This design comes from an exercise in tuning for small area on the open sky130 flow, not from production work. Where RTL was checked, it was by simulation tests only, not by an equivalence proof against the original. Some runs may be left out. An edit can pass the tests and still lose a function that they never use. No functional check of the RTL was part of runs 5 and 6.

--- design/flow/run.sh ---
#!/bin/bash
# synth_recipe.tcl (not shown) runs the flow's synth.tcl, then flattens the netlist and writes it again
# the make line also repeats each setting of config.mk as NAME=value (left out here)
make -C /OpenROAD-flow-scripts/flow DESIGN_CONFIG=/design/flow/config.mk WORK_HOME=/design/flow/orfs CLKGATE_MAP_FILE= SYNTH_SCRIPT=/design/flow/synth_recipe.tcl finish
--- design/flow/design.v ---
module clock_generator(
    input logic clk,
    input logic rst,
    output logic low_clk,
    output logic tick
);
logic [10:0] ct;
assign tick = (ct == 11'd399);
always_ff @ (posedge clk) begin
    if (rst) begin
        ct <= 11'd0;
        low_clk <= 1'b0;
    end else begin
        if (ct == 11'd200) low_clk <= 1'b0;
        if (ct == 11'd399) begin
            low_clk <= 1'b1;
            ct <= 11'd0;
        end else ct <= ct + 11'd1;
    end
end
endmodule
module processor(
    input logic rst,
    input logic clk,
    input logic tick,
    input logic [167:0] msg,
    output logic signal,
    output logic [31:0] balance,
    output logic msg_enable,
    output logic msg_type
);
logic [31:0] bestBid;
logic [31:0] myBid;
logic [31:0] bestAsk;
logic [31:0] myAsk;
logic [31:0] seq;
logic [1:0] state;
logic [31:0] stock;
logic [31:0] prev_ct;
logic [31:0] cur_ct;
always_ff @ (posedge clk) begin
    if (rst) begin
        msg_enable <= 1'b0;
        prev_ct <= 32'd0;
    end else if (tick) begin
        if (cur_ct != prev_ct) begin
            prev_ct <= cur_ct;
            msg_enable <= 1'b1;
        end else begin
            msg_enable <= 1'b0;
        end
    end
end
always_ff @ (posedge clk) begin
    if (rst) begin
        balance <= 32'd100000;
        cur_ct <= 32'd0;
        bestBid <= 32'd0;
        myBid <= 32'd1;
        bestAsk <= 32'hFFFFFFFF;
        myAsk <= 32'hFFFFFFFE;
        seq <= 32'd0;
        state <= 2'd0;
        stock <= 32'd0;
        signal <= 1'b0;
        msg_type <= 1'b0;
    end else if (state == 2'd0) begin
        signal <= 1'b0;
        if (seq == msg[39:8]) begin
            if (msg[7:0] == 8'd0) begin
                if (msg[47:40] == 8'd0) begin
                    if (msg[111:80] >= myAsk) begin
                        state <= 2'd1;
                        stock <= stock - msg[143:112];
                        balance <= balance + msg[111:80] * msg[143:112];
                        cur_ct <= cur_ct + 32'd1;
                        msg_type <= 1'b1;
                    end
                    else begin
                        if (msg[111:80] > bestBid) begin
                            bestBid <= msg[111:80];
                            myBid <= msg[111:80] + 32'd1;
                        end
                    end
                end else begin
                    if (msg[111:80] <= myBid) begin
                        state <= 2'd1;
                        stock <= stock + msg[143:112];
                        balance <= balance - msg[111:80] * msg[143:112];
                        cur_ct <= cur_ct + 32'd1;
                        msg_type <= 1'b0;
                    end
                    else begin
                        if (msg[111:80] < bestAsk) begin
                            bestAsk <= msg[111:80];
                            myAsk <= msg[111:80] - 32'd1;
                        end
                    end
                end
            seq <= seq + 32'd1;
            end
        end
    end else if (state == 2'd1) begin
        state <= 2'd0;
        signal <= 1'b1;
    end
end
endmodule
module led_driver(
    input logic rst,
    input logic clk,
    input logic [31:0] balance,
    output logic cclr_neg,
    output logic[3:0] num,
    output logic clk_out,
    output logic tick
);
logic [3:0] buffer[0:7];
logic [3:0] ct;
logic [2:0] state_1;
clock_generator gen(.clk(clk), .rst(rst), .low_clk(clk_out), .tick(tick));
always_ff @ (posedge clk) begin
    if (rst) begin
        state_1 <= 3'd0;
        ct <= 4'd0;
        cclr_neg <= 1'b0;
        num <= 4'd0;
    end else if (tick) begin
        if (state_1 == 3'd0) begin
            cclr_neg <= 1'b0;
            state_1 <= 3'd1;
            ct <= 4'd0;
        end else if (state_1 == 3'd1) begin
            state_1 <= 3'd2;
            cclr_neg <= 1'b1;
        end else begin
            cclr_neg <= 1'b1;
            num <= buffer[ct[2:0]];
            if (ct == 4'd7) ct <= 4'd0;
            else ct <= ct + 4'd1;
        end
    end
end
logic [3:0] calculation[0:7];
logic [3:0] ct_cal;
logic [3:0] state;
logic [31:0] balance_buf;
logic [31:0] place;
always_comb begin
    case (state)
        4'd1: place = 32'd10000000;
        4'd2: place = 32'd1000000;
        4'd3: place = 32'd100000;
        4'd4: place = 32'd10000;
        4'd5: place = 32'd1000;
        4'd6: place = 32'd100;
        4'd7: place = 32'd10;
        4'd8: place = 32'd1;
        default: place = 32'd0;
    endcase
end
always_ff @ (posedge clk) begin
    if (rst) begin
        state <= 4'd0;
        ct_cal <= 4'd0;
    end else if (state == 4'd0) begin
        balance_buf <= balance;
        ct_cal <= 4'd0;
        state <= 4'd1;
    end else if (state == 4'd9) begin
        buffer[ct_cal[2:0]] <= calculation[ct_cal[2:0]];
        if (ct_cal == 4'd7) begin
            ct_cal <= 4'd0;
            state <= 4'd0;
        end else ct_cal <= ct_cal + 4'd1;
    end else begin
        if (({28'd0, ct_cal} + 32'd1) * place > balance_buf) begin
            calculation[state[2:0] - 3'd1] <= ct_cal;
            balance_buf <= balance_buf - {28'd0, ct_cal} * place;
            ct_cal <= 4'd0;
            state <= state + 4'd1;
        end else ct_cal <= ct_cal + 4'd1;
    end
end
endmodule
module trader_core(
    input logic rst,
    input logic clk,
    input logic [167:0] msg,
    output logic signal,
    output logic [31:0] balance,
    output logic cclr_neg,
    output logic clk_out,
    output logic [3:0] num,
    output logic msg_enable,
    output logic msg_type
);
logic tick;
led_driver driver(.rst(rst), .clk(clk), .balance(balance), .cclr_neg(cclr_neg),
                  .num(num), .clk_out(clk_out), .tick(tick));
processor process(.rst(rst), .clk(clk), .tick(tick), .msg(msg), .signal(signal),
                  .balance(balance), .msg_enable(msg_enable), .msg_type(msg_type));
endmodule
--- design/flow/constraint.sdc ---
create_clock -name core_clock -period 12.0 [get_ports {clk}]
set_input_delay 2.4000 -clock core_clock [delete_from_list [all_inputs] [get_ports {clk}]]
set_output_delay 2.4000 -clock core_clock [all_outputs]
set_load 0.01 [all_outputs]
--- design/flow/config.mk ---
export PLATFORM = sky130hd
export DESIGN_NAME = trader_core
export DESIGN_NICKNAME = trader_core
export VERILOG_FILES = /design/flow/design.v
export SDC_FILE = /design/flow/constraint.sdc
export NUM_CORES = 4
export LEC_CHECK = 0
export CAP_MARGIN = 20
export CORE_MARGIN = 2
export CORE_UTILIZATION = 40
export SLEW_MARGIN = 20
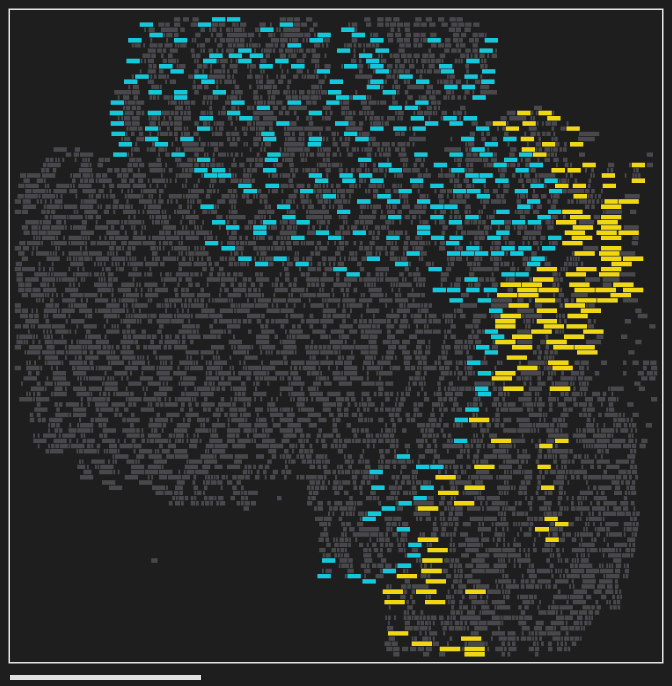
(run_1/hierarchy.png)
Scale bar: 100 um. Other cells in grey.
| scope | colour | flops |
|---|---|---|
| process | cyan | 260 |
| driver | yellow | 127 |

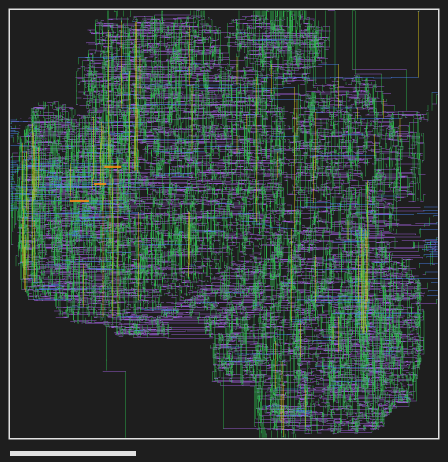
(run_1/metal_stack.png)
Scale bar: 100 um.
| layer | colour | wire length |
|---|---|---|
| met4 | yellow | 3490 um |
| met3 | blue | 4400 um |
| met1 | purple | 52.6 mm |
| met2 | green | 55.5 mm |
| met5 | orange | 34.0 um |

==> metrics.md, run 1 <==
| Metric | Value |
|---|---|
| Outcome | timing/DRC/antenna clean |
| Met1 Wirelength | 52600 um |
| Antenna viol nets, final | 0 |
| I/O Pins | 211 |
| Layout net count | around 6400 |
| Die Y-Extent | 341 um |
| DRC viols | 0 |
| Worst Hold Class | reg2reg |
| Max Buffers Root-to-Sink | 3 |
| Worst R2R Path Depth | 30 |
| Die area | 116000 um^2 |
| Family with the most delay on the worst path | adder cells |
| Worst slack at placement | -84.4 ps |
| CTS Buf Count | 44 |
| Met2 wire len | roughly 56000 um |
| Finished layout cell area | 50800 um^2 |
| Final setup vio count | 0 |
| Via count | 34860 |
| CTS tree | yes |
| Routing usage on met2 | 34.2% |
| CTS sink cnt | a little under 400 |
| Mapped Cells | 5186 |
| Share of cells above drive strength 1 | 5.26% |
| Worst slew margin | 31.1% |
| Startpoint Class | input pin |
| Cells after DPL | around 6700 |
| Number of global-route vias before repair | around 35000 |
| Seq/Total Area, Yosys | a little under a fifth |
| #FFs+latches synth | 387 |
| Ys flop type | dfxtp_1 |
| Pre-Repair DR Iteration Count | 6 |
| Largest net degree at the start of global routing | 95 |
| Fin crit period | roughly 11000 ps |
| Setup repair after global routing missed its margin | no |
| GP Congestion | 0.898 |
| Vias/cell | about 5.1 |
| Post-route setup slack | approximately 530 ps |
| Crit path to | process.balance[31] |
| Max-slew violation count | 0 |
| Filler cells | 10944 |
| Worst EP required | 12480 ps |
| Syn_area_per_cell | 8.75 um^2 |
| CORE AREA | 112000 um^2 |
| Width of the die | 341 um |
| Endpoint class of the critical path | flip-flop |
| Row cnt | ~120 |
| Max Used Layer | met5 |
| Distinct cells, synth | 77 |
| RR Endpoint | driver.calculation[7][2] |
| Max Freq | between 0.08 and 0.09 GHz |
| First-pass GRT wire length | 189000 um |
| DR WL met3 | about 4400 um |
| Worst Clk Skew | between 30 and 40 ps |
| Worst-Margin Slew | 1030 ps |
| Count of hold-fix buffers inserted at cts | 0 |
| Area Overhead vs Synth | 12.0% |
| Finished Core Util | 45.2% |
| Final Hold Viols | 0 |
| Met3 Use GR | 2.04% |
| Top-count cell post-synth | inv_1 |
| Crit path kind | in2reg |
| Port bufs | 154 |
| Initial antenna violation count | 8 |
| Crit-path max FO | 13 |
| Hpwl dp | 92600 um |
| Multi-input gate area | 33000 um^2 |
| Layout Cells excl Fill | 6821 |
| Arr. time, crit path | 11950 ps |
| Worst reg2reg path startpoint | driver.state[0] |
| Worst-path clk slew | ~60 ps |
| Busiest grt layer | met2 |
| Placed cell area | 49100 um^2 |
| Syn_nets | 6289 |
| Warnings, synthesis | 3 |
| Most frequent cells in the layout | 730 x inv_1, 520 x fa_1, 513 x nand2_1, 476 x nor2_1, 413 x ha_1 |
| Synth top area share | 22.9% |
| Setup TNS Final | 0 ps |
| Total gr overflow | 0 |
| Top post-synthesis cells by area | fa_1 23%, dfxtp_1 13%, ha_1 11% |
| Most common cell on crit path | fa_1 |
| CP Launch Point | msg[92] |
| DRT Wirelength | ~120000 um |
| Hold slack | 466 ps |
| CP max stage cell | clkdlybuf4s50_1 |
| Hold path depth | 1 |
| Number of synthesized flops with an enable pin | 96 |
| Buf+Inv Stages, Crit Path | 5 |
| Total GRT Usage | 20.2% |
| Initial Util | 40.3% |
| Hold-critical path endpoint | driver.gen.ct[0] |
| H-tree depth | 2 |
| Initial DRC Count | 1885 |
| FF-to-FF setup slack | 1620 ps |
| Number of max-cap violations | 0 |
| Ratio of final minimum period to clock period | 95.6% |
| Register area | 8710 um^2 |
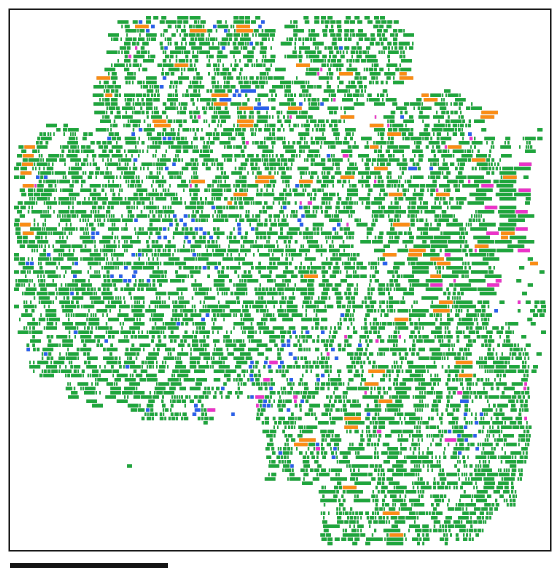
(run_1/drive_strength.png)
Scale bar: 100 um.
| size | colour | cells | share |
|---|---|---|---|
| drive 6 and up | orange | 74 | 1.4% |
| drive 3 to 4 | blue | 151 | 2.8% |
| drive 1 or less | green | 5041 | 95% |
| drive 2 | magenta | 55 | 1.0% |

[run 1: cell type report]
cell class	count	area share (%)
clock inverter	32	1.13
sequential	387	17.1
inverter	732	5.41
clock buffer	50	2.29
timing repair buffer	303	5.36
multi-input combinational	3817	65.0
tap	1500	3.69
[run 1: cells by family (layout without fill, tap and decap cells)]
family          count (synthesis)  in the layout  synth area share (%)
simple gates                 1747           1747                  18.5
buf+inv                       982           1117                  8.17
fa+ha+maj                     933            933                  34.3
compound gates                592            592                  8.58
flops                         387            387                  19.2
xor+xnor                      375            375                  7.24
mux                           170            170                  4.03
[run 1: repair_timing]
item	in CTS	in global routing
setup buffers	0	0
gates resized for setup	0	2
setup endpoints to repair	0	1
## Run 2: large edit since run 1, in outline
design/flow/design.v: 203 -> 1136 lines; modules unchanged: 1
  clock_generator: edited, 21 -> 12 lines
  processor: edited, 87 -> 56 lines
  mac: new, 970 lines
  led_driver: edited, 77 -> 80 lines
==> module led_driver as of run 2 <==
module led_driver(
    input logic rst,
    input logic clk,
    input logic [31:0] balance,
    output logic cclr_neg,
    output logic[3:0] num,
    output logic clk_out,
    output logic tick
);
logic [8:0] phase;
logic ticked;           
logic [2:0] digit;      
logic [3:0] bcd[0:7];   
clock_generator gen(.clk(clk), .rst(rst), .phase(phase), .tick(tick));
assign clk_out = ticked & phase[8];
wire start = (phase == 9'd171);
logic bin;
always_comb begin
    case (phase[4:0])
        5'd11: bin = balance[26];
        5'd12: bin = balance[25];
        5'd13: bin = balance[24];
        5'd14: bin = balance[23];
        5'd15: bin = balance[22];
        5'd16: bin = balance[21];
        5'd17: bin = balance[20];
        5'd18: bin = balance[19];
        5'd19: bin = balance[18];
        5'd20: bin = balance[17];
        5'd21: bin = balance[16];
        5'd22: bin = balance[15];
        5'd23: bin = balance[14];
        5'd24: bin = balance[13];
        5'd25: bin = balance[12];
        5'd26: bin = balance[11];
        5'd27: bin = balance[10];
        5'd28: bin = balance[9];
        5'd29: bin = balance[8];
        5'd30: bin = balance[7];
        5'd31: bin = balance[6];
        5'd0:  bin = balance[5];
        5'd1:  bin = balance[4];
        5'd2:  bin = balance[3];
        5'd3:  bin = balance[2];
        5'd4:  bin = balance[1];
        5'd5:  bin = balance[0];
        default: bin = 1'b0;
    endcase
end
logic [3:0] adj[1:7];
always_comb begin
    for (int i = 1; i < 8; i++)
        adj[i] = (bcd[i] >= 4'd5) ? bcd[i] + 4'd3 : bcd[i];
end
always_ff @ (posedge clk) begin
    if (start) begin
        for (int i = 0; i < 7; i++) bcd[i] <= 4'd0;
        bcd[7] <= {3'd0, bin};
    end else begin
        bcd[0] <= {bcd[0][2:0], adj[1][3]};
        for (int i = 1; i < 7; i++) bcd[i] <= {adj[i][2:0], adj[i+1][3]};
        bcd[7] <= {adj[7][2:0], bin};
    end
end
always_ff @ (posedge clk) begin
    if (rst) begin
        ticked <= 1'b0;
        cclr_neg <= 1'b0;
        digit <= 3'd0;
        num <= 4'd0;
    end else if (tick) begin
        ticked <= 1'b1;
        cclr_neg <= ticked;
        if (cclr_neg) begin
            num <= bcd[digit];
            digit <= digit + 3'd1;
        end
    end
end
endmodule
==> module processor as of run 2 <==
module processor(
    input logic rst,
    input logic clk,
    input logic tick,
    input logic [167:0] msg,
    output logic signal,
    output logic [31:0] balance,
    output logic msg_enable,
    output logic msg_type
);
logic [31:0] bestBid;
logic [31:0] myAsk;
logic [31:0] seq;
logic post;       
logic traded;     
wire [31:0] price = msg[111:80];
wire [31:0] qty = msg[143:112];
wire is_ask = |msg[47:40];
wire accept = ~post & (msg[7:0] == 8'd0) & (msg[39:8] == seq);
wire cmp_ask = is_ask ? (price > myAsk) : (price >= myAsk);
wire [31:0] pm1 = price - 32'd1;
wire pz = (price == 32'd0);
wire cmp_bid = ~pz & (is_ask ? (pm1 > bestBid) : (pm1 >= bestBid));
wire trade = accept & (is_ask ? ~cmp_bid : cmp_ask);
wire [31:0] new_balance;
mac m(.a(price), .b(qty), .acc(balance), .sub(is_ask), .y(new_balance));
always_ff @ (posedge clk) begin
    if (rst) begin
        balance <= 32'd100000;
        bestBid <= 32'd0;
        myAsk <= 32'hFFFFFFFE;
        seq <= 32'd0;
        post <= 1'b0;
        signal <= 1'b0;
        msg_type <= 1'b0;
        traded <= 1'b0;
        msg_enable <= 1'b0;
    end else begin
        post <= trade;
        signal <= post;
        if (accept) seq <= seq + 32'd1;
        if (trade) begin
            balance <= new_balance;
            msg_type <= ~is_ask;
        end
        if (accept & ~is_ask & ~cmp_ask & cmp_bid) bestBid <= price;
        if (accept & is_ask & cmp_bid & ~cmp_ask) myAsk <= pm1;
        if (tick) begin
            msg_enable <= traded | post;
            traded <= 1'b0;
        end else begin
            traded <= traded | post;
        end
    end
end
endmodule
==> module clock_generator as of run 2 <==
module clock_generator(
    input logic clk,
    input logic rst,
    output logic [8:0] phase,
    output logic tick
);
assign tick = (phase == 9'd198);
always_ff @ (posedge clk) begin
    if (rst | tick) phase <= 9'd311;
    else phase <= phase + 9'd1;
end
endmodule
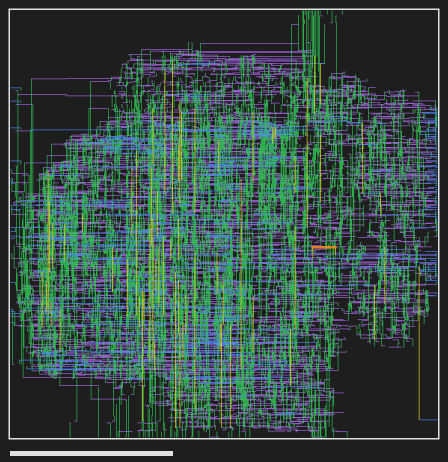
(run_2/metal_stack.png)
Scale bar: 100 um.
| layer | colour | wire length |
|---|---|---|
| met4 | yellow | 2710 um |
| met3 | blue | 6390 um |
| met5 | orange | 13.8 um |
| met1 | purple | 38.2 mm |
| met2 | green | 40.1 mm |

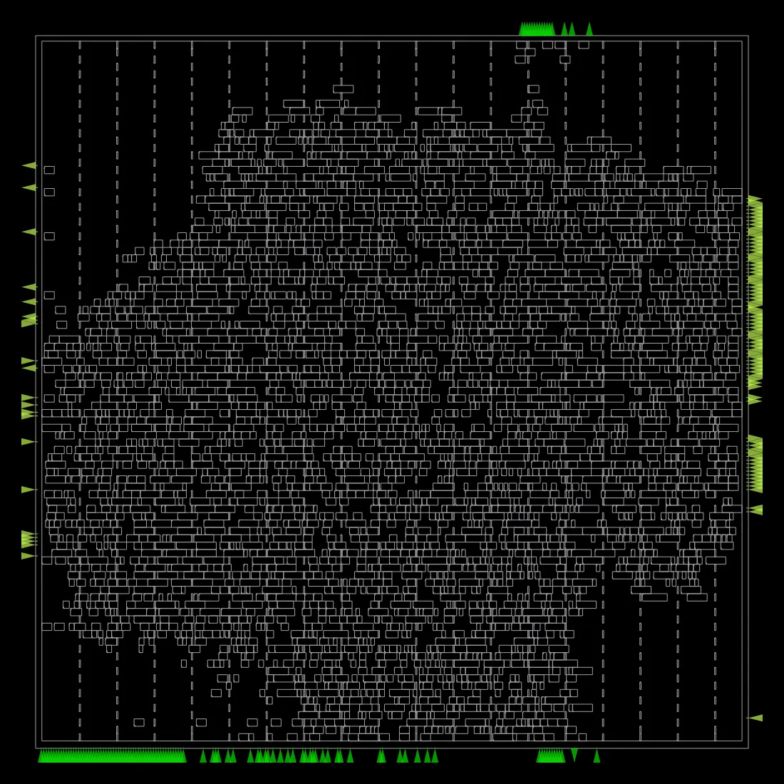
(run_2/final_placement.png)
row cnt: 95
Layout Cells excl Fill: 3992
Filler cells: 6653
CORE AREA: 66800 um^2
Seq cells: 183

==> run 2 against run 1 <==
  * Final cell count decreased by 41%
  * Sequential cell count decreased by 204
  * Critical endpoint unchanged
  * Worst setup slack improved by 410 ps
  * Clock skew decreased by 6.3 ps
  * Count of clock-buffer cells in the layout decreased by 32
==> metrics.md, run 2 <==
| Metric | Value |
|---|---|
| CTS tree | yes (unchanged) |
| Arr. time, crit path | 11420 ps (was 11950 ps) |
| Setup repair after global routing missed its margin | no (unchanged) |
| FF-to-FF setup slack | 4420 ps (was 1620 ps) |
| Worst slew margin | 32.1% (was 31.1%) |
| Setup TNS Final | 0 ps (unchanged) |
| CP max stage cell | clkdlybuf4s50_1 (unchanged) |
| DRC viols | 0 (unchanged) |
| Critical path's largest stage delay | 920 ps (was 710 ps) |
| Total GRT Usage | 25.4% (was 20.2%) |
| Final Hold Viols | 0 (unchanged) |
| Max Buffers Root-to-Sink | 2 (was 3) |
| Syn_area_per_cell | 8.57 um^2 (was 8.75 um^2) |
| Number of synthesized flops with an enable pin | 0 (was 96) |
| Most frequent cells in the layout | 313 x xnor2_1, 266 x a21oi_1, 255 x inv_1, 253 x fa_1, 215 x a221oi_1 (was 730 x inv_1, 520 x fa_1, 513 x nand2_1, 476 x nor2_1, 413 x ha_1) |
| Buf+Inv Stages, Crit Path | 7 (was 5) |
| Endpoint class of the critical path | flip-flop (unchanged) |
| Worst Clk Skew | 31.6 ps (was 37.9 ps) |
| Most common cell after layout, fill and taps aside | xnor2_1 (was inv_1) |
| Hold-critical path endpoint | process.traded (was driver.gen.ct[0]) |
| Routing usage on met2 | 40.6% (was 34.2%) |
| Biggest area consumer among synthesized cells | fa_1 (unchanged) |
| Ys flop type | dfxtp_1 (unchanged) |
| Final setup vio count | 0 (unchanged) |
| Worst R2R Path Depth | 28 (was 30) |
| Die Y-Extent | 263 um (was 341 um) |
| Most common cell on crit path | fa_1 (unchanged) |
| Die area | 69300 um^2 (was 116000 um^2) |
| CTS root buf | clkbuf_16 (unchanged) |
| Met1 Resource Use GR | 34.8% (was 27.1%) |
| Crit-path max FO | 14 (was 13) |
| Cells after DPL | 3958 (was 6738) |
| Vias/cell | 5.72 (was 5.11) |
| Initial DRC Count | 2057 (was 1885) |
| Outcome | timing/DRC/antenna clean (unchanged) |
| Routed WL per cell | 21.9 um (was 17.0 um) |
| Met1 Wirelength | 38200 um (was 52600 um) |
| Worst-Margin Slew | 1020 ps (was 1030 ps) |
| Max-slew violation count | 0 (unchanged) |
| Pre-Repair DR Iteration Count | 7 (was 6) |
| Clk latency of the worst-skew pair | 510 ps (was 620 ps) |
| Busiest grt layer | met2 (unchanged) |
| Worst-path clk slew | 80 ps (was 60 ps) |
| Warnings, synthesis | 5 (was 3) |
| Total gr overflow | 0 (unchanged) |
| Worst Hold Class | reg2reg (unchanged) |
| Initial Util | 40.2% (was 40.3%) |
| Synth top area share | 18.9% (was 22.9%) |
| Initial antenna violation count | 5 (was 8) |
| Crit path to | process.balance[31] (unchanged) |
| CP Launch Point | msg[121] (was msg[92]) |
| Top-count cell post-synth | xnor2_1 (was inv_1) |
| Mapped Area | 26900 um^2 (was 45400 um^2) |
| Number of global-route vias before repair | 22182 (was 34978) |
| Distinct cells, synth | 71 (was 77) |
| Syn_nets | 3684 (was 6289) |
| Mapped Cells | 3136 (was 5186) |
| Ratio of final minimum period to clock period | 92.2% (was 95.6%) |
| Max Freq | 0.0904 GHz (was 0.0872 GHz) |
| Finished Core Util | 44.3% (was 45.2%) |
| Synth cell count leaders | 313 x xnor2_1, 266 x a21oi_1, 255 x inv_1 (was 730 x inv_1, 520 x fa_1, 514 x nand2_1) |
| CTS Buf Count | 17 (was 44) |
| Top post-synthesis cells by area | fa_1 19%, dfxtp_1 14%, xnor2_1 10% (was fa_1 23%, dfxtp_1 13%, ha_1 11%) |
| Worst reg2reg path startpoint | process.balance[24] (was driver.state[0]) |
| RR Endpoint | process.balance[31] (was driver.calculation[7][2]) |
| Largest net degree at the start of global routing | 78 (was 95) |
| #FFs+latches synth | 183 (was 387) |
| Count of hold-fix buffers inserted at cts | 0 (unchanged) |
| Startpoint Class | input pin (unchanged) |
| DR WL met3 | 6390 um (was 4400 um) |
| Share of cells above drive strength 1 | 11.5% (was 5.26%) |
| First-pass GRT wire length | 137000 um (was 189000 um) |
| Worst EP required | 12360 ps (was 12480 ps) |
| CTS sink cnt | 183 (was 387) |
| WP depth | 34 (was 30) |
| DRT Wirelength | 87400 um (was 116000 um) |
| Post-CTS sizing | 0 (unchanged) |
| Via count | 22846 (was 34860) |
| Crit path kind | in2reg (unchanged) |
| Area Overhead vs Synth | 10.1% (was 12.0%) |
| H-tree depth | 4 (was 2) |
| Seq/Total Area, Yosys | 13.6% (was 19.2%) |
| Antenna viol nets, final | 0 (unchanged) |
| Family with the most delay on the worst path | adder cells (unchanged) |
| Layout net count | 3652 (was 6388) |
| Hold slack | 460 ps (was 466 ps) |
| Max Used Layer | met5 (unchanged) |
| I/O Pins | 211 (unchanged) |
| Width of the die | 263 um (was 341 um) |
| Fin crit period | 11060 ps (was 11470 ps) |
| Post-CTS setup buffers | 0 (unchanged) |
| Port bufs | 154 (unchanged) |
| Hold path depth | 2 (was 1) |
| Met3 Use GR | 4.17% (was 2.04%) |
| Hpwl dp | 66200 um (was 92600 um) |
| Asr flop ratio synth | 0% (unchanged) |
| Number of max-cap violations | 0 (unchanged) |
| HP Start | process.traded (was driver.gen.ct[0]) |
| GP Congestion | 0.886 (was 0.898) |
| Met2 wire len | 40100 um (was 55500 um) |
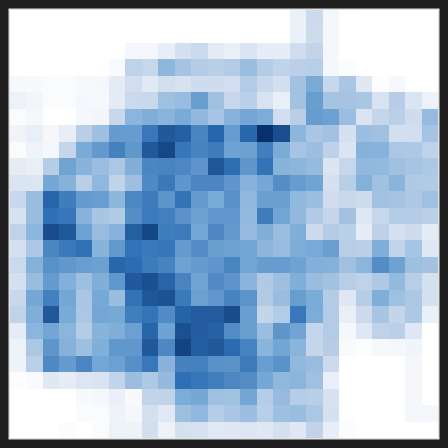
(run_2/wire_density.png)
The die is cut into 26 by 26 equal tiles; white is low, dark blue is high, scaled to the fullest tile. Values are wire area over tile area, all layers added.
nearly empty tiles: 17%
fullest tile: 0.62
tiles over half the peak: 28%
densest ninth of the die: middle
emptiest ninth of the die: top left
mean over tiles: 0.21

==> run 2: metrics by stage <==
stage | instance area, um^2 | worst slack [ps]
finish | 29600 | 940
global route | 29600 | 458
CTS | 29600 | 1020
detailed placement | 29000 | 487
global placement | 29000 | 489
floorplan | 26900 | 1900
==> run 2: cells by family (layout without fill, tap and decap cells) <==
kind of cell | count (synthesis) | in the layout | share of synthesized area [%]
XOR/XNOR | 450 | 450 | 14.9
multiplexers | 260 | 260 | 10.6
AO/OA/AOI/OAI | 708 | 708 | 17.6
buffers and inverters | 563 | 544 | 8.24
other | 0 | 2 | 0
flip-flops | 183 | 183 | 13.6
AND/OR/NAND/NOR | 594 | 594 | 10.4
adder cells (fa/ha/maj) | 378 | 378 | 24.7
==> run 2: area by class of cell <==
type | instances | area, um^2
Antenna cell | 2 | 5.00
Clock inverter | 14 | 128
Inverter | 256 | 962
Multi-Input combinational cell | 2390 | 21000
Sequential cell | 183 | 3660
Tap cell | 873 | 1090
Timing Repair Buffer | 256 | 2270
Fill cell | 6653 | 37200
Clock buffer | 18 | 439
## Run 3: what changed since run 2
--- a/design/flow/design.v
+++ b/design/flow/design.v
@@ -31,6 +31,8 @@
 wire accept = ~post & (msg[7:0] == 8'd0) & (msg[39:8] == seq);
-wire cmp_ask = is_ask ? (price > myAsk) : (price >= myAsk);
+wire [32:0] sum_ask = {1'b0, price} + {1'b0, ~myAsk} + {32'd0, ~is_ask};
+wire cmp_ask = sum_ask[32];
 wire [31:0] pm1 = price - 32'd1;
 wire pz = (price == 32'd0);
-wire cmp_bid = ~pz & (is_ask ? (pm1 > bestBid) : (pm1 >= bestBid));
+wire [32:0] sum_bid = {1'b0, pm1} + {1'b0, ~bestBid} + {32'd0, ~is_ask};
+wire cmp_bid = ~pz & sum_bid[32];
 wire trade = accept & (is_ask ? ~cmp_bid : cmp_ask);
@@ -52,3 +54,3 @@
         signal <= post;
-        if (accept) seq <= seq + 32'd1;
+        seq <= seq + {31'd0, accept};
         if (trade) begin
--- a/design/flow/config.mk
+++ b/design/flow/config.mk
@@ -7,5 +7,7 @@
 export LEC_CHECK = 0
+export ABC_AREA = 1
+export ABC_CLOCK_PERIOD_IN_PS = 100000
 export CAP_MARGIN = 20
 export CORE_MARGIN = 2
-export CORE_UTILIZATION = 40
+export CORE_UTILIZATION = 70
 export SLEW_MARGIN = 20
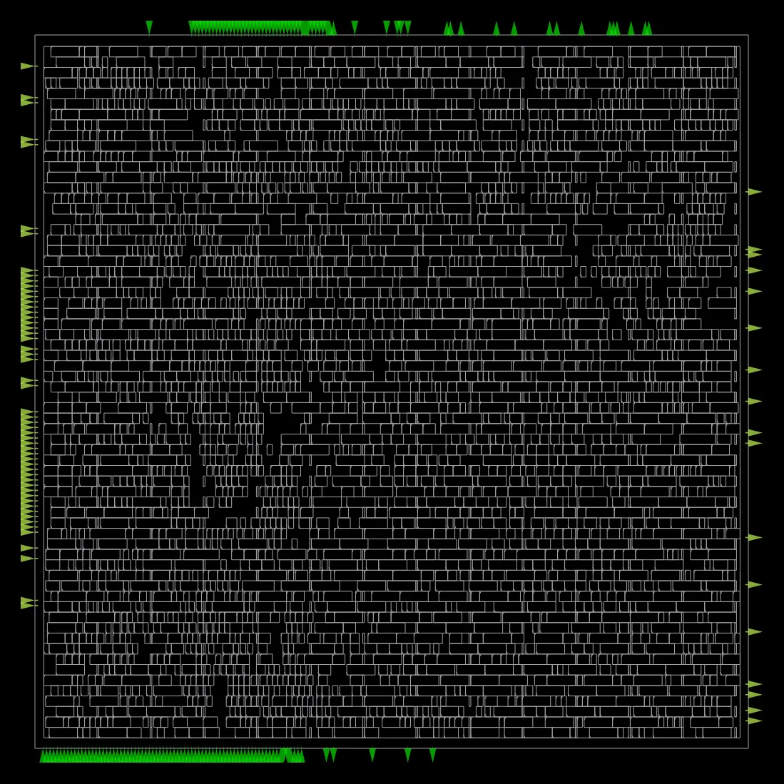
(run_3/final_placement.png)
row cnt: 66
Tap Count: 442
Finished Core Util: 78.1%

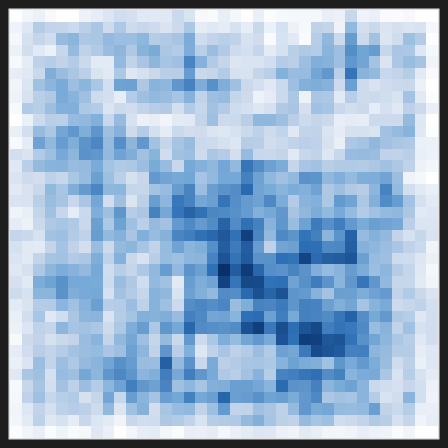
(run_3/wire_density.png)
The die is cut into 37 by 37 equal tiles; white is low, dark blue is high, scaled to the fullest tile. Values are wire area over tile area, all layers added.
densest ninth of the die: middle
nearly empty tiles: 1.2%
mean over tiles: 0.37
tiles over half the peak: 23%

==> run 3 against run 2 <==
  * Wire length shrank 18%
  * Synthesized cell count is 6.0% lower
  * Sequential cell count did not move
  * Critical path type unchanged
  * Critical endpoint unchanged
==> metrics.md, run 3 <==
| Metric | Value |
|---|---|
| Antenna viol nets, final | 0 (unchanged) |
| Leading cell kind | multi-input combinational cells (unchanged) |
| Total gr overflow | 0 (unchanged) |
| Met2 wire len | 31400 um (was 40100 um) |
| Count of hold-fix buffers inserted at cts | 0 (unchanged) |
| Post-CTS setup buffers | 0 (unchanged) |
| Met1 Wirelength | 26300 um (was 38200 um) |
| Signal buffers | 186 (was 256) |
| Mapped Cells | 2947 (was 3136) |
| Largest net degree at the start of global routing | 65 (was 78) |
| Pre-Repair DR Iteration Count | 6 (was 7) |
| Worst Clk Skew | 23.6 ps (was 31.6 ps) |
| H-tree depth | 4 (unchanged) |
| DRT Wirelength | 71400 um (was 87400 um) |
| Crit path kind | in2reg (unchanged) |
| Arr. time, crit path | 10740 ps (was 11420 ps) |
| Final setup vio count | 0 (unchanged) |
| Number of global-route vias before repair | 21816 (was 22182) |
| Worst Hold Class | reg2reg (unchanged) |
| Fin crit period | 10410 ps (was 11060 ps) |
| Multi-In Gates | 2148 (was 2390) |
| Most common cell on crit path | fa_1 (unchanged) |
| GP Congestion | 0.967 (was 0.886) |
| Initial Util | 70.8% (was 40.2%) |
| Worst-Margin Slew | 1080 ps (was 1020 ps) |
| Number of max-cap violations | 0 (unchanged) |
| Ratio of final minimum period to clock period | 86.8% (was 92.2%) |
| Buf+Inv Stages, Crit Path | 10 (was 7) |
| Most frequent cells in the layout | 447 x inv_1, 430 x nand2_1, 253 x fa_1, 249 x o22ai_1, 234 x xor2_1 (was 313 x xnor2_1, 266 x a21oi_1, 255 x inv_1, 253 x fa_1, 215 x a221oi_1) |
| Max Buffers Root-to-Sink | 2 (unchanged) |
| Biggest area consumer among synthesized cells | fa_1 (unchanged) |
| Area Overhead vs Synth | 10.2% (was 10.1%) |
| CTS Buf Count | 17 (unchanged) |
| Fraction of area in multi-input gates | 66.8% (was 71.1%) |
| Max Freq | 0.0960 GHz (was 0.0904 GHz) |
| Setup TNS Final | 0 ps (unchanged) |
| Worst EP required | 12330 ps (was 12360 ps) |
| Ys flop type | dfxtp_1 (unchanged) |
| Syn_nets | 3496 (was 3684) |
| Die Y-Extent | 185 um (was 263 um) |
| Warnings, synthesis | 5 (unchanged) |
| Worst slew margin | 27.5% (was 32.1%) |
| Routed WL per cell | 20.6 um (was 21.9 um) |
| Initial DRC Count | 2535 (was 2057) |
| Worst-path clk slew | 80 ps (about the same) |
| Outcome | timing/DRC/antenna clean (unchanged) |
| Distinct cells, synth | 58 (was 71) |
| Layout net count | 3565 (was 3652) |
| Family with the most delay on the worst path | adder cells (unchanged) |
| Met3 Use GR | 11.9% (was 4.17%) |
| Crit-path max FO | 18 (was 14) |
| Number of synthesized flops with an enable pin | 0 (unchanged) |
| Seq cells | 183 (unchanged) |
| Routing usage on met2 | 65.5% (was 40.6%) |
| Hpwl dp | 54000 um (was 66200 um) |
| CTS tree | yes (unchanged) |
| Synth top area share | 22.0% (was 18.9%) |
| Top post-synthesis cells by area | fa_1 22%, dfxtp_1 16%, xor2_1 9.1% (was fa_1 19%, dfxtp_1 14%, xnor2_1 10%) |
| Initial antenna violation count | 0 (was 5) |
| Top-count cell post-synth | inv_1 (was xnor2_1) |
| Startpoint Class | input pin (unchanged) |
| Die area | 34300 um^2 (was 69300 um^2) |
| Max-slew violation count | 0 (unchanged) |
| Mapped Area | 23000 um^2 (was 26900 um^2) |
| Most common cell after layout, fill and taps aside | inv_1 (was xnor2_1) |
| Setup repair after global routing missed its margin | no (unchanged) |
| Multi-input gate area | 16900 um^2 (was 21000 um^2) |
| Diodes inserted | 0 (was 2) |
| DR WL met3 | 8600 um (was 6390 um) |
| First-pass GRT wire length | 112000 um (was 137000 um) |
| Busiest grt layer | met2 (unchanged) |
| Port bufs | 154 (unchanged) |
| Syn_area_per_cell | 7.80 um^2 (was 8.57 um^2) |
| Seq/Total Area, Yosys | 15.9% (was 13.6%) |
| I/O Pins | 211 (unchanged) |
| Final clock-cell share | 2.44% (was 1.92%) |
| Share of cells above drive strength 1 | 5.02% (was 11.5%) |
| CORE AREA | 32500 um^2 (was 66800 um^2) |
| CTS root buf | clkbuf_16 (unchanged) |
| Synth cell count leaders | 448 x inv_1, 431 x nand2_1, 253 x fa_1 (was 313 x xnor2_1, 266 x a21oi_1, 255 x inv_1) |
| Total GRT Usage | 42.4% (was 25.4%) |
| Critical path's largest stage delay | 760 ps (was 920 ps) |
| Met1 Resource Use GR | 52.7% (was 34.8%) |
| Post-CTS sizing | 0 (unchanged) |
| DRC viols | 0 (unchanged) |
| CTS sink cnt | 183 (unchanged) |
| Register area | 3660 um^2 (unchanged) |
| Asr flop ratio synth | 0% (unchanged) |
| Clk latency of the worst-skew pair | 490 ps (was 510 ps) |
| CLK BUF | 17 (was 18) |
| Inverters | 480 (was 256) |
| Final Hold Viols | 0 (unchanged) |
| Endpoint class of the critical path | flip-flop (unchanged) |
| Max Used Layer | met4 (was met5) |
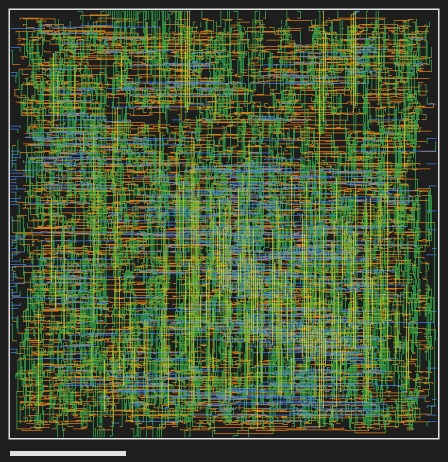
(run_3/metal_stack.png)
Scale bar: 50 um.
| layer | colour | wire length |
|---|---|---|
| met3 | blue | 8600 um |
| met1 | orange | 26.3 mm |
| met4 | yellow | 5020 um |
| met2 | green | 31.4 mm |

-- run 3: cells by family (layout without fill, tap and decap cells) --
kind of cell,count (synthesis),count (layout),share of synthesized area (%)
xor gates and xnor gates,335,335,13.0
buffers and inverters,616,698,10.7
adders and majority gates,379,379,28.9
and+or+nand+nor,823,823,16.2
AOI/OAI and AO/OA,611,611,15.3
DFF,183,183,15.9
-- run 3: final timing paths --
kind,startpoint,to,slack [ps],cells after the start
max,msg[40],process.balance[31],1590,33
min reg2reg,driver.bcd[0][1],driver.bcd[0][2],430,2
min,driver.bcd[0][1],driver.bcd[0][2],430,2
max reg2reg,process.balance[0],process.balance[31],5440,33
-- run 3: through the flow --
step | area, um^2 | worst slack [ps] | hold WS, ps | cells
floorplan | 23000 | 2790 | 400 | 2947
global placement | 24700 | 1440 | 415 | 3439
detailed placement | 24700 | 1280 | 421 | 3439
CTS | 25300 | 1760 | 429 | 3471
global route | 25300 | 1190 | 459 | 3471
finish | 25300 | 1590 | 427 | 3471
## Run 4: what changed since run 3
--- a/design/flow/config.mk
+++ b/design/flow/config.mk
@@ -11,3 +11,3 @@
 export CORE_MARGIN = 2
-export CORE_UTILIZATION = 70
+export CORE_UTILIZATION = 40
 export SLEW_MARGIN = 20
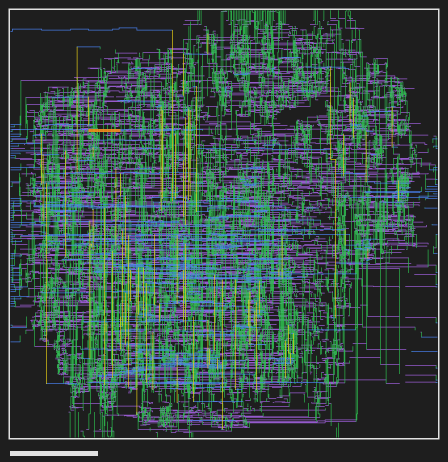
(run_4/metal_stack.png)
Scale bar: 50 um.
| layer | colour | wire length |
|---|---|---|
| met4 | yellow | 2650 um |
| met5 | orange | 16.6 um |
| met2 | green | 34.5 mm |
| met1 | purple | 32.5 mm |
| met3 | blue | 5910 um |

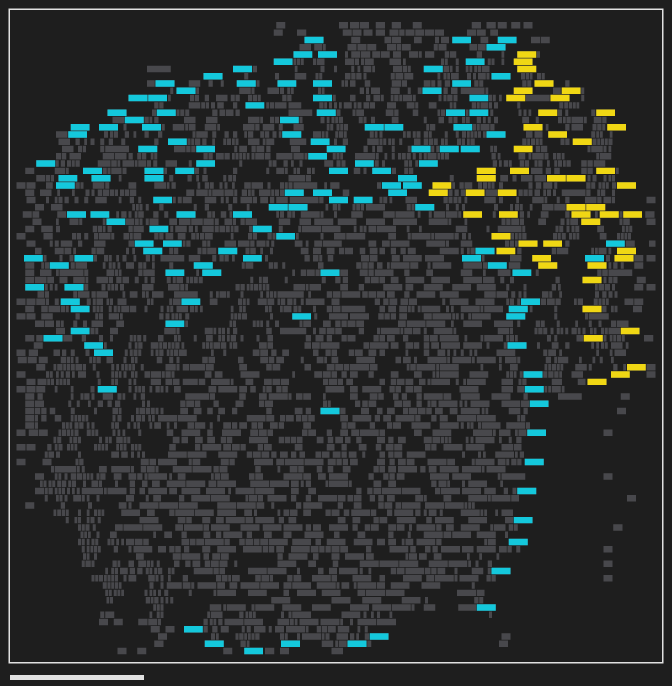
(run_4/hierarchy.png)
Scale bar: 50 um. Other cells in grey.
| scope | colour | flops |
|---|---|---|
| process | cyan | 133 |
| driver | yellow | 50 |

==> run 4 against run 3 <==
  * Critical endpoint unchanged
  * First-iteration DRC count decreased by 24%
  * Critical path depth unchanged
  * Synthesized cell count unchanged
  * Die area increased by 73%
  * Synthesized area unchanged
  * Non-clock buffer count increased by 14
  * Sequential cell count unchanged
  * Clock skew increased by 1.1 ps
  * Critical path type unchanged
  * Worst hold slack improved by 9.2 ps
  * Maximum frequency increased by 2.5%
==> metrics.md, run 4 <==
| Metric | Value |
|---|---|
| Outcome | timing/DRC/antenna clean (unchanged) |
| Synth top area share | 22.0% (unchanged) |
| Share of cells above drive strength 1 | 5.39% (was 5.02%) |
| Syn_area_per_cell | 7.80 um^2 (unchanged) |
| Post-route setup slack | 1840 ps (was 1590 ps) |
| Number of max-cap violations | 0 (unchanged) |
| Via count | 21014 (was 21885) |
| Syn_nets | 3496 (unchanged) |
| Count of hold-fix buffers inserted at cts | 0 (unchanged) |
| Largest net degree at the start of global routing | 75 (was 65) |
| Hold slack | 436 ps (was 427 ps) |
| Startpoint Class | input pin (unchanged) |
| CP max stage cell | xor2_4 (was xor2_2) |
| Met3 Use GR | 5.16% (was 11.9%) |
| Initial DRC Count | 1923 (was 2535) |
| Worst reg2reg path startpoint | process.balance[0] (unchanged) |
| Mapped Area | 23000 um^2 (unchanged) |
| #FFs+latches synth | 183 (unchanged) |
| Asr flop ratio synth | 0% (unchanged) |
| Die Y-Extent | 244 um (was 185 um) |
| Endpoint class of the critical path | flip-flop (unchanged) |
| Pre-Repair DR Iteration Count | 5 (was 6) |
| Clk latency of the worst-skew pair | 500 ps (was 490 ps) |
| Total GRT Usage | 25.6% (was 42.4%) |
| Met1 Wirelength | 32500 um (was 26300 um) |
| Synth Area in Adders | 28.9% (unchanged) |
| Warnings, synthesis | 5 (unchanged) |
| Ratio of final minimum period to clock period | 84.6% (was 86.8%) |
| Initial antenna violation count | 1 (was 0) |
| Post-CTS sizing | 0 (unchanged) |
| Critical path's largest stage delay | 620 ps (was 760 ps) |
| Max Used Layer | met5 (was met4) |
| Crit-path max FO | 16 (was 18) |
| Setup repair after global routing missed its margin | no (unchanged) |
| Seq/Total Area, Yosys | 15.9% (unchanged) |
| Worst slew margin | 28.0% (was 27.5%) |
| Mapped Cells | 2947 (unchanged) |
| Filler cells | 5639 (was 2379) |
| Final Hold Viols | 0 (unchanged) |
| RR Endpoint | process.balance[31] (unchanged) |
| H-tree depth | 4 (unchanged) |
| Vias/cell | 5.53 (was 6.31) |
| Most common cell on crit path | fa_1 (unchanged) |
| CTS Buf Count | 17 (unchanged) |
| Biggest area consumer among synthesized cells | fa_1 (unchanged) |
| Worst-Margin Slew | 1080 ps (about the same) |
| Worst R2R Path Depth | 33 (unchanged) |
| Width of the die | 244 um (was 185 um) |
| Buf+Inv Stages, Crit Path | 8 (was 10) |
| FF-to-FF setup slack | 5400 ps (was 5440 ps) |
| Most common cell after layout, fill and taps aside | inv_1 (unchanged) |
| CTS root buf | clkbuf_16 (unchanged) |
| Worst-path clk slew | 90 ps (was 80 ps) |
| CTS tree | yes (unchanged) |
| Max Buffers Root-to-Sink | 2 (unchanged) |
| Met1 Resource Use GR | 33.9% (was 52.7%) |
| DR WL met3 | 5910 um (was 8600 um) |
| Arr. time, crit path | 10500 ps (was 10740 ps) |
| Hold path depth | 1 (was 2) |
| Row cnt | 87 (was 66) |
| Area Overhead vs Synth | 12.2% (was 10.2%) |
| Busiest grt layer | met2 (unchanged) |
| Distinct cells, synth | 58 (unchanged) |
| Total gr overflow | 0 (unchanged) |
| Fin crit period | 10160 ps (was 10410 ps) |
| XOR/XNOR share of the synthesized area | 13.0% (unchanged) |
| Hpwl dp | 58700 um (was 54000 um) |
| Family with the most delay on the worst path | adder cells (unchanged) |
| Synth cell count leaders | 448 x inv_1, 431 x nand2_1, 253 x fa_1 (unchanged) |
| Max-slew violation count | 0 (unchanged) |
| Worst slack at placement | 1330 ps (was 1280 ps) |
| Worst Clk Skew | 24.8 ps (was 23.6 ps) |
| CORE AREA | 56600 um^2 (was 32500 um^2) |
| Setup TNS Final | 0 ps (unchanged) |
| Routed WL per cell | 19.9 um (was 20.6 um) |
| DRT Wirelength | 75600 um (was 71400 um) |
| CTS sink cnt | 183 (unchanged) |
| I/O Pins | 211 (unchanged) |
| Mux cell area share after synthesis | 0% (unchanged) |
| Max Freq | 0.0984 GHz (was 0.0960 GHz) |
| Layout net count | 3579 (was 3565) |
| Antenna viol nets, final | 0 (unchanged) |
| Number of synthesized flops with an enable pin | 0 (unchanged) |
| CP Launch Point | msg[41] (was msg[40]) |
| Met2 wire len | 34500 um (was 31400 um) |
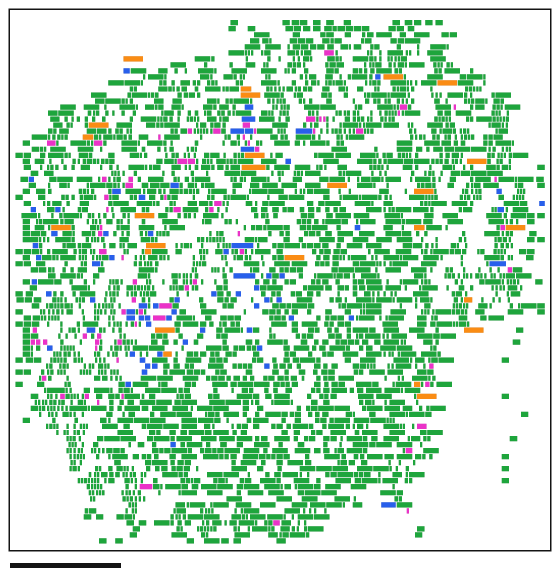
(run_4/drive_strength.png)
Scale bar: 50 um.
| size | colour | cells | share |
|---|---|---|---|
| drive 1 or less | green | 2877 | 95% |
| drive 3 to 4 | blue | 69 | 2.3% |
| drive 2 | magenta | 70 | 2.3% |
| drive 6 and up | orange | 25 | 0.82% |

[run 4: stage by stage]
step / cell area (um^2) / util, % / instances
floorplan: 23000 / - / 2947
global placement: 25200 / 44.5 / 3767
detailed placement: 25200 / 44.5 / 3767
CTS: 25800 / 45.6 / 3797
global route: 25800 / 45.6 / 3797
finish: 25800 / 45.6 / 3797
[run 4: final cells by class]
| cell class | instances | area (um^2) | share of cell area [%] |
|---|---|---|---|
| Timing Repair Buffer | 200 | 1880 | 7.31 |
| Tap cell | 756 | 946 | 3.67 |
| Sequential cell | 183 | 3660 | 14.2 |
| Clock inverter | 10 | 113 | 0.437 |
| Inverter | 480 | 1800 | 6.98 |
| Multi-Input combinational cell | 2148 | 16900 | 65.6 |
| Clock buffer | 20 | 467 | 1.81 |
[run 4: cell families (layout without fill, tap and decap cells)]
kind of cell               Yosys count  count (layout)
and+or+nand+nor                    823             823
buffers and inverters              616             710
AOI/OAI and AO/OA                  611             611
adders and majority gates          379             379
xor gates and xnor gates           335             335
DFF                                183             183
## Run 5: what changed since run 4
--- a/design/flow/design.v
+++ b/design/flow/design.v
@@ -6,5 +6,5 @@
 );
-assign tick = (phase == 9'd198);
+assign tick = (phase == 9'd416);
 always_ff @ (posedge clk) begin
-    if (rst | tick) phase <= 9'd311;
+    if (rst | tick) phase <= 9'd17;
     else phase <= phase + 9'd1;
@@ -31,8 +31,17 @@
 wire accept = ~post & (msg[7:0] == 8'd0) & (msg[39:8] == seq);
-wire [32:0] sum_ask = {1'b0, price} + {1'b0, ~myAsk} + {32'd0, ~is_ask};
-wire cmp_ask = sum_ask[32];
-wire [31:0] pm1 = price - 32'd1;
-wire pz = (price == 32'd0);
-wire [32:0] sum_bid = {1'b0, pm1} + {1'b0, ~bestBid} + {32'd0, ~is_ask};
-wire cmp_bid = ~pz & sum_bid[32];
+logic [32:0] ca, cb, z;
+logic [31:0] pm1;
+assign ca[0] = ~is_ask;
+assign cb[0] = ~is_ask;
+assign z[0] = 1'b1;
+genvar i;
+for (i = 0; i < 32; i++) begin : chain
+    assign pm1[i] = price[i] ^ z[i];
+    assign z[i+1] = z[i] & ~price[i];
+    assign ca[i+1] = (price[i] & ~myAsk[i]) | (ca[i] & (price[i] | ~myAsk[i]));
+    assign cb[i+1] = (pm1[i] & ~bestBid[i]) | (cb[i] & (pm1[i] | ~bestBid[i]));
+end
+wire pz = z[32];
+wire cmp_ask = ca[32];
+wire cmp_bid = ~pz & cb[32];
 wire trade = accept & (is_ask ? ~cmp_bid : cmp_ask);
@@ -1052,53 +1061,17 @@
 logic [2:0] digit;      
-logic [3:0] bcd[0:7];   
+logic [31:0] quo;       
+logic [3:0] rem;        
 clock_generator gen(.clk(clk), .rst(rst), .phase(phase), .tick(tick));
-assign clk_out = ticked & phase[8];
-wire start = (phase == 9'd171);
-logic bin;
-always_comb begin
-    case (phase[4:0])
-        5'd11: bin = balance[26];
-        5'd12: bin = balance[25];
-        5'd13: bin = balance[24];
-        5'd14: bin = balance[23];
-        5'd15: bin = balance[22];
-        5'd16: bin = balance[21];
-        5'd17: bin = balance[20];
-        5'd18: bin = balance[19];
-        5'd19: bin = balance[18];
-        5'd20: bin = balance[17];
-        5'd21: bin = balance[16];
-        5'd22: bin = balance[15];
-        5'd23: bin = balance[14];
-        5'd24: bin = balance[13];
-        5'd25: bin = balance[12];
-        5'd26: bin = balance[11];
-        5'd27: bin = balance[10];
-        5'd28: bin = balance[9];
-        5'd29: bin = balance[8];
-        5'd30: bin = balance[7];
-        5'd31: bin = balance[6];
-        5'd0:  bin = balance[5];
-        5'd1:  bin = balance[4];
-        5'd2:  bin = balance[3];
-        5'd3:  bin = balance[2];
-        5'd4:  bin = balance[1];
-        5'd5:  bin = balance[0];
-        default: bin = 1'b0;
-    endcase
-end
-logic [3:0] adj[1:7];
-always_comb begin
-    for (int i = 1; i < 8; i++)
-        adj[i] = (bcd[i] >= 4'd5) ? bcd[i] + 4'd3 : bcd[i];
-end
+assign clk_out = ticked & (phase <= 9'd217);
+wire first = (phase[8:5] == 4'd5);
+wire [4:0] pass_digit = {1'b0, phase[8:5]} + {2'b0, digit};
+wire active = (pass_digit <= 5'd12);
+wire start = (phase[4:0] == 5'd0);
+wire din = first ? balance[~phase[4:0]] : quo[31];
+wire [3:0] r = start ? 4'd0 : rem;
+wire ge5 = r[3] | (r[2] & (r[1] | r[0]));      
+wire [2:0] rs = ge5 ? r[2:0] + 3'd3 : r[2:0];   
 always_ff @ (posedge clk) begin
-    if (start) begin
-        for (int i = 0; i < 7; i++) bcd[i] <= 4'd0;
-        bcd[7] <= {3'd0, bin};
-    end else begin
-        bcd[0] <= {bcd[0][2:0], adj[1][3]};
-        for (int i = 1; i < 7; i++) bcd[i] <= {adj[i][2:0], adj[i+1][3]};
-        bcd[7] <= {adj[7][2:0], bin};
-    end
+    quo <= {quo[30:0], ge5};
+    if (active) rem <= {rs, din};
 end
@@ -1114,3 +1087,3 @@
         if (cclr_neg) begin
-            num <= bcd[digit];
+            num <= rem;
             digit <= digit + 3'd1;
==> design/flow/flow/run.sh (new file) <==
#!/bin/bash
# Own flow: the standard synthesis, then an area re-mapping of its logic
# (full-adder polarity clean-up, then ABC with an area script), then the standard flow's
# standard layout from that netlist. Each tool writes its own log here.
set -euo pipefail
W=$(pwd)
R=$W/orfs/results/$FLOW_PLATFORM/trader_core/base
YOSYS=$FLOW_HOME/../tools/install/yosys/bin/yosys
[[ -x $YOSYS ]] || YOSYS=$(command -v yosys)
LIB=$FLOW_HOME/platforms/sky130hd/lib/sky130_fd_sc_hd__tt_025C_1v80.lib
DONTUSE=$(grep -o 'sky130_fd_sc_hd__[a-z0-9_]*' flow/dont_use.txt | sed 's/^/-dont_use /' | tr '\n' ' ')

bash standard.sh synth > synth_standard.log 2>&1
cp "$R/1_2_yosys.v" standard.v
python3 flow/fapol.py standard.v fapol.v > fapol.log 2>&1
sed -e "s|@LIB@|$LIB|g" -e "s|@DONTUSE@|$DONTUSE|g" flow/remap.ys > remap_run.ys
"$YOSYS" -l remap.log -q -s remap_run.ys > /dev/null 2>&1
cp remap.v "$R/1_2_yosys.v"
rm -f "$R/1_synth.odb" "$R/1_synth.sdc"
# Port buffers: the smallest buffer instead of the clkdlybuf4s50_1 buffer_ports picks.
export BUFFER_PORTS_ARGS="-buffer_cell sky130_fd_sc_hd__buf_1"
# Clock tree: smaller buffers and no dummy loads.
export CTS_ARGS="-sink_clustering_enable -repair_clock_nets -buf_list sky130_fd_sc_hd__clkbuf_8 -dont_use_dummy_load"
bash standard.sh finish > layout.log 2>&1
==> design/flow/flow/area.abc (new file) <==
strash
dc2
dch -f
amap
topo
==> design/flow/flow/dont_use.txt (new file) <==
sky130_fd_sc_hd__probe_p_8
sky130_fd_sc_hd__probec_p_8
sky130_fd_sc_hd__lpflow_bleeder_1
sky130_fd_sc_hd__lpflow_clkbufkapwr_1
sky130_fd_sc_hd__lpflow_clkbufkapwr_16
sky130_fd_sc_hd__lpflow_clkbufkapwr_2
sky130_fd_sc_hd__lpflow_clkbufkapwr_4
sky130_fd_sc_hd__lpflow_clkbufkapwr_8
sky130_fd_sc_hd__lpflow_clkinvkapwr_1
sky130_fd_sc_hd__lpflow_clkinvkapwr_16
sky130_fd_sc_hd__lpflow_clkinvkapwr_2
sky130_fd_sc_hd__lpflow_clkinvkapwr_4
sky130_fd_sc_hd__lpflow_clkinvkapwr_8
sky130_fd_sc_hd__lpflow_decapkapwr_12
sky130_fd_sc_hd__lpflow_decapkapwr_3
sky130_fd_sc_hd__lpflow_decapkapwr_4
sky130_fd_sc_hd__lpflow_decapkapwr_6
sky130_fd_sc_hd__lpflow_decapkapwr_8
sky130_fd_sc_hd__lpflow_inputiso0n_1
sky130_fd_sc_hd__lpflow_inputiso0p_1
sky130_fd_sc_hd__lpflow_inputiso1n_1
sky130_fd_sc_hd__lpflow_inputiso1p_1
sky130_fd_sc_hd__lpflow_inputisolatch_1
sky130_fd_sc_hd__lpflow_isobufsrc_1
sky130_fd_sc_hd__lpflow_isobufsrc_16
sky130_fd_sc_hd__lpflow_isobufsrc_2
sky130_fd_sc_hd__lpflow_isobufsrc_4
sky130_fd_sc_hd__lpflow_isobufsrc_8
sky130_fd_sc_hd__lpflow_isobufsrckapwr_16
sky130_fd_sc_hd__lpflow_lsbuf_lh_hl_isowell_tap_1
sky130_fd_sc_hd__lpflow_lsbuf_lh_hl_isowell_tap_2
sky130_fd_sc_hd__lpflow_lsbuf_lh_hl_isowell_tap_4
sky130_fd_sc_hd__lpflow_lsbuf_lh_isowell_4
sky130_fd_sc_hd__lpflow_lsbuf_lh_isowell_tap_1
sky130_fd_sc_hd__lpflow_lsbuf_lh_isowell_tap_2
sky130_fd_sc_hd__lpflow_lsbuf_lh_isowell_tap_4
==> design/flow/flow/fapol.py (new file) <==
#!/usr/bin/env python3
"""Flip full adders (FA(~a,~b,~c) = ~FA(a,b,c)) to cut inverters between adder cells.
usage: fapol.py in.v out.v   (flat mapped netlist, one module)"""
import re, sys, random
src = open(sys.argv[1]).read()
cell_re = re.compile(r'^(\s*)(sky130_fd_sc_hd__\w+)\s+(\S+)\s*\((.*?)\);', re.S | re.M)
pin_re = re.compile(r'\.(\w+)\(\s*(\\\S+ |[^()\s]+)\s*\)')
cells = []
for m in cell_re.finditer(src):
    pins = {p: v.strip() for p, v in pin_re.findall(m.group(4))}
    cells.append(dict(type=m.group(2), name=m.group(3), pins=pins, span=m.span()))
drv = {}
for i, c in enumerate(cells):
    for p, v in c['pins'].items():
        if p in ('X', 'Y', 'SUM', 'COUT', 'Q', 'Q_N', 'HI', 'LO'):
            drv[v] = (i, p)
def isinv(c): return re.match(r'sky130_fd_sc_hd__(clk)?inv_\d+$', c['type'])
def isfa(c): return re.match(r'sky130_fd_sc_hd__fa_\d+$', c['type'])
def isha(c): return re.match(r'sky130_fd_sc_hd__ha_\d+$', c['type'])
def resolve(net):
    par = 0
    while net in drv and isinv(cells[drv[net][0]]):
        net = cells[drv[net][0]]['pins']['A']; par ^= 1
    return net, par
adders = [i for i, c in enumerate(cells) if isfa(c)]   # half adders are re-mapped as plain logic
edges = []   # (src cell, dst cell, parity)
for i in adders:
    c = cells[i]
    for p in ('A', 'B', 'CIN'):
        if p not in c['pins']: continue
        n, par = resolve(c['pins'][p])
        if n in drv and drv[n][0] in adders:
            edges.append((drv[n][0], i, par))
flip = {i: 0 for i in adders}
free = [i for i in adders if isfa(cells[i])]
adj = {i: [] for i in adders}
for e in edges:
    adj[e[0]].append(e); adj[e[1]].append(e)
def cost_of(i):
    return sum(p ^ flip[s] ^ flip[d] for s, d, p in adj[i])
def total(): return sum(p ^ flip[s] ^ flip[d] for s, d, p in edges)
print("edges", len(edges), "odd before", total(), file=sys.stderr)
best = dict(flip); bestc = total()
rng = random.Random(1)
for rnd in range(30):
    changed = True
    while changed:
        changed = False
        for i in free:
            c0 = cost_of(i); flip[i] ^= 1
            if cost_of(i) < c0: changed = True
            else: flip[i] ^= 1
    t = total()
    if t < bestc: bestc = t; best = dict(flip)
    flip = dict(best)
    for i in rng.sample(free, len(free) // 10): flip[i] ^= 1
flip = best
print("odd after", bestc, "flipped", sum(flip.values()), file=sys.stderr)
# rewrite
out = []; pos = 0; k = [0]; newwires = []; extra = []
def fresh():
    k[0] += 1; n = f"_fapol_{k[0]}_"; newwires.append(n); return n
for i, c in enumerate(cells):
    if not flip.get(i): continue
    s, e = c['span']
    body = src[s:e]
    for p in list(c['pins']):
        v = c['pins'][p]
        w = fresh()
        if p in ('A', 'B', 'CIN'):
            extra.append(f"  sky130_fd_sc_hd__inv_1 _fapoli_{k[0]}_ (.A({v} ), .Y({w}));")
        else:
            extra.append(f"  sky130_fd_sc_hd__inv_1 _fapoli_{k[0]}_ (.A({w}), .Y({v} ));")
        c['pins'][p] = w
    pins = ",\n".join(f"    .{p}({v}{' ' if v.startswith(chr(92)) else ''})" for p, v in c['pins'].items())
    out.append((s, e, f"  {c['type']} {c['name']} (\n{pins}\n  );"))
res = []; pos = 0
for s, e, txt in sorted(out):
    res.append(src[pos:s]); res.append(txt); pos = e
res.append(src[pos:])
res = "".join(res)
# declare wires after the module header's port list, add cells before endmodule
hdr_end = res.index(';', res.index('module ')) + 1
res = res[:hdr_end] + "\n" + "".join(f"  wire {w};\n" for w in newwires) + res[hdr_end:]
idx = res.rindex('endmodule')
res = res[:idx] + "\n".join(extra) + "\n" + res[idx:]
open(sys.argv[2], 'w').write(res)
==> design/flow/flow/remap.ys (new file) <==
# Re-map the standard synthesis's logic for area. Flip-flops and full adders
# stay as they are (kept as black boxes); every other cell is read back as its
# liberty function and mapped again by ABC with an area-oriented script.
read_liberty -overwrite -ignore_miss_func @LIB@
read_verilog -overwrite fapol.v
hierarchy -top trader_core
blackbox sky130_fd_sc_hd__fa_1 sky130_fd_sc_hd__fa_2 sky130_fd_sc_hd__fa_4 sky130_fd_sc_hd__dfxtp_1 sky130_fd_sc_hd__dfxtp_2 sky130_fd_sc_hd__dfxtp_4 sky130_fd_sc_hd__edfxtp_1 sky130_fd_sc_hd__conb_1
flatten
rename -hide w:_*
opt -purge
abc -liberty @LIB@ @DONTUSE@ -script flow/area.abc
opt_clean -purge
splitnets
opt_clean -purge
hilomap -singleton -hicell sky130_fd_sc_hd__conb_1 HI -locell sky130_fd_sc_hd__conb_1 LO
insbuf -buf sky130_fd_sc_hd__buf_4 A X
opt_clean -purge
read_liberty -lib -overwrite -ignore_miss_func @LIB@
check -assert
stat -liberty @LIB@
write_verilog -noattr -nohex -nodec remap.v
==> design/flow/standard.sh (new file) <==
#!/bin/bash
# synth_recipe.tcl (not shown) runs the flow's synth.tcl, then flattens the netlist and writes it again
# the make line also repeats each setting of config.mk as NAME=value (left out here)
make -C /OpenROAD-flow-scripts/flow DESIGN_CONFIG=/design/flow/config.mk WORK_HOME=/design/flow/orfs CLKGATE_MAP_FILE= SYNTH_SCRIPT=/design/flow/synth_recipe.tcl "${@:-finish}"
removed: design/flow/run.sh
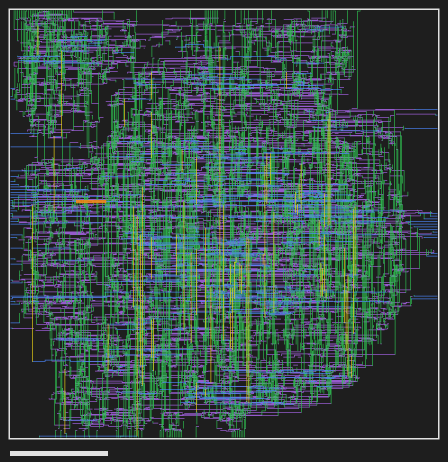
(run_5/metal_stack.png)
Scale bar: 50 um.
| layer | colour | wire length |
|---|---|---|
| met2 | green | 30.5 mm |
| met5 | orange | 13.8 um |
| met1 | purple | 28.7 mm |
| met4 | yellow | 2150 um |
| met3 | blue | 5620 um |

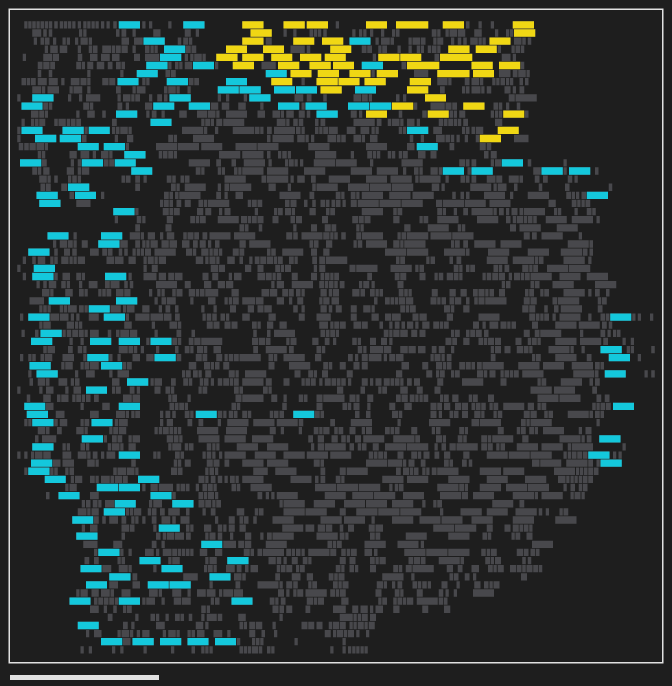
(run_5/hierarchy.png)
Scale bar: 50 um. Other cells in grey.
| scope | colour | flops |
|---|---|---|
| driver | yellow | 54 |
| process | cyan | 133 |

==> run 5 against run 4 <==
  * Worst hold slack got worse by 110 ps
  * Final area shrank 20%
  * Final cell count down 16%
  * Largest cell class unchanged
  * Count of clock-buffer cells in the layout is 3 lower
  * Wire length decreased by 11%
==> metrics.md, run 5 <==
| Metric | Value |
|---|---|
| Outcome | timing/DRC/antenna clean (unchanged) |
| CTS tree | yes (unchanged) |
| Count of hold-fix buffers inserted at cts | 0 (unchanged) |
| Hpwl dp | 51300 um (was 58700 um) |
| Post-CTS sizing | 0 (unchanged) |
| Startpoint Class | input pin (unchanged) |
| Layout Cells excl Fill | 3191 (was 3797) |
| Post-CTS setup buffers | 0 (unchanged) |
| CORE AREA | 45400 um^2 (was 56600 um^2) |
| Worst slew margin | 25.2% (was 28.0%) |
| Clk latency of the worst-skew pair | 550 ps (was 500 ps) |
| Met1 Wirelength | 28700 um (was 32500 um) |
| Most common cell after layout, fill and taps aside | nor2_1 (was inv_1) |
| Routing usage on met2 | 45.9% (was 41.1%) |
| HP Start | driver.quo[15] (was driver.gen.phase[0]) |
| Met3 Use GR | 5.46% (was 5.16%) |
| Die Y-Extent | 219 um (was 244 um) |
| Ratio of final minimum period to clock period | 91.8% (was 84.6%) |
| GP Congestion | 0.945 (was 0.957) |
| Endpoint class of the critical path | flip-flop (unchanged) |
| Arr. time, crit path | 11520 ps (was 10500 ps) |
| Syn_area_per_cell | 7.88 um^2 (was 7.80 um^2) |
| Crit path kind | in2reg (unchanged) |
| Critical path's largest stage delay | 600 ps (was 620 ps) |
| Number of global-route vias before repair | 17908 (was 21161) |
| DR WL met3 | 5620 um (was 5910 um) |
| Warnings, synthesis | 3 (was 5) |
| Worst Hold Class | reg2reg (unchanged) |
| Syn_nets | 2760 (was 3496) |
| Worst-Margin Slew | 1120 ps (was 1080 ps) |
| Most frequent cells in the layout | 336 x nor2_1, 290 x o22ai_1, 257 x o21ai_0, 254 x fa_1, 252 x nand2_1 (was 447 x inv_1, 430 x nand2_1, 253 x fa_1, 249 x o22ai_1, 234 x xor2_1) |
| CTS root buf | clkbuf_8 (was clkbuf_16) |
| Max-slew violation count | 0 (unchanged) |
| Crit-path max FO | 18 (was 16) |
| Setup TNS Final | 0 ps (unchanged) |
| Initial Util | 40.6% (about the same) |
| Placed cell area | 20400 um^2 (was 25200 um^2) |
| Worst-path clk slew | 100 ps (was 90 ps) |
| I/O Pins | 211 (unchanged) |
| Worst EP required | 12500 ps (was 12350 ps) |
| DRC viols | 0 (unchanged) |
| Mapped Cells | 2336 (was 2947) |
| Port bufs | 154 (unchanged) |
| Met2 wire len | 30500 um (was 34500 um) |
| Finished layout cell area | 20700 um^2 (was 25800 um^2) |
| Busiest grt layer | met2 (unchanged) |
| Max Freq | 0.0908 GHz (was 0.0984 GHz) |
| Via count | 18806 (was 21014) |
| Hold-critical path endpoint | driver.quo[16] (was driver.gen.phase[0]) |
| Max Used Layer | met5 (unchanged) |
| Setup repair after global routing missed its margin | no (unchanged) |
| Filler cells | 4632 (was 5639) |
| Worst R2R Path Depth | 49 (was 33) |
| Area Overhead vs Synth | 12.4% (was 12.2%) |
| Routed WL per cell | 21.0 um (was 19.9 um) |
| Total gr overflow | 0 (unchanged) |
| Die area | 47700 um^2 (was 59400 um^2) |
| Hold slack | 326 ps (was 436 ps) |
| FF-to-FF setup slack | 3740 ps (was 5400 ps) |
| Row cnt | 78 (was 87) |
| Worst reg2reg path startpoint | process.balance[0] (unchanged) |
| DRT Wirelength | 67000 um (was 75600 um) |
| First-pass GRT wire length | 104000 um (was 118000 um) |
| Layout net count | 3014 (was 3579) |
| Worst Clk Skew | 31.5 ps (was 24.8 ps) |
| H-tree depth | 4 (unchanged) |
| Width of the die | 219 um (was 244 um) |
| Mapped Area | 18400 um^2 (was 23000 um^2) |
| Final Hold Viols | 0 (unchanged) |
| Number of max-cap violations | 0 (unchanged) |
| Final setup vio count | 0 (unchanged) |
| Most common cell on crit path | nor2_1 (was fa_1) |
| Worst slack at placement | 284 ps (was 1330 ps) |
| Max Buffers Root-to-Sink | 2 (unchanged) |
| Cells after DPL | 3169 (was 3767) |
| CP max stage cell | clkinv_1 (was xor2_4) |
| Initial antenna violation count | 5 (was 1) |
| Finished Core Util | 45.6% (about the same) |
| CTS sink cnt | 187 (was 183) |
| Pre-Repair DR Iteration Count | 6 (was 5) |
| Post-route setup slack | 985 ps (was 1840 ps) |
| Share of cells above drive strength 1 | 4.48% (was 5.39%) |
| Antenna viol nets, final | 0 (unchanged) |
| Total GRT Usage | 28.6% (was 25.6%) |
| Hold path depth | 0 (was 1) |
| Vias/cell | 5.89 (was 5.53) |
| Met1 Resource Use GR | 38.3% (was 33.9%) |
| Initial DRC Count | 1728 (was 1923) |
| Fin crit period | 11020 ps (was 10160 ps) |
| Largest net degree at the start of global routing | 84 (was 75) |
| CTS Buf Count | 17 (unchanged) |
| RR Endpoint | process.balance[31] (unchanged) |
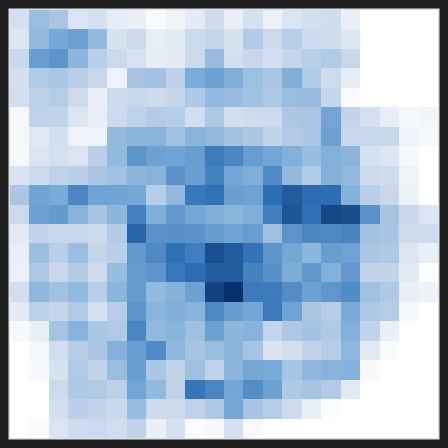
(run_5/wire_density.png)
The die is cut into 22 by 22 equal tiles; white is low, dark blue is high, scaled to the fullest tile. Values are wire area over tile area, all layers added.
nearly empty tiles: 12%
fullest tile: 0.73
mean over tiles: 0.23
tiles over half the peak: 22%

run 5: final cells by class:
type	instances	area (um^2)	share of cell area, %
Multi-Input combinational cell	1913	13800	66.9
Clock buffer	17	234	1.13
Sequential cell	187	3780	18.3
Timing Repair Buffer	235	1190	5.75
Antenna cell	3	7.51	0.0363
Tap cell	600	751	3.63
Inverter	236	892	4.31
run 5: critical path: cells and delay by family:
family                     cells  cell delay, ps
adders and majority gates      9            3830
and+or+nand+nor               20            2750
buffers and inverters          9            1700
AOI/OAI and AO/OA              2             810
run 5: worst max path at each step:
stage	startpoint	to	slack [ps]	cells after the start
floorplan	msg[47]	process.myAsk[26]	210	56
global placement	msg[47]	process.balance[31]	360	50
detailed placement	msg[47]	process.balance[31]	280	51
CTS	msg[44]	process.balance[31]	850	50
global route	msg[41]	process.balance[31]	70	51
finish	msg[47]	process.balance[31]	980	40
## Run 6: what changed since run 5
--- a/design/flow/config.mk
+++ b/design/flow/config.mk
@@ -9,5 +9,5 @@
 export ABC_CLOCK_PERIOD_IN_PS = 100000
-export CAP_MARGIN = 20
+export CAP_MARGIN = 0
 export CORE_MARGIN = 2
 export CORE_UTILIZATION = 40
-export SLEW_MARGIN = 20
+export SLEW_MARGIN = 0
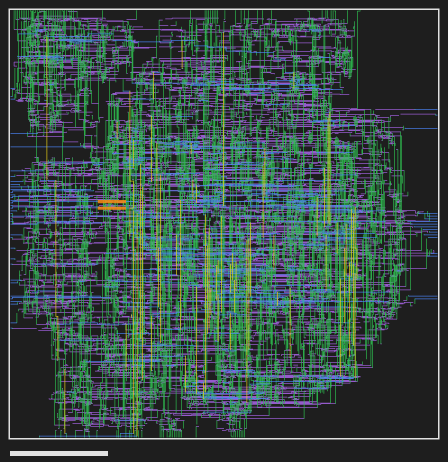
(run_6/metal_stack.png)
Scale bar: 50 um.
| layer | colour | wire length |
|---|---|---|
| met2 | green | 30.4 mm |
| met1 | purple | 28.8 mm |
| met4 | yellow | 2520 um |
| met3 | blue | 5530 um |
| met5 | orange | 25.8 um |

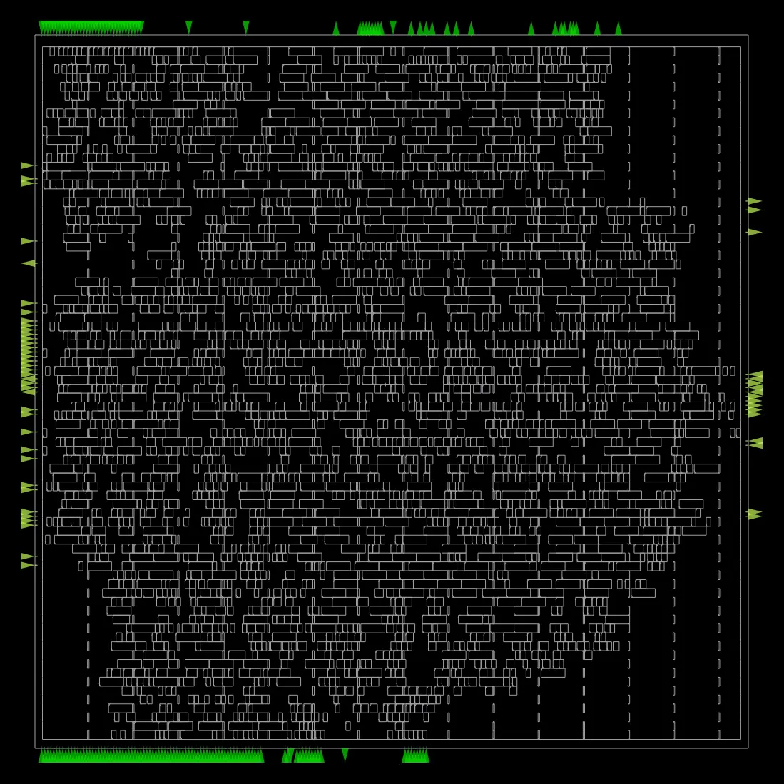
(run_6/final_placement.png)
CORE AREA: 45400 um^2
Filler cells: 4654
Seq cells: 187

==> run 6 against run 5 <==
  * Worst setup slack improved by 25 ps
  * Maximum frequency is 0.22% higher
  * Core utilization is essentially flat
  * Largest cell class unchanged
  * Die area stayed put
  * Highest routed layer unchanged
==> metrics.md, run 6 <==
| Metric | Value |
|---|---|
| Count of hold-fix buffers inserted at cts | 0 (unchanged) |
| Antenna viol nets, final | 0 (unchanged) |
| CTS tree | yes (unchanged) |
| Width of the die | 219 um (unchanged) |
| Placed cell area | 20400 um^2 (about the same) |
| Setup TNS Final | 0 ps (unchanged) |
| Fin crit period | 10990 ps (was 11020 ps) |
| Hold slack | 320 ps (was 326 ps) |
| Largest net degree at the start of global routing | 84 (unchanged) |
| Setup repair after global routing missed its margin | no (unchanged) |
| Initial DRC Count | 1772 (was 1728) |
| Worst Clk Skew | 35.1 ps (was 31.5 ps) |
| Arr. time, crit path | 11460 ps (was 11520 ps) |
| Post-CTS sizing | 0 (unchanged) |
| Worst-path clk slew | 80 ps (was 100 ps) |
| CTS root buf | clkbuf_8 (unchanged) |
| Worst-Margin Slew | 1170 ps (was 1120 ps) |
| I/O Pins | 211 (unchanged) |
| Max-slew violation count | 0 (unchanged) |
| Met3 Use GR | 6.04% (was 5.46%) |
| CTS sink cnt | 187 (unchanged) |
| Max Freq | 0.0910 GHz (was 0.0908 GHz) |
| RR Endpoint | process.balance[31] (unchanged) |
| DRT Wirelength | 67300 um (was 67000 um) |
| Finished layout cell area | 20700 um^2 (about the same) |
| Syn_nets | 2760 (unchanged) |
| Met1 Wirelength | 28800 um (was 28700 um) |
| Post-CTS setup buffers | 0 (unchanged) |
| Most common cell on crit path | nor2_1 (unchanged) |
| Worst reg2reg path startpoint | process.balance[0] (unchanged) |
| Worst slack at placement | 259 ps (was 284 ps) |
| Post-route setup slack | 1010 ps (was 985 ps) |
| Busiest grt layer | met2 (unchanged) |
| Pre-Repair DR Iteration Count | 6 (unchanged) |
| Total GRT Usage | 28.5% (was 28.6%) |
| CP Launch Point | msg[41] (was msg[47]) |
| Total gr overflow | 0 (unchanged) |
| Ratio of final minimum period to clock period | 91.6% (was 91.8%) |
| Row cnt | 78 (unchanged) |
| Via count | 18902 (was 18806) |
| DR WL met3 | 5530 um (was 5620 um) |
| Crit path kind | in2reg (unchanged) |
| Final Hold Viols | 0 (unchanged) |
| Mapped Cells | 2336 (unchanged) |
| First-pass GRT wire length | 103000 um (was 104000 um) |
| Most frequent cells in the layout | 335 x nor2_1, 291 x o22ai_1, 257 x o21ai_0, 254 x fa_1, 252 x nand2_1 (was 336 x nor2_1, 290 x o22ai_1, 257 x o21ai_0, 254 x fa_1, 252 x nand2_1) |
| Hpwl dp | 51200 um (was 51300 um) |
| Die Y-Extent | 219 um (unchanged) |
| Warnings, synthesis | 3 (unchanged) |
| Routing usage on met2 | 44.9% (was 45.9%) |
| Number of global-route vias before repair | 17867 (was 17908) |
| CTS Buf Count | 17 (unchanged) |
| Final setup vio count | 0 (unchanged) |
| GP Congestion | 0.945 (unchanged) |
| Initial antenna violation count | 5 (unchanged) |
| Vias/cell | 5.92 (was 5.89) |
| Startpoint Class | input pin (unchanged) |
| Worst EP required | 12470 ps (was 12500 ps) |
| Crit path to | process.balance[31] (unchanged) |
| Max Used Layer | met5 (unchanged) |
| Die area | 47700 um^2 (unchanged) |
| Met2 wire len | 30400 um (was 30500 um) |
| Met1 Resource Use GR | 37.9% (was 38.3%) |
| Max Buffers Root-to-Sink | 2 (unchanged) |
| FF-to-FF setup slack | 3840 ps (was 3740 ps) |
| Outcome | timing/DRC/antenna clean (unchanged) |
| Initial Util | 40.6% (unchanged) |
| DRC viols | 0 (unchanged) |
| Worst Hold Class | reg2reg (unchanged) |
| Worst R2R Path Depth | 49 (unchanged) |
| Endpoint class of the critical path | flip-flop (unchanged) |
| Number of max-cap violations | 0 (unchanged) |
| Clk latency of the worst-skew pair | 550 ps (about the same) |
| Most common cell after layout, fill and taps aside | nor2_1 (unchanged) |
| Layout Cells excl Fill | 3191 (unchanged) |
| Cells after DPL | 3169 (unchanged) |
| Routed WL per cell | 21.1 um (was 21.0 um) |
| Crit-path max FO | 10 (was 18) |
| Port bufs | 154 (unchanged) |
| Layout net count | 3014 (unchanged) |
| Area Overhead vs Synth | 12.4% (about the same) |
| Share of cells above drive strength 1 | 4.48% (unchanged) |
| H-tree depth | 4 (unchanged) |
| Worst slew margin | 22.3% (was 25.2%) |
| Syn_area_per_cell | 7.88 um^2 (unchanged) |
| Mapped Area | 18400 um^2 (unchanged) |
| CP max stage cell | fa_1 (was clkinv_1) |
| Critical path's largest stage delay | 500 ps (was 600 ps) |
| Finished Core Util | 45.6% (about the same) |
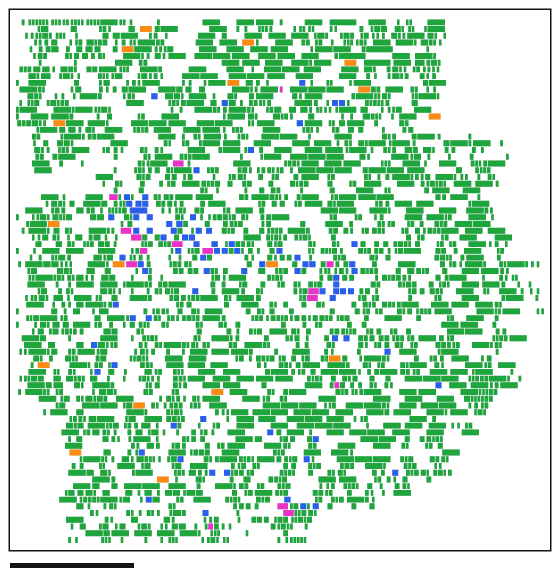
(run_6/drive_strength.png)
Scale bar: 50 um.
| size | colour | cells | share |
|---|---|---|---|
| drive 1 or less | green | 2472 | 96% |
| drive 3 to 4 | blue | 83 | 3.2% |
| drive 6 and up | orange | 17 | 0.66% |
| drive 2 | magenta | 16 | 0.62% |

==> run 6: changes by cell type in the layout (fill, tap and decap cells not counted) <==
cell / before / now
buf_4: 81 / 80
nor2_2: 0 / 1
nor2_1: 336 / 335
inv_4: 1 / 0
o22ai_1: 290 / 291
inv_2: 0 / 1
o22ai_4: 2 / 1
o22ai_2: 9 / 10
==> run 6: area by class of cell <==
type,instances,area [um^2],share of cell area [%]
sequential,187,3780,18.3
inverter,236,890,4.30
tap,600,751,3.63
multi-input combinational,1914,13800,66.9
antenna,3,7.51,0.0363
timing repair buffer,234,1180,5.72
clock buffer,17,234,1.13
==> run 6: critical path, delay by kind of cell <==
kind / cells / cell delay [ps]
buffers and inverters: 11 / 1230
AND/OR/NAND/NOR: 30 / 4680
adder cells (fa/ha/maj): 8 / 2640
AO/OA/AOI/OAI: 2 / 530
==> run 6: how the worst min path moves through the flow <==
stage,start,end,slack (ps),cells past startpoint
after detailed placement,driver.quo[13],driver.quo[14],310,0
after CTS,driver.quo[13],driver.quo[14],320,0
final,driver.quo[13],driver.quo[14],320,0
after global routing,driver.quo[11],driver.quo[12],320,0
after global placement,driver.quo[30],driver.quo[31],310,0
after floorplan,driver.quo[9],driver.quo[10],310,0
## Run 7: what changed since run 6
--- a/design/flow/design.v
+++ b/design/flow/design.v
@@ -6,5 +6,5 @@
 );
-assign tick = (phase == 9'd416);
+assign tick = (phase == 9'd198);
 always_ff @ (posedge clk) begin
-    if (rst | tick) phase <= 9'd17;
+    if (rst | tick) phase <= 9'd311;
     else phase <= phase + 9'd1;
@@ -1061,17 +1061,57 @@
 logic [2:0] digit;      
-logic [31:0] quo;       
-logic [3:0] rem;        
+logic [3:0] bcd[0:7];
 clock_generator gen(.clk(clk), .rst(rst), .phase(phase), .tick(tick));
-assign clk_out = ticked & (phase <= 9'd217);
-wire first = (phase[8:5] == 4'd5);
-wire [4:0] pass_digit = {1'b0, phase[8:5]} + {2'b0, digit};
-wire active = (pass_digit <= 5'd12);
-wire start = (phase[4:0] == 5'd0);
-wire din = first ? balance[~phase[4:0]] : quo[31];
-wire [3:0] r = start ? 4'd0 : rem;
-wire ge5 = r[3] | (r[2] & (r[1] | r[0]));      
-wire [2:0] rs = ge5 ? r[2:0] + 3'd3 : r[2:0];   
+assign clk_out = ticked & phase[8];
+wire start = (phase == 9'd171);
+logic bin;
+always_comb begin
+    case (phase[4:0])
+        5'd11: bin = balance[26];
+        5'd12: bin = balance[25];
+        5'd13: bin = balance[24];
+        5'd14: bin = balance[23];
+        5'd15: bin = balance[22];
+        5'd16: bin = balance[21];
+        5'd17: bin = balance[20];
+        5'd18: bin = balance[19];
+        5'd19: bin = balance[18];
+        5'd20: bin = balance[17];
+        5'd21: bin = balance[16];
+        5'd22: bin = balance[15];
+        5'd23: bin = balance[14];
+        5'd24: bin = balance[13];
+        5'd25: bin = balance[12];
+        5'd26: bin = balance[11];
+        5'd27: bin = balance[10];
+        5'd28: bin = balance[9];
+        5'd29: bin = balance[8];
+        5'd30: bin = balance[7];
+        5'd31: bin = balance[6];
+        5'd0:  bin = balance[5];
+        5'd1:  bin = balance[4];
+        5'd2:  bin = balance[3];
+        5'd3:  bin = balance[2];
+        5'd4:  bin = balance[1];
+        5'd5:  bin = balance[0];
+        default: bin = 1'b0;
+    endcase
+end
+logic [3:0] adj[0:7];
+logic [7:0] cin;
+logic [7:0] inj;    
+always_comb begin
+    for (int i = 0; i < 8; i++) begin
+        adj[i][3] = bcd[i][3] | (bcd[i][2] & (bcd[i][1] | bcd[i][0]));
+        adj[i][2] = (bcd[i][2] & ~bcd[i][1] & ~bcd[i][0]) | (bcd[i][3] & bcd[i][0]);
+        adj[i][1] = (bcd[i][1] & ~bcd[i][2]) | (bcd[i][1] & bcd[i][0]) | (bcd[i][3] & ~bcd[i][0]);
+        adj[i][0] = (~bcd[i][3] & ~bcd[i][2] & bcd[i][0]) | (bcd[i][2] & bcd[i][1] & ~bcd[i][0])
+                  | (bcd[i][3] & ~bcd[i][0]);
+    end
+    for (int i = 0; i < 8; i++) inj[i] = (digit == 3'(7 - i));
+    for (int i = 0; i < 7; i++) cin[i] = inj[i] ? bin : adj[i + 1][3];
+    cin[7] = bin;
+end
 always_ff @ (posedge clk) begin
-    quo <= {quo[30:0], ge5};
-    if (active) rem <= {rs, din};
+    for (int i = 0; i < 8; i++)
+        bcd[i] <= start ? {3'd0, inj[i] & bin} : {adj[i][2:0], cin[i]};
 end
@@ -1087,3 +1127,3 @@
         if (cclr_neg) begin
-            num <= rem;
+            num <= bcd[0];
             digit <= digit + 3'd1;
--- a/design/flow/flow/run.sh
+++ b/design/flow/flow/run.sh
@@ -19,6 +19,2 @@
 rm -f "$R/1_synth.odb" "$R/1_synth.sdc"
-# Port buffers: the smallest buffer instead of the clkdlybuf4s50_1 buffer_ports picks.
-export BUFFER_PORTS_ARGS="-buffer_cell sky130_fd_sc_hd__buf_1"
-# Clock tree: smaller buffers and no dummy loads.
-export CTS_ARGS="-sink_clustering_enable -repair_clock_nets -buf_list sky130_fd_sc_hd__clkbuf_8 -dont_use_dummy_load"
 bash standard.sh finish > layout.log 2>&1
--- a/design/flow/flow/fapol.py
+++ b/design/flow/flow/fapol.py
@@ -24,3 +24,3 @@
     return net, par
-adders = [i for i, c in enumerate(cells) if isfa(c)]   # half adders are re-mapped as plain logic
+adders = [i for i, c in enumerate(cells) if isfa(c) or isha(c)]
 edges = []   # (src cell, dst cell, parity)
--- a/design/flow/config.mk
+++ b/design/flow/config.mk
@@ -9,5 +9,5 @@
 export ABC_CLOCK_PERIOD_IN_PS = 100000
-export CAP_MARGIN = 0
+export CAP_MARGIN = 20
 export CORE_MARGIN = 2
 export CORE_UTILIZATION = 40
-export SLEW_MARGIN = 0
+export SLEW_MARGIN = 20
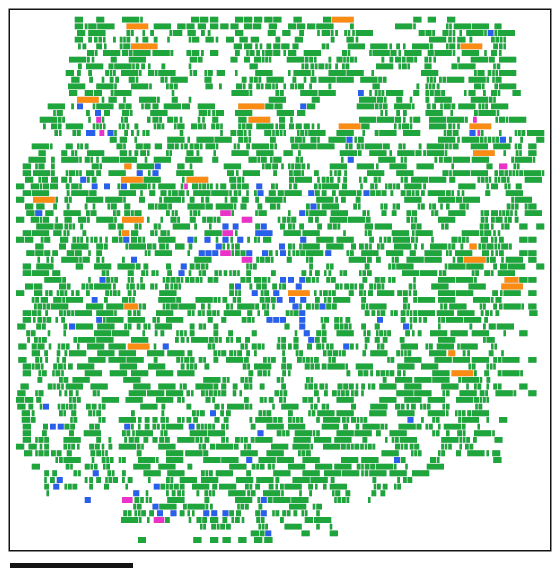
(run_7/drive_strength.png)
Scale bar: 50 um.
| size | colour | cells | share |
|---|---|---|---|
| drive 6 and up | orange | 25 | 0.92% |
| drive 3 to 4 | blue | 100 | 3.7% |
| drive 2 | magenta | 13 | 0.48% |
| drive 1 or less | green | 2570 | 95% |

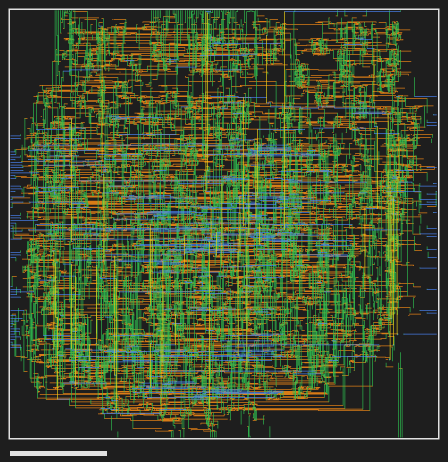
(run_7/metal_stack.png)
Scale bar: 50 um.
| layer | colour | wire length |
|---|---|---|
| met1 | orange | 30.3 mm |
| met2 | green | 29.7 mm |
| met4 | yellow | 2140 um |
| met3 | blue | 5220 um |

==> run 7 against run 6 <==
  * Global-route usage shrank 0.44 points
  * First-iteration DRC count grew 23%
  * Final cell count grew 3.9%
  * Sequential share of layout area shrank 1.9 points
  * Critical path depth shrank 8
  * Clock skew shrank 7.1 ps
  * Non-clock buffer count grew 13
  * Wire length grew 0.11%
==> metrics.md, run 7 <==
| Metric | Value |
|---|---|
| Met1 Wirelength | 30300 um (was 28800 um) |
| H-tree depth | 4 (unchanged) |
| Finished Core Util | 48.2% (was 45.6%) |
| Worst R2R Path Depth | 37 (was 49) |
| GP Congestion | 0.910 (was 0.945) |
| Hpwl dp | 52600 um (was 51200 um) |
| Startpoint Class | input pin (unchanged) |
| Largest net degree at the start of global routing | 61 (was 84) |
| Pre-Repair DR Iteration Count | 6 (unchanged) |
| CTS Buf Count | 17 (unchanged) |
| Hold-critical path endpoint | driver.gen.phase[0] (was driver.quo[14]) |
| Mapped Cells | 2429 (was 2336) |
| Most common cell on crit path | nor2_1 (unchanged) |
| Crit-path max FO | 30 (was 10) |
| Crit path to | process.balance[31] (unchanged) |
| Crit path kind | in2reg (unchanged) |
| Initial Util | 40.3% (was 40.6%) |
| Max Buffers Root-to-Sink | 2 (unchanged) |
| Syn_nets | 2852 (was 2760) |
| Worst EP required | 12370 ps (was 12470 ps) |
| Signal buffers | 247 (was 234) |
| Worst slack at placement | 512 ps (was 259 ps) |
| Row cnt | 79 (was 78) |
| Via count | 19275 (was 18902) |
| Number of max-cap violations | 0 (unchanged) |
| Endpoint class of the critical path | flip-flop (unchanged) |
| Width of the die | 220 um (was 219 um) |
| Family with the most delay on the worst path | simple AND/OR/NAND/NOR gates (unchanged) |
| Post-route setup slack | 989 ps (was 1010 ps) |
| Syn_area_per_cell | 7.70 um^2 (was 7.88 um^2) |
| Die area | 48500 um^2 (was 47700 um^2) |
| Worst-path clk slew | 90 ps (was 80 ps) |
| Multi-In Gates | 2006 (was 1914) |
| Critical path's largest stage delay | 490 ps (was 500 ps) |
| Seq cells | 183 (was 187) |
| Met1 Resource Use GR | 40.2% (was 37.9%) |
| Met3 Use GR | 4.38% (was 6.04%) |
| Total GRT Usage | 28.0% (was 28.5%) |
| Worst Clk Skew | 28.0 ps (was 35.1 ps) |
| Antenna viol nets, final | 0 (unchanged) |
| Layout net count | 3118 (was 3014) |
| Register area | 3660 um^2 (was 3780 um^2) |
| Vias/cell | 5.81 (was 5.92) |
| Number of global-route vias before repair | 17827 (was 17867) |
| Fraction of area in multi-input gates | 63.5% (was 66.9%) |
| Post-CTS setup buffers | 0 (unchanged) |
| Final Hold Viols | 0 (unchanged) |
| Routed WL per cell | 20.3 um (was 21.1 um) |
| Busiest grt layer | met2 (unchanged) |
| Final setup vio count | 0 (unchanged) |
| Fin crit period | 11010 ps (was 10990 ps) |
| RR Endpoint | process.seq[31] (was process.balance[31]) |
| Post-CTS sizing | 0 (unchanged) |
| HP Start | driver.gen.phase[0] (was driver.quo[13]) |
| Worst slew margin | 35.0% (was 22.3%) |
| Initial DRC Count | 2183 (was 1772) |
| Max Freq | 0.0908 GHz (was 0.0910 GHz) |
| DRC viols | 0 (unchanged) |
| Most frequent cells in the layout | 401 x nor2_1, 296 x o22ai_1, 259 x nand2_1, 253 x fa_1, 252 x a21oi_1 (was 335 x nor2_1, 291 x o22ai_1, 257 x o21ai_0, 254 x fa_1, 252 x nand2_1) |
| WP depth | 43 (was 51) |
| Worst reg2reg path startpoint | process.seq[4] (was process.balance[0]) |
| Met2 wire len | 29700 um (was 30400 um) |
| Worst-Margin Slew | 950 ps (was 1170 ps) |
| Initial antenna violation count | 2 (was 5) |
| Setup TNS Final | 0 ps (unchanged) |
| Total gr overflow | 0 (unchanged) |
| Leading cell kind | multi-input combinational cells (unchanged) |
| CTS tree | yes (unchanged) |
| Outcome | timing/DRC/antenna clean (unchanged) |
| Tap Count | 607 (was 600) |
| Clk latency of the worst-skew pair | 500 ps (was 550 ps) |
| Final clock-cell share | 2.67% (was 1.13%) |
| CP max stage cell | fa_1 (unchanged) |
| Mapped Area | 18700 um^2 (was 18400 um^2) |
| Multi-input gate area | 14200 um^2 (was 13800 um^2) |
| FF-to-FF setup slack | 4200 ps (was 3840 ps) |
| Die Y-Extent | 220 um (was 219 um) |
| Max Used Layer | met4 (was met5) |
| Setup repair after global routing missed its margin | no (unchanged) |
| Routing usage on met2 | 42.5% (was 44.9%) |
| Most common cell after layout, fill and taps aside | nor2_1 (unchanged) |
| Inverters | 240 (was 236) |
| CLK BUF | 18 (was 17) |
| I/O Pins | 211 (unchanged) |
| First-pass GRT wire length | 103000 um (about the same) |
| Hold path depth | 1 (was 0) |
| DR WL met3 | 5220 um (was 5530 um) |
| Diodes inserted | 2 (was 3) |
| Hold slack | 442 ps (was 320 ps) |
| Worst Hold Class | reg2reg (unchanged) |
| Max-slew violation count | 0 (unchanged) |
| Area Overhead vs Synth | 19.7% (was 12.4%) |
| Warnings, synthesis | 5 (was 3) |
| CTS root buf | clkbuf_16 (was clkbuf_8) |
| CP Launch Point | msg[46] (was msg[41]) |
| DRT Wirelength | 67400 um (was 67300 um) |
| Share of cells above drive strength 1 | 5.10% (was 4.48%) |
| Count of hold-fix buffers inserted at cts | 0 (unchanged) |
| CTS sink cnt | 183 (was 187) |
| Ratio of final minimum period to clock period | 91.8% (was 91.6%) |
| Arr. time, crit path | 11380 ps (was 11460 ps) |
| Port bufs | 154 (unchanged) |
| NonClk Buf Share | 10.0% (was 5.72%) |
| Buf+Inv Stages, Crit Path | 8 (was 11) |
| Filler cells | 4537 (was 4654) |
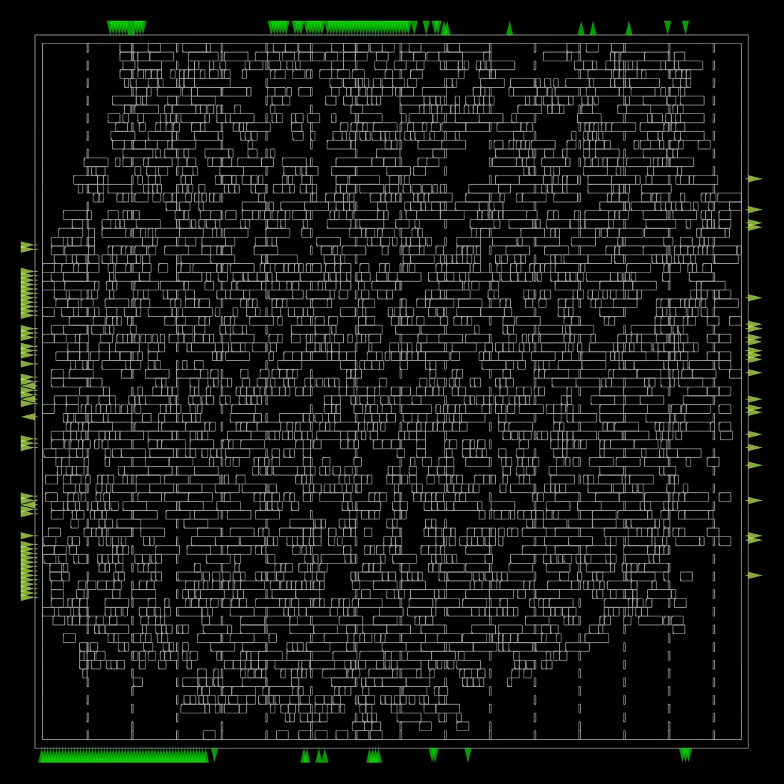
(run_7/final_placement.png)
sequential share of cell area: 16.4%
CORE AREA: 46400 um^2

==> run 7: cell count changes in the layout (fill, tap and decap cells not counted), moves of 9 or more <==
| cell | before | now |
|---|---|---|
| buf_1 | 153 | 0 |
| nor3_1 | 17 | 32 |
| o21ai_0 | 257 | 232 |
| a21oi_1 | 233 | 252 |
| clkdlybuf4s50_1 | 0 | 153 |
| nor2_1 | 335 | 401 |
| a2111oi_0 | 1 | 10 |
| buf_4 | 80 | 94 |
| clkbuf_16 | 0 | 17 |
| clkbuf_8 | 17 | 0 |
| a22oi_1 | 48 | 58 |
| a221oi_1 | 24 | 11 |
| o221ai_1 | 41 | 32 |
==> run 7: stage by stage <==
stage          area, um^2  cells
6_report            22400   3317
5_1_grt             22400   3317
4_1_cts             22400   3315
3_5_place_dp        21800   3283
3_3_place_gp        21800   3283
2_1_floorplan       18700   2429
==> run 7: worst reg2reg max path: cells and delay by family (launching register included) <==
family	cells	cell delay (ps)
compound gates	4	1190
buf+inv	2	200
flops	1	430
simple gates	31	5890
==> run 8: too many edits to list; what changed since run 7 <==
design/flow/design.v: 1151 -> 1095 lines; modules unchanged: 2
  clock_generator: edited, 12 -> 12 lines
  mac: edited, 970 -> 954 lines
  led_driver: edited, 84 -> 44 lines
==> module clock_generator as of run 8 <==
module clock_generator(
    input logic clk,
    input logic rst,
    output logic [8:0] phase,
    output logic tick
);
assign tick = (phase == 9'd416);
always_ff @ (posedge clk) begin
    if (rst | tick) phase <= 9'd17;
    else phase <= phase + 9'd1;
end
endmodule
==> module led_driver as of run 8 <==
module led_driver(
    input logic rst,
    input logic clk,
    input logic [31:0] balance,
    output logic cclr_neg,
    output logic[3:0] num,
    output logic clk_out,
    output logic tick
);
logic [8:0] phase;
logic ticked;           
logic [2:0] digit;      
logic [31:0] quo;       
logic [3:0] rem;        
clock_generator gen(.clk(clk), .rst(rst), .phase(phase), .tick(tick));
assign clk_out = ticked & (phase <= 9'd217);
wire first = (phase[8:5] == 4'd5);
wire [4:0] pass_digit = {1'b0, phase[8:5]} + {2'b0, digit};
wire active = (pass_digit <= 5'd12);
wire start = (phase[4:0] == 5'd0);
wire din = first ? balance[~phase[4:0]] : quo[31];
wire [3:0] r = start ? 4'd0 : rem;
wire ge5 = r[3] | (r[2] & (r[1] | r[0]));      
wire [2:0] rs = ge5 ? r[2:0] + 3'd3 : r[2:0];   
always_ff @ (posedge clk) begin
    quo <= {quo[30:0], ge5};
    if (active) rem <= {rs, din};
end
always_ff @ (posedge clk) begin
    if (rst) begin
        ticked <= 1'b0;
        cclr_neg <= 1'b0;
        digit <= 3'd0;
        num <= 4'd0;
    end else if (tick) begin
        ticked <= 1'b1;
        cclr_neg <= ticked;
        if (cclr_neg) begin
            num <= rem;
            digit <= digit + 3'd1;
        end
    end
end
endmodule
--- a/design/flow/flow/run.sh
+++ b/design/flow/flow/run.sh
@@ -18,3 +18,7 @@
 cp remap.v "$R/1_2_yosys.v"
 rm -f "$R/1_synth.odb" "$R/1_synth.sdc"
+# Port buffers: the smallest buffer instead of the clkdlybuf4s50_1 buffer_ports picks.
+export BUFFER_PORTS_ARGS="-buffer_cell sky130_fd_sc_hd__buf_1"
+# Clock tree: smaller buffers and no dummy loads.
+export CTS_ARGS="-sink_clustering_enable -repair_clock_nets -buf_list sky130_fd_sc_hd__clkbuf_8 -dont_use_dummy_load"
 bash standard.sh finish > layout.log 2>&1
--- a/design/flow/flow/fapol.py
+++ b/design/flow/flow/fapol.py
@@ -23,5 +23,5 @@
         net = cells[drv[net][0]]['pins']['A']; par ^= 1
     return net, par
-adders = [i for i, c in enumerate(cells) if isfa(c) or isha(c)]
+adders = [i for i, c in enumerate(cells) if isfa(c)]   # half adders are re-mapped as plain logic
 edges = []   # (src cell, dst cell, parity)
 for i in adders:
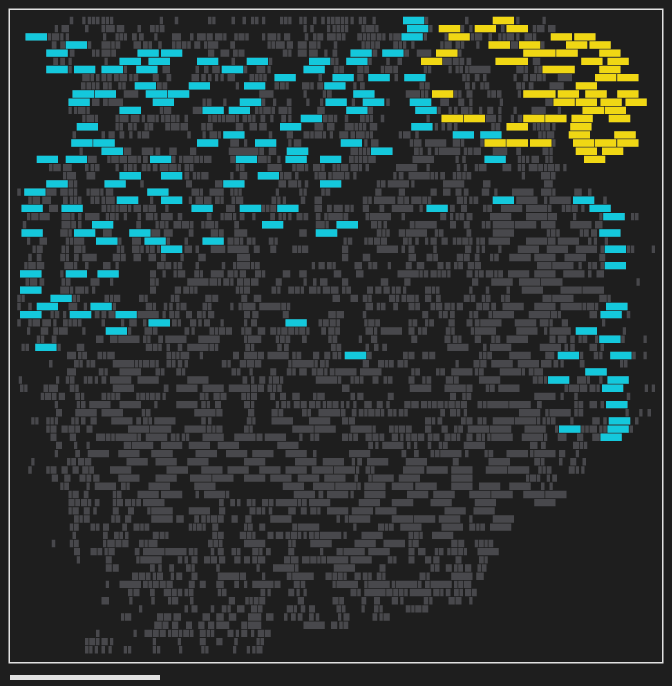
(run_8/hierarchy.png)
Scale bar: 50 um. Other cells in grey.
| scope | colour | flops |
|---|---|---|
| process | cyan | 133 |
| driver | yellow | 54 |

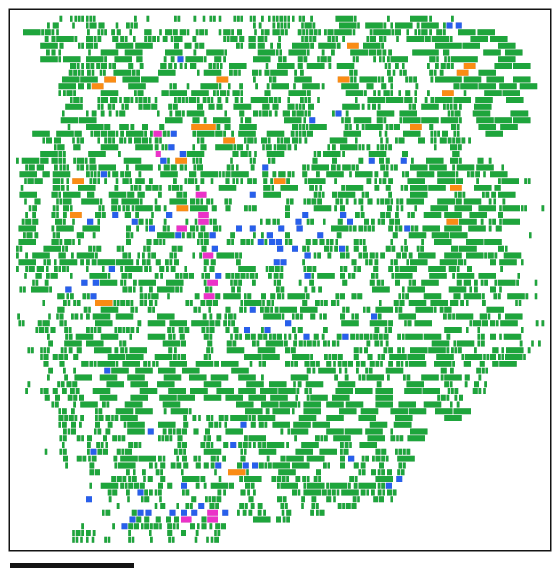
(run_8/drive_strength.png)
Scale bar: 50 um.
| size | colour | cells | share |
|---|---|---|---|
| drive 1 or less | green | 2424 | 96% |
| drive 6 and up | orange | 20 | 0.79% |
| drive 2 | magenta | 12 | 0.47% |
| drive 3 to 4 | blue | 79 | 3.1% |

==> run 8 against run 7 <==
  * Still clean
  * Worst hold slack worse by 120 ps
  * Final area down 8.6%
  * Synthesized area decreased by 2.9%
  * Wire length down 2.9%
  * Sequential share of layout area is 2.1 points higher
  * Critical path type unchanged
  * Largest cell class unchanged
==> metrics.md, run 8 <==
| Metric | Value |
|---|---|
| Port bufs | 154 (unchanged) |
| Die Y-Extent | 217 um (was 220 um) |
| Endpoint class of the critical path | flip-flop (unchanged) |
| Pre-Repair DR Iteration Count | 6 (unchanged) |
| Met2 wire len | 28700 um (was 29700 um) |
| Fin crit period | 11370 ps (was 11010 ps) |
| CTS sink cnt | 187 (was 183) |
| Worst Clk Skew | 46.1 ps (was 28.0 ps) |
| Max Buffers Root-to-Sink | 2 (unchanged) |
| Final clock-cell share | 1.14% (was 2.67%) |
| Filler cells | 4615 (was 4537) |
| Met3 Use GR | 6.28% (was 4.38%) |
| Via count | 18508 (was 19275) |
| DR WL met3 | 5850 um (was 5220 um) |
| I/O Pins | 211 (unchanged) |
| Total gr overflow | 0 (unchanged) |
| Crit path kind | in2reg (unchanged) |
| Finished layout cell area | 20400 um^2 (was 22400 um^2) |
| Die area | 47100 um^2 (was 48500 um^2) |
| Width of the die | 217 um (was 220 um) |
| Largest net degree at the start of global routing | 90 (was 61) |
| Register area | 3780 um^2 (was 3660 um^2) |
| NonClk Buf Share | 5.97% (was 10.0%) |
| Most common cell after layout, fill and taps aside | nor2_1 (unchanged) |
| CTS root buf | clkbuf_8 (was clkbuf_16) |
| Hpwl dp | 51200 um (was 52600 um) |
| Initial antenna violation count | 9 (was 2) |
| CLK BUF | 17 (was 18) |
| Post-CTS setup buffers | 0 (unchanged) |
| Multi-In Gates | 1883 (was 2006) |
| Mapped Area | 18100 um^2 (was 18700 um^2) |
| Hold path depth | 0 (was 1) |
| Diodes inserted | 2 (unchanged) |
| Multi-input gate area | 13600 um^2 (was 14200 um^2) |
| Routing usage on met2 | 42.0% (was 42.5%) |
| Initial DRC Count | 2028 (was 2183) |
| Final Hold Viols | 0 (unchanged) |
| Cells after DPL | 3117 (was 3283) |
| Area Overhead vs Synth | 12.6% (was 19.7%) |
| CTS tree | yes (unchanged) |
| Signal buffers | 233 (was 247) |
| Sequential share of cell area | 18.5% (was 16.4%) |
| DRT Wirelength | 65400 um (was 67400 um) |
| Layout Cells excl Fill | 3137 (was 3317) |
| Syn_area_per_cell | 7.94 um^2 (was 7.70 um^2) |
| Warnings, synthesis | 3 (was 5) |
| Arr. time, crit path | 11800 ps (was 11380 ps) |
| Busiest grt layer | met2 (unchanged) |
| Leading cell kind | multi-input combinational cells (unchanged) |
| Initial Util | 40.3% (about the same) |
| Most frequent cells in the layout | 341 x nor2_1, 299 x o22ai_1, 256 x nand2_1, 254 x fa_1, 245 x o21ai_0 (was 401 x nor2_1, 296 x o22ai_1, 259 x nand2_1, 253 x fa_1, 252 x a21oi_1) |
| Final setup vio count | 0 (unchanged) |
| Ratio of final minimum period to clock period | 94.8% (was 91.8%) |
| Worst-path clk slew | 90 ps (about the same) |
| Vias/cell | 5.90 (was 5.81) |
| Placed cell area | 20100 um^2 (was 21800 um^2) |
| Worst R2R Path Depth | 37 (unchanged) |
| Crit-path max FO | 20 (was 30) |
| First-pass GRT wire length | 99400 um (was 103000 um) |
| GP Congestion | 0.930 (was 0.910) |
| Clk latency of the worst-skew pair | 510 ps (was 500 ps) |
| Worst slack at placement | -51.2 ps (was 512 ps) |
| Number of max-cap violations | 0 (unchanged) |
| DRC viols | 0 (unchanged) |
| H-tree depth | 4 (unchanged) |
| Met1 Resource Use GR | 38.8% (was 40.2%) |
| CP max stage cell | clkinv_1 (was fa_1) |
| Post-route setup slack | 628 ps (was 989 ps) |
| Max Freq | 0.0879 GHz (was 0.0908 GHz) |
| Critical path's largest stage delay | 550 ps (was 490 ps) |
| Syn_nets | 2709 (was 2852) |
| Layout net count | 2961 (was 3118) |
| Max-slew violation count | 0 (unchanged) |
| Worst-Margin Slew | 1030 ps (was 950 ps) |
| Worst Hold Class | reg2reg (unchanged) |
| Number of global-route vias before repair | 17003 (was 17827) |
| Max Used Layer | met5 (was met4) |
| Setup repair after global routing missed its margin | no (unchanged) |
| Mapped Cells | 2285 (was 2429) |
| Outcome | timing/DRC/antenna clean (unchanged) |
| Startpoint Class | input pin (unchanged) |
| Total GRT Usage | 27.5% (was 28.0%) |
| Worst EP required | 12430 ps (was 12370 ps) |
| Antenna viol nets, final | 0 (unchanged) |
| Inverters | 215 (was 240) |
| Fraction of area in multi-input gates | 66.7% (was 63.5%) |
| Share of cells above drive strength 1 | 4.38% (was 5.10%) |
| CTS Buf Count | 17 (unchanged) |
| Most common cell on crit path | nor2_1 (unchanged) |
| Routed WL per cell | 20.8 um (was 20.3 um) |
| Seq cells | 187 (was 183) |
| Worst slew margin | 31.6% (was 35.0%) |
| Met1 Wirelength | 29000 um (was 30300 um) |
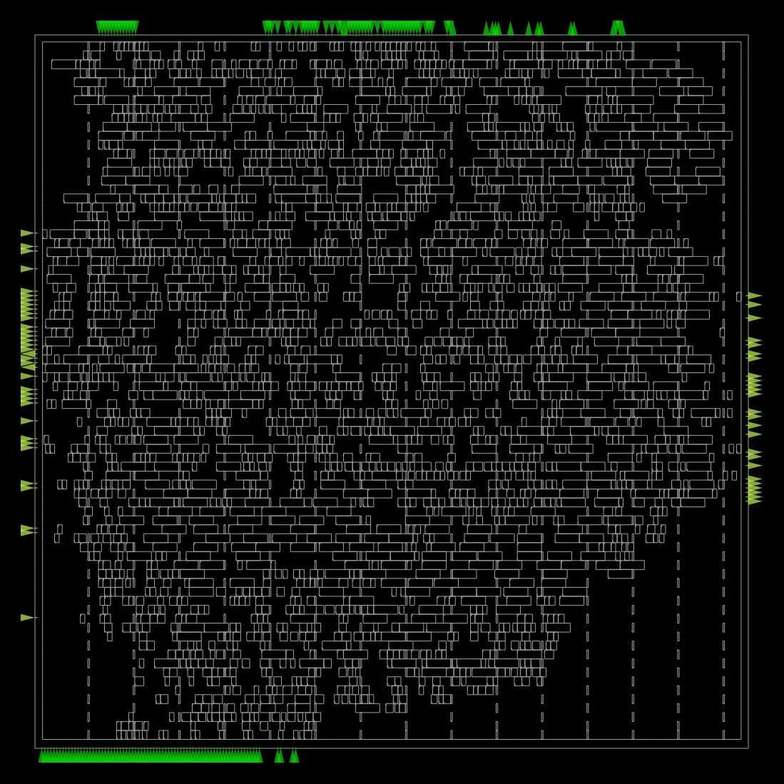
(run_8/final_placement.png)
Tap Count: 600
Finished Core Util: 45.3%
CORE AREA: 45100 um^2
row cnt: 78

[run 8: timing repair]
action,CTS,global route
hold buffers,0,0
gates resized for setup,0,4
setup endpoints to repair,0,2
[run 8: critical path: cells and delay by family]
kind / cells / cell delay [ps]
buffers and inverters: 12 / 1970
AND/OR/NAND/NOR: 19 / 2340
AO/OA/AOI/OAI: 3 / 1160
adder cells (fa/ha/maj): 9 / 3930
[run 8: stage by stage]
step / hold WS (ps) / TNS (ps)
global route: 317 / 0
finish: 317 / 0
CTS: 320 / 0
global placement: 312 / 0
floorplan: 310 / 0
detailed placement: 312 / -51.2
[run 8: final timing paths]
kind | startpoint | to | slack (ps)
setup / recovery | msg[43] | process.balance[31] | 630
setup reg to reg | process.balance[11] | process.balance[31] | 4150
hold reg to reg | driver.quo[29] | driver.quo[30] | 320
hold / removal | driver.quo[29] | driver.quo[30] | 320
## Run 9: what changed since run 8
==> design/flow/flow/area.abc (replaced) <==
strash
dch -f
amap
topo
--- a/design/flow/flow/fapol.py
+++ b/design/flow/flow/fapol.py
@@ -18,2 +18,3 @@
 def isfa(c): return re.match(r'sky130_fd_sc_hd__fa_\d+$', c['type'])
+def isff(c): return re.match(r'sky130_fd_sc_hd__e?dfx', c['type'])
 def isha(c): return re.match(r'sky130_fd_sc_hd__ha_\d+$', c['type'])
@@ -31,7 +32,10 @@
         n, par = resolve(c['pins'][p])
-        if n in drv and drv[n][0] in adders:
+        if n in drv and (drv[n][0] in adders or isff(cells[drv[n][0]])):
+            # a flip-flop cannot absorb an inversion: it is a source of fixed polarity
             edges.append((drv[n][0], i, par))
 flip = {i: 0 for i in adders}
+for s_, d_, p_ in edges:
+    flip.setdefault(s_, 0)
 free = [i for i in adders if isfa(cells[i])]
-adj = {i: [] for i in adders}
+adj = {i: [] for i in flip}
 for e in edges:
--- a/design/flow/config.mk
+++ b/design/flow/config.mk
@@ -11,3 +11,3 @@
 export CORE_MARGIN = 2
-export CORE_UTILIZATION = 40
+export CORE_UTILIZATION = 72
 export SLEW_MARGIN = 20
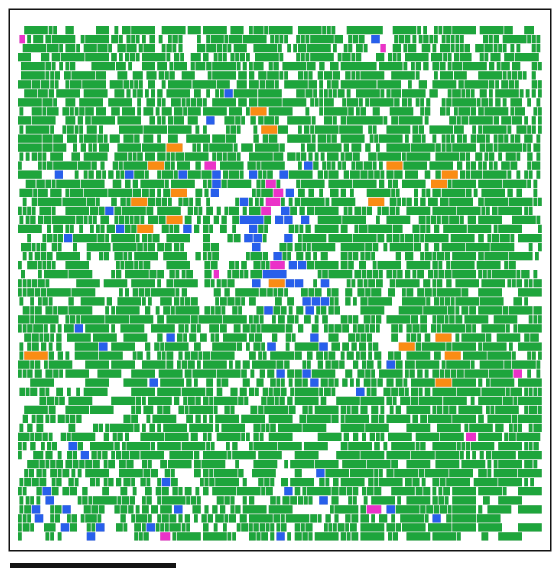
(run_9/drive_strength.png)
Scale bar: 50 um.
| size | colour | cells | share |
|---|---|---|---|
| drive 6 and up | orange | 18 | 0.74% |
| drive 3 to 4 | blue | 72 | 2.9% |
| drive 2 | magenta | 13 | 0.53% |
| drive 1 or less | green | 2343 | 96% |

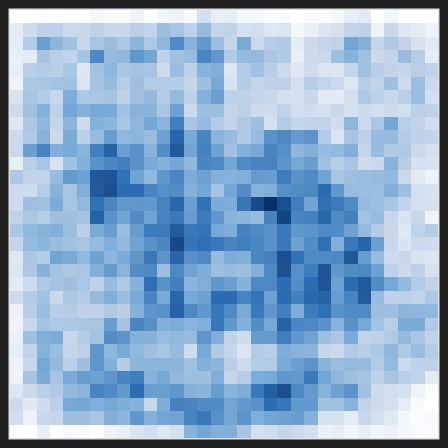
(run_9/wire_density.png)
The die is cut into 32 by 32 equal tiles; white is low, dark blue is high, scaled to the fullest tile. Values are wire area over tile area, all layers added.
nearly empty tiles: 1.9%
emptiest ninth of the die: top right
fullest tile: 1.1
densest ninth of the die: middle
mean over tiles: 0.45
tiles over half the peak: 31%

==> run 9 against run 8 <==
  * Synthesized cell count fell by 3.4%
  * Global-route usage up 21 points
  * Largest cell class unchanged
  * Die area fell by 44%
  * Wire length shrank 2.3%
  * Worst hold slack worse by 15 ps
==> metrics.md, run 9 <==
| Metric | Value |
|---|---|
| Outcome | timing/DRC/antenna clean (unchanged) |
| Met3 Use GR | 17.2% (was 6.28%) |
| Layout net count | 2872 (was 2961) |
| Met1 Wirelength | 21400 um (was 29000 um) |
| Worst slack at placement | -188 ps (was -51.2 ps) |
| CTS root buf | clkbuf_8 (unchanged) |
| Crit path kind | in2reg (unchanged) |
| Worst slew margin | 29.7% (was 31.6%) |
| DRT Wirelength | 63900 um (was 65400 um) |
| FF-to-FF setup slack | 4010 ps (was 4150 ps) |
| Worst R2R Path Depth | 38 (was 37) |
| Final setup vio count | 0 (unchanged) |
| Initial Util | 73.9% (was 40.3%) |
| GP Congestion | 0.999 (was 0.930) |
| Endpoint class of the critical path | flip-flop (unchanged) |
| Mapped Area | 18100 um^2 (about the same) |
| Fin crit period | 11260 ps (was 11370 ps) |
| Setup repair after global routing missed its margin | no (unchanged) |
| Most frequent cells in the layout | 287 x o22ai_1, 279 x nor2_1, 272 x nand2_1, 254 x fa_1, 253 x o21ai_0 (was 341 x nor2_1, 299 x o22ai_1, 256 x nand2_1, 254 x fa_1, 245 x o21ai_0) |
| Area Overhead vs Synth | 10.1% (was 12.6%) |
| Clk latency of the worst-skew pair | 490 ps (was 510 ps) |
| Worst Clk Skew | 53.6 ps (was 46.1 ps) |
| Hold slack | 303 ps (was 317 ps) |
| Max-slew violation count | 0 (unchanged) |
| Post-route setup slack | 738 ps (was 628 ps) |
| Max Buffers Root-to-Sink | 2 (unchanged) |
| Pre-Repair DR Iteration Count | 13 (was 6) |
| Via count | 19788 (was 18508) |
| Syn_area_per_cell | 8.19 um^2 (was 7.94 um^2) |
| Ratio of final minimum period to clock period | 93.9% (was 94.8%) |
| Total gr overflow | 0 (unchanged) |
| Worst-Margin Slew | 1050 ps (was 1030 ps) |
| Finished Core Util | 81.4% (was 45.3%) |
| CP max stage cell | fa_1 (was clkinv_1) |
| Vias/cell | 7.14 (was 5.90) |
| Warnings, synthesis | 3 (unchanged) |
| CTS sink cnt | 187 (unchanged) |
| First-pass GRT wire length | 98700 um (was 99400 um) |
| Max Used Layer | met5 (unchanged) |
| Met1 Resource Use GR | 58.7% (was 38.8%) |
| DRC viols | 0 (unchanged) |
| Most common cell on crit path | nor2_1 (unchanged) |
| Port bufs | 154 (unchanged) |
| Routed WL per cell | 23.0 um (was 20.8 um) |
| Largest net degree at the start of global routing | 62 (was 90) |
| Antenna viol nets, final | 0 (unchanged) |
| Syn_nets | 2631 (was 2709) |
| Die Y-Extent | 162 um (was 217 um) |
| H-tree depth | 4 (unchanged) |
| Worst EP required | 12350 ps (was 12430 ps) |
| Initial antenna violation count | 4 (was 9) |
| Row cnt | 57 (was 78) |
| Arr. time, crit path | 11610 ps (was 11800 ps) |
| CTS tree | yes (unchanged) |
| Initial DRC Count | 3364 (was 2028) |
| Total GRT Usage | 48.6% (was 27.5%) |
| Mapped Cells | 2207 (was 2285) |
| Worst-path clk slew | 100 ps (was 90 ps) |
| Hold-critical path endpoint | driver.quo[14] (was driver.quo[30]) |
| Layout Cells excl Fill | 2773 (was 3137) |
| Number of global-route vias before repair | 18896 (was 17003) |
| Most common cell after layout, fill and taps aside | o22ai_1 (was nor2_1) |
| Width of the die | 162 um (was 217 um) |
| Placed cell area | 19600 um^2 (was 20100 um^2) |
| Worst reg2reg path startpoint | process.balance[11] (unchanged) |
| Max Freq | 0.0888 GHz (was 0.0879 GHz) |
| Cells after DPL | 2747 (was 3117) |
| Hold path depth | 0 (unchanged) |
| Finished layout cell area | 19900 um^2 (was 20400 um^2) |
| Final Hold Viols | 0 (unchanged) |
| Worst Hold Class | reg2reg (unchanged) |
| Die area | 26400 um^2 (was 47100 um^2) |
| I/O Pins | 211 (unchanged) |
| Number of max-cap violations | 0 (unchanged) |
| Share of cells above drive strength 1 | 4.21% (was 4.38%) |
| Startpoint Class | input pin (unchanged) |
| Critical path's largest stage delay | 510 ps (was 550 ps) |
| DR WL met3 | 9690 um (was 5850 um) |
| Hpwl dp | 47100 um (was 51200 um) |
| Busiest grt layer | met2 (unchanged) |
| Setup TNS Final | 0 ps (unchanged) |
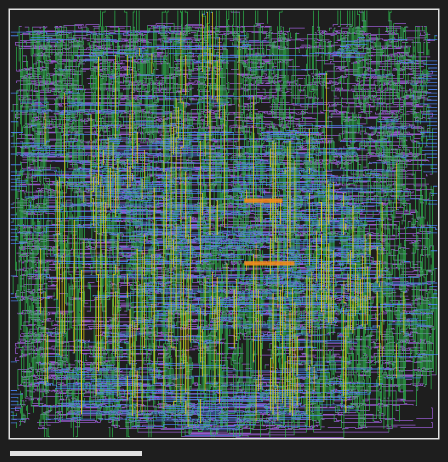
(run_9/metal_stack.png)
Scale bar: 50 um.
| layer | colour | wire length |
|---|---|---|
| met1 | purple | 21.4 mm |
| met4 | yellow | 4600 um |
| met3 | blue | 9690 um |
| met2 | green | 28.2 mm |
| met5 | orange | 30.4 um |

[run 9: repair_timing]
action,4_1_cts,5_1_grt
buffers inserted,0,5
gates resized for setup,0,10
setup endpoints to repair,0,3
hold endpoints to repair,0,0
[run 9: final cells by class]
type | instances | area, um^2 | share of cell area, %
Multi-Input combinational cell | 1819 | 13600 | 68.3
Sequential cell | 187 | 3780 | 19.0
Timing Repair Buffer | 221 | 1090 | 5.50
Inverter | 201 | 771 | 3.87
Tap cell | 324 | 405 | 2.04
Clock buffer | 17 | 234 | 1.18
Antenna cell | 3 | 7.51 | 0.0377
Timing Repair inverter | 1 | 5.00 | 0.0251
[run 9: worst max path at each step]
stage               slack [ps]  startpoint                  end
floorplan                   50     msg[46]  process.balance[31]
global placement           420     msg[46]  process.balance[31]
detailed placement        -190     msg[43]  process.balance[31]
CTS                        280     msg[43]  process.balance[31]
global route                50     msg[44]  process.balance[31]
finish                     740     msg[45]  process.balance[31]
[run 9: critical path, delay by kind of cell]
family / cells / cell delay, ps
AOI/OAI and AO/OA: 4 / 990
and+or+nand+nor: 25 / 4110
buffers and inverters: 12 / 1810
adders and majority gates: 7 / 2250
## Run 10: what changed since run 9
--- a/design/flow/config.mk
+++ b/design/flow/config.mk
@@ -11,3 +11,3 @@
 export CORE_MARGIN = 2
-export CORE_UTILIZATION = 72
+export CORE_UTILIZATION = 40
 export SLEW_MARGIN = 20
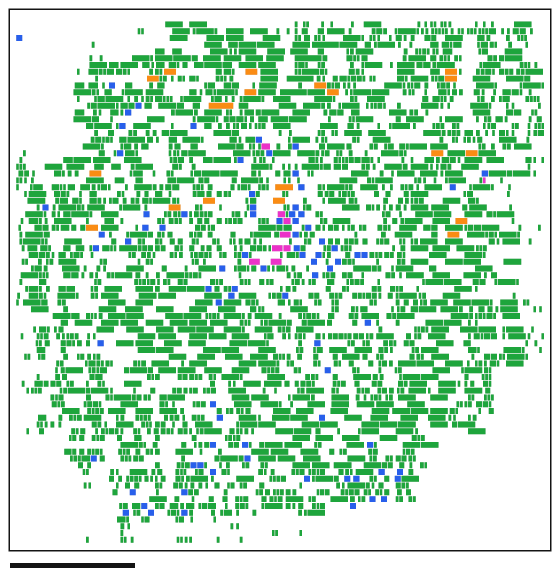
(run_10/drive_strength.png)
Scale bar: 50 um.
| size | colour | cells | share |
|---|---|---|---|
| drive 3 to 4 | blue | 82 | 3.3% |
| drive 6 and up | orange | 19 | 0.77% |
| drive 1 or less | green | 2351 | 96% |
| drive 2 | magenta | 9 | 0.37% |

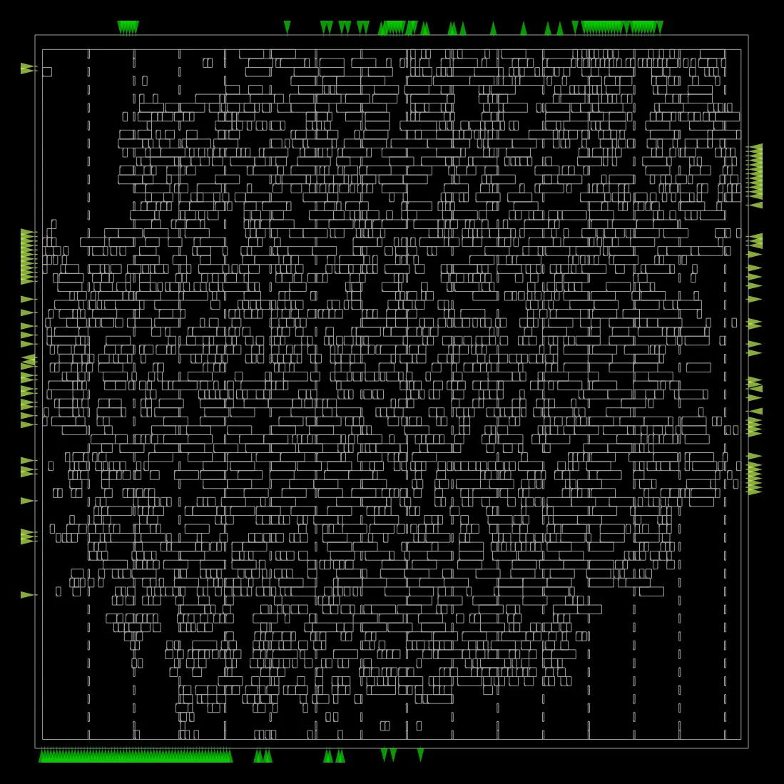
(run_10/final_placement.png)
CORE AREA: 44400 um^2
Filler cells: 4399
Finished Core Util: 45.8%

==> run 10 against run 9 <==
  * Maximum frequency grew 0.69%
  * Worst hold slack gained 11 ps
  * Core utilization shrank 36 points
  * Count of clock-buffer cells in the layout is the same
  * Via count shrank 7.7%
  * First-iteration DRC count shrank 47%
  * Critical path type unchanged
  * Final cell count grew 10%
  * Clock skew shrank 23 ps
==> metrics.md, run 10 <==
| Metric | Value |
|---|---|
| Met3 Use GR | 5.67% (was 17.2%) |
| Post-CTS sizing | 0 (unchanged) |
| Outcome | timing/DRC/antenna clean (unchanged) |
| Area Overhead vs Synth | 12.5% (was 10.1%) |
| Crit path kind | in2reg (unchanged) |
| Endpoint class of the critical path | flip-flop (unchanged) |
| Critical path's largest stage delay | 620 ps (was 510 ps) |
| Total gr overflow | 0 (unchanged) |
| Total GRT Usage | 27.1% (was 48.6%) |
| Via count | 18265 (was 19788) |
| Most frequent cells in the layout | 288 x o22ai_1, 279 x nor2_1, 272 x nand2_1, 254 x fa_1, 254 x o21ai_0 (was 287 x o22ai_1, 279 x nor2_1, 272 x nand2_1, 254 x fa_1, 253 x o21ai_0) |
| Hpwl dp | 49500 um (was 47100 um) |
| Die Y-Extent | 217 um (was 162 um) |
| Pre-Repair DR Iteration Count | 8 (was 13) |
| Initial DRC Count | 1790 (was 3364) |
| Max Freq | 0.0894 GHz (was 0.0888 GHz) |
| Worst reg2reg path startpoint | process.balance[11] (unchanged) |
| Hold path depth | 0 (unchanged) |
| Family with the most delay on the worst path | adder cells (was simple AND/OR/NAND/NOR gates) |
| Final setup vio count | 0 (unchanged) |
| Max Buffers Root-to-Sink | 2 (unchanged) |
| CP max stage cell | clkinv_1 (was fa_1) |
| Startpoint Class | input pin (unchanged) |
| Post-route setup slack | 815 ps (was 738 ps) |
| Largest net degree at the start of global routing | 58 (was 62) |
| Die area | 46900 um^2 (was 26400 um^2) |
| Finished layout cell area | 20300 um^2 (was 19900 um^2) |
| Fin crit period | 11190 ps (was 11260 ps) |
| Row cnt | 77 (was 57) |
| Worst Clk Skew | 31.0 ps (was 53.6 ps) |
| Port bufs | 154 (unchanged) |
| Mapped Cells | 2207 (unchanged) |
| CTS Buf Count | 17 (unchanged) |
| Setup repair after global routing missed its margin | no (unchanged) |
| Cells after DPL | 3035 (was 2747) |
| Setup TNS Final | 0 ps (unchanged) |
| Antenna viol nets, final | 0 (unchanged) |
| Width of the die | 217 um (was 162 um) |
| Post-CTS setup buffers | 0 (unchanged) |
| Count of hold-fix buffers inserted at cts | 0 (unchanged) |
| WP depth | 41 (was 48) |
| Placed cell area | 20100 um^2 (was 19600 um^2) |
| Layout net count | 2887 (was 2872) |
| H-tree depth | 4 (unchanged) |
| Crit-path max FO | 18 (was 23) |
| Worst Hold Class | reg2reg (unchanged) |
| CTS sink cnt | 187 (unchanged) |
| Warnings, synthesis | 3 (unchanged) |
| Most common cell on crit path | fa_1 (was nor2_1) |
| Worst slack at placement | 481 ps (was -188 ps) |
| Worst R2R Path Depth | 37 (was 38) |
| HP Start | driver.quo[9] (was driver.quo[13]) |
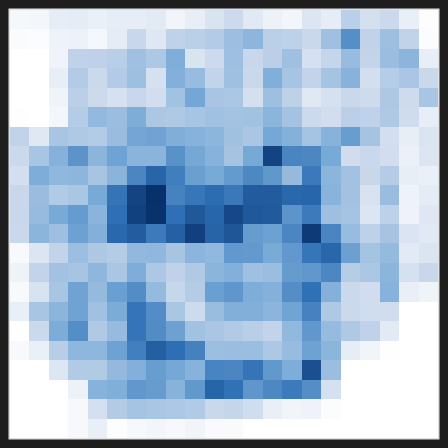
(run_10/wire_density.png)
The die is cut into 22 by 22 equal tiles; white is low, dark blue is high, scaled to the fullest tile. Values are wire area over tile area, all layers added.
densest ninth of the die: middle
fullest tile: 0.66
mean over tiles: 0.22
nearly empty tiles: 12%

[run 10: area by class of cell]
cell class                      count  area [um^2]  share of cell area (%)
Timing Repair Buffer              237         1240                    6.09
Tap cell                          592          741                    3.64
Clock buffer                       17          234                    1.15
Inverter                          201          754                    3.71
Multi-Input combinational cell   1819        13600                    66.8
Antenna cell                        1         2.50                  0.0123
Sequential cell                   187         3780                    18.6
[run 10: worst reg2reg max path, delay by kind of cell, from the launching register on]
kind,cells,cell delay (ps)
AOI/OAI and AO/OA,2,510
buffers and inverters,9,800
adders and majority gates,10,4190
DFF,1,370
and+or+nand+nor,16,1760
[run 10: layer usage]
layer  vias up  part of all wire (%)  routed length [um]
li1       8701                     -                   -
met1      8604                    42               26800
met2       842                    46               29000
met3       114                   8.8                5600
met4         4                   2.9                1860
met5         -                 0.044                  28

==> separate check: timing with driven ports <==
The flow's constraints put no driver on any port. The routed layouts listed below were extracted and timed again, unchanged, in two steps.
Step 1: set_driving_cell puts a clkbuf_16 on clk and a buf_2 on each other input, an assumption about the parent block.
Step 2 moves the port delays by t, midway between the first and last clock arrival at a register: inputs arrive t later, outputs are due t later. That takes back most of the time a late clock gives input paths.
Three values: ideal, step 1, step 2; two values: the first two.
run | shift t [ns] | setup WS [ns] | pins driven straight from the clock port
run 1 | 0.670 | 0.530 / 0.578 / -0.092 | 1
run 2 | 0.557 | 0.940 / 0.975 / 0.418 | 1
run 3 | 0.531 | 1.587 / 1.622 / 1.091 | 1
run 4 | 0.550 | 1.842 / 1.881 / 1.330 | 1
run 5 | 0.593 | 0.985 / 1.015 / 0.422 | 1
run 6 | 0.587 | 1.010 / 1.044 / 0.458 | 1
run 7 | 0.542 | 0.989 / 1.018 / 0.476 | 1
run 8 | 0.526 | 0.628 / 0.645 / 0.119 | 1
run 9 | 0.515 | 0.738 / 0.765 / 0.250 | 1
run 10 | 0.518 | 0.815 / 0.838 / 0.320 | 1
With both steps, setup timing fails in run 1, where it was met with ideal ports. The setup slack of run 1, which loses most, moves by +0.048 ns with the drivers and by -0.622 ns with both steps.
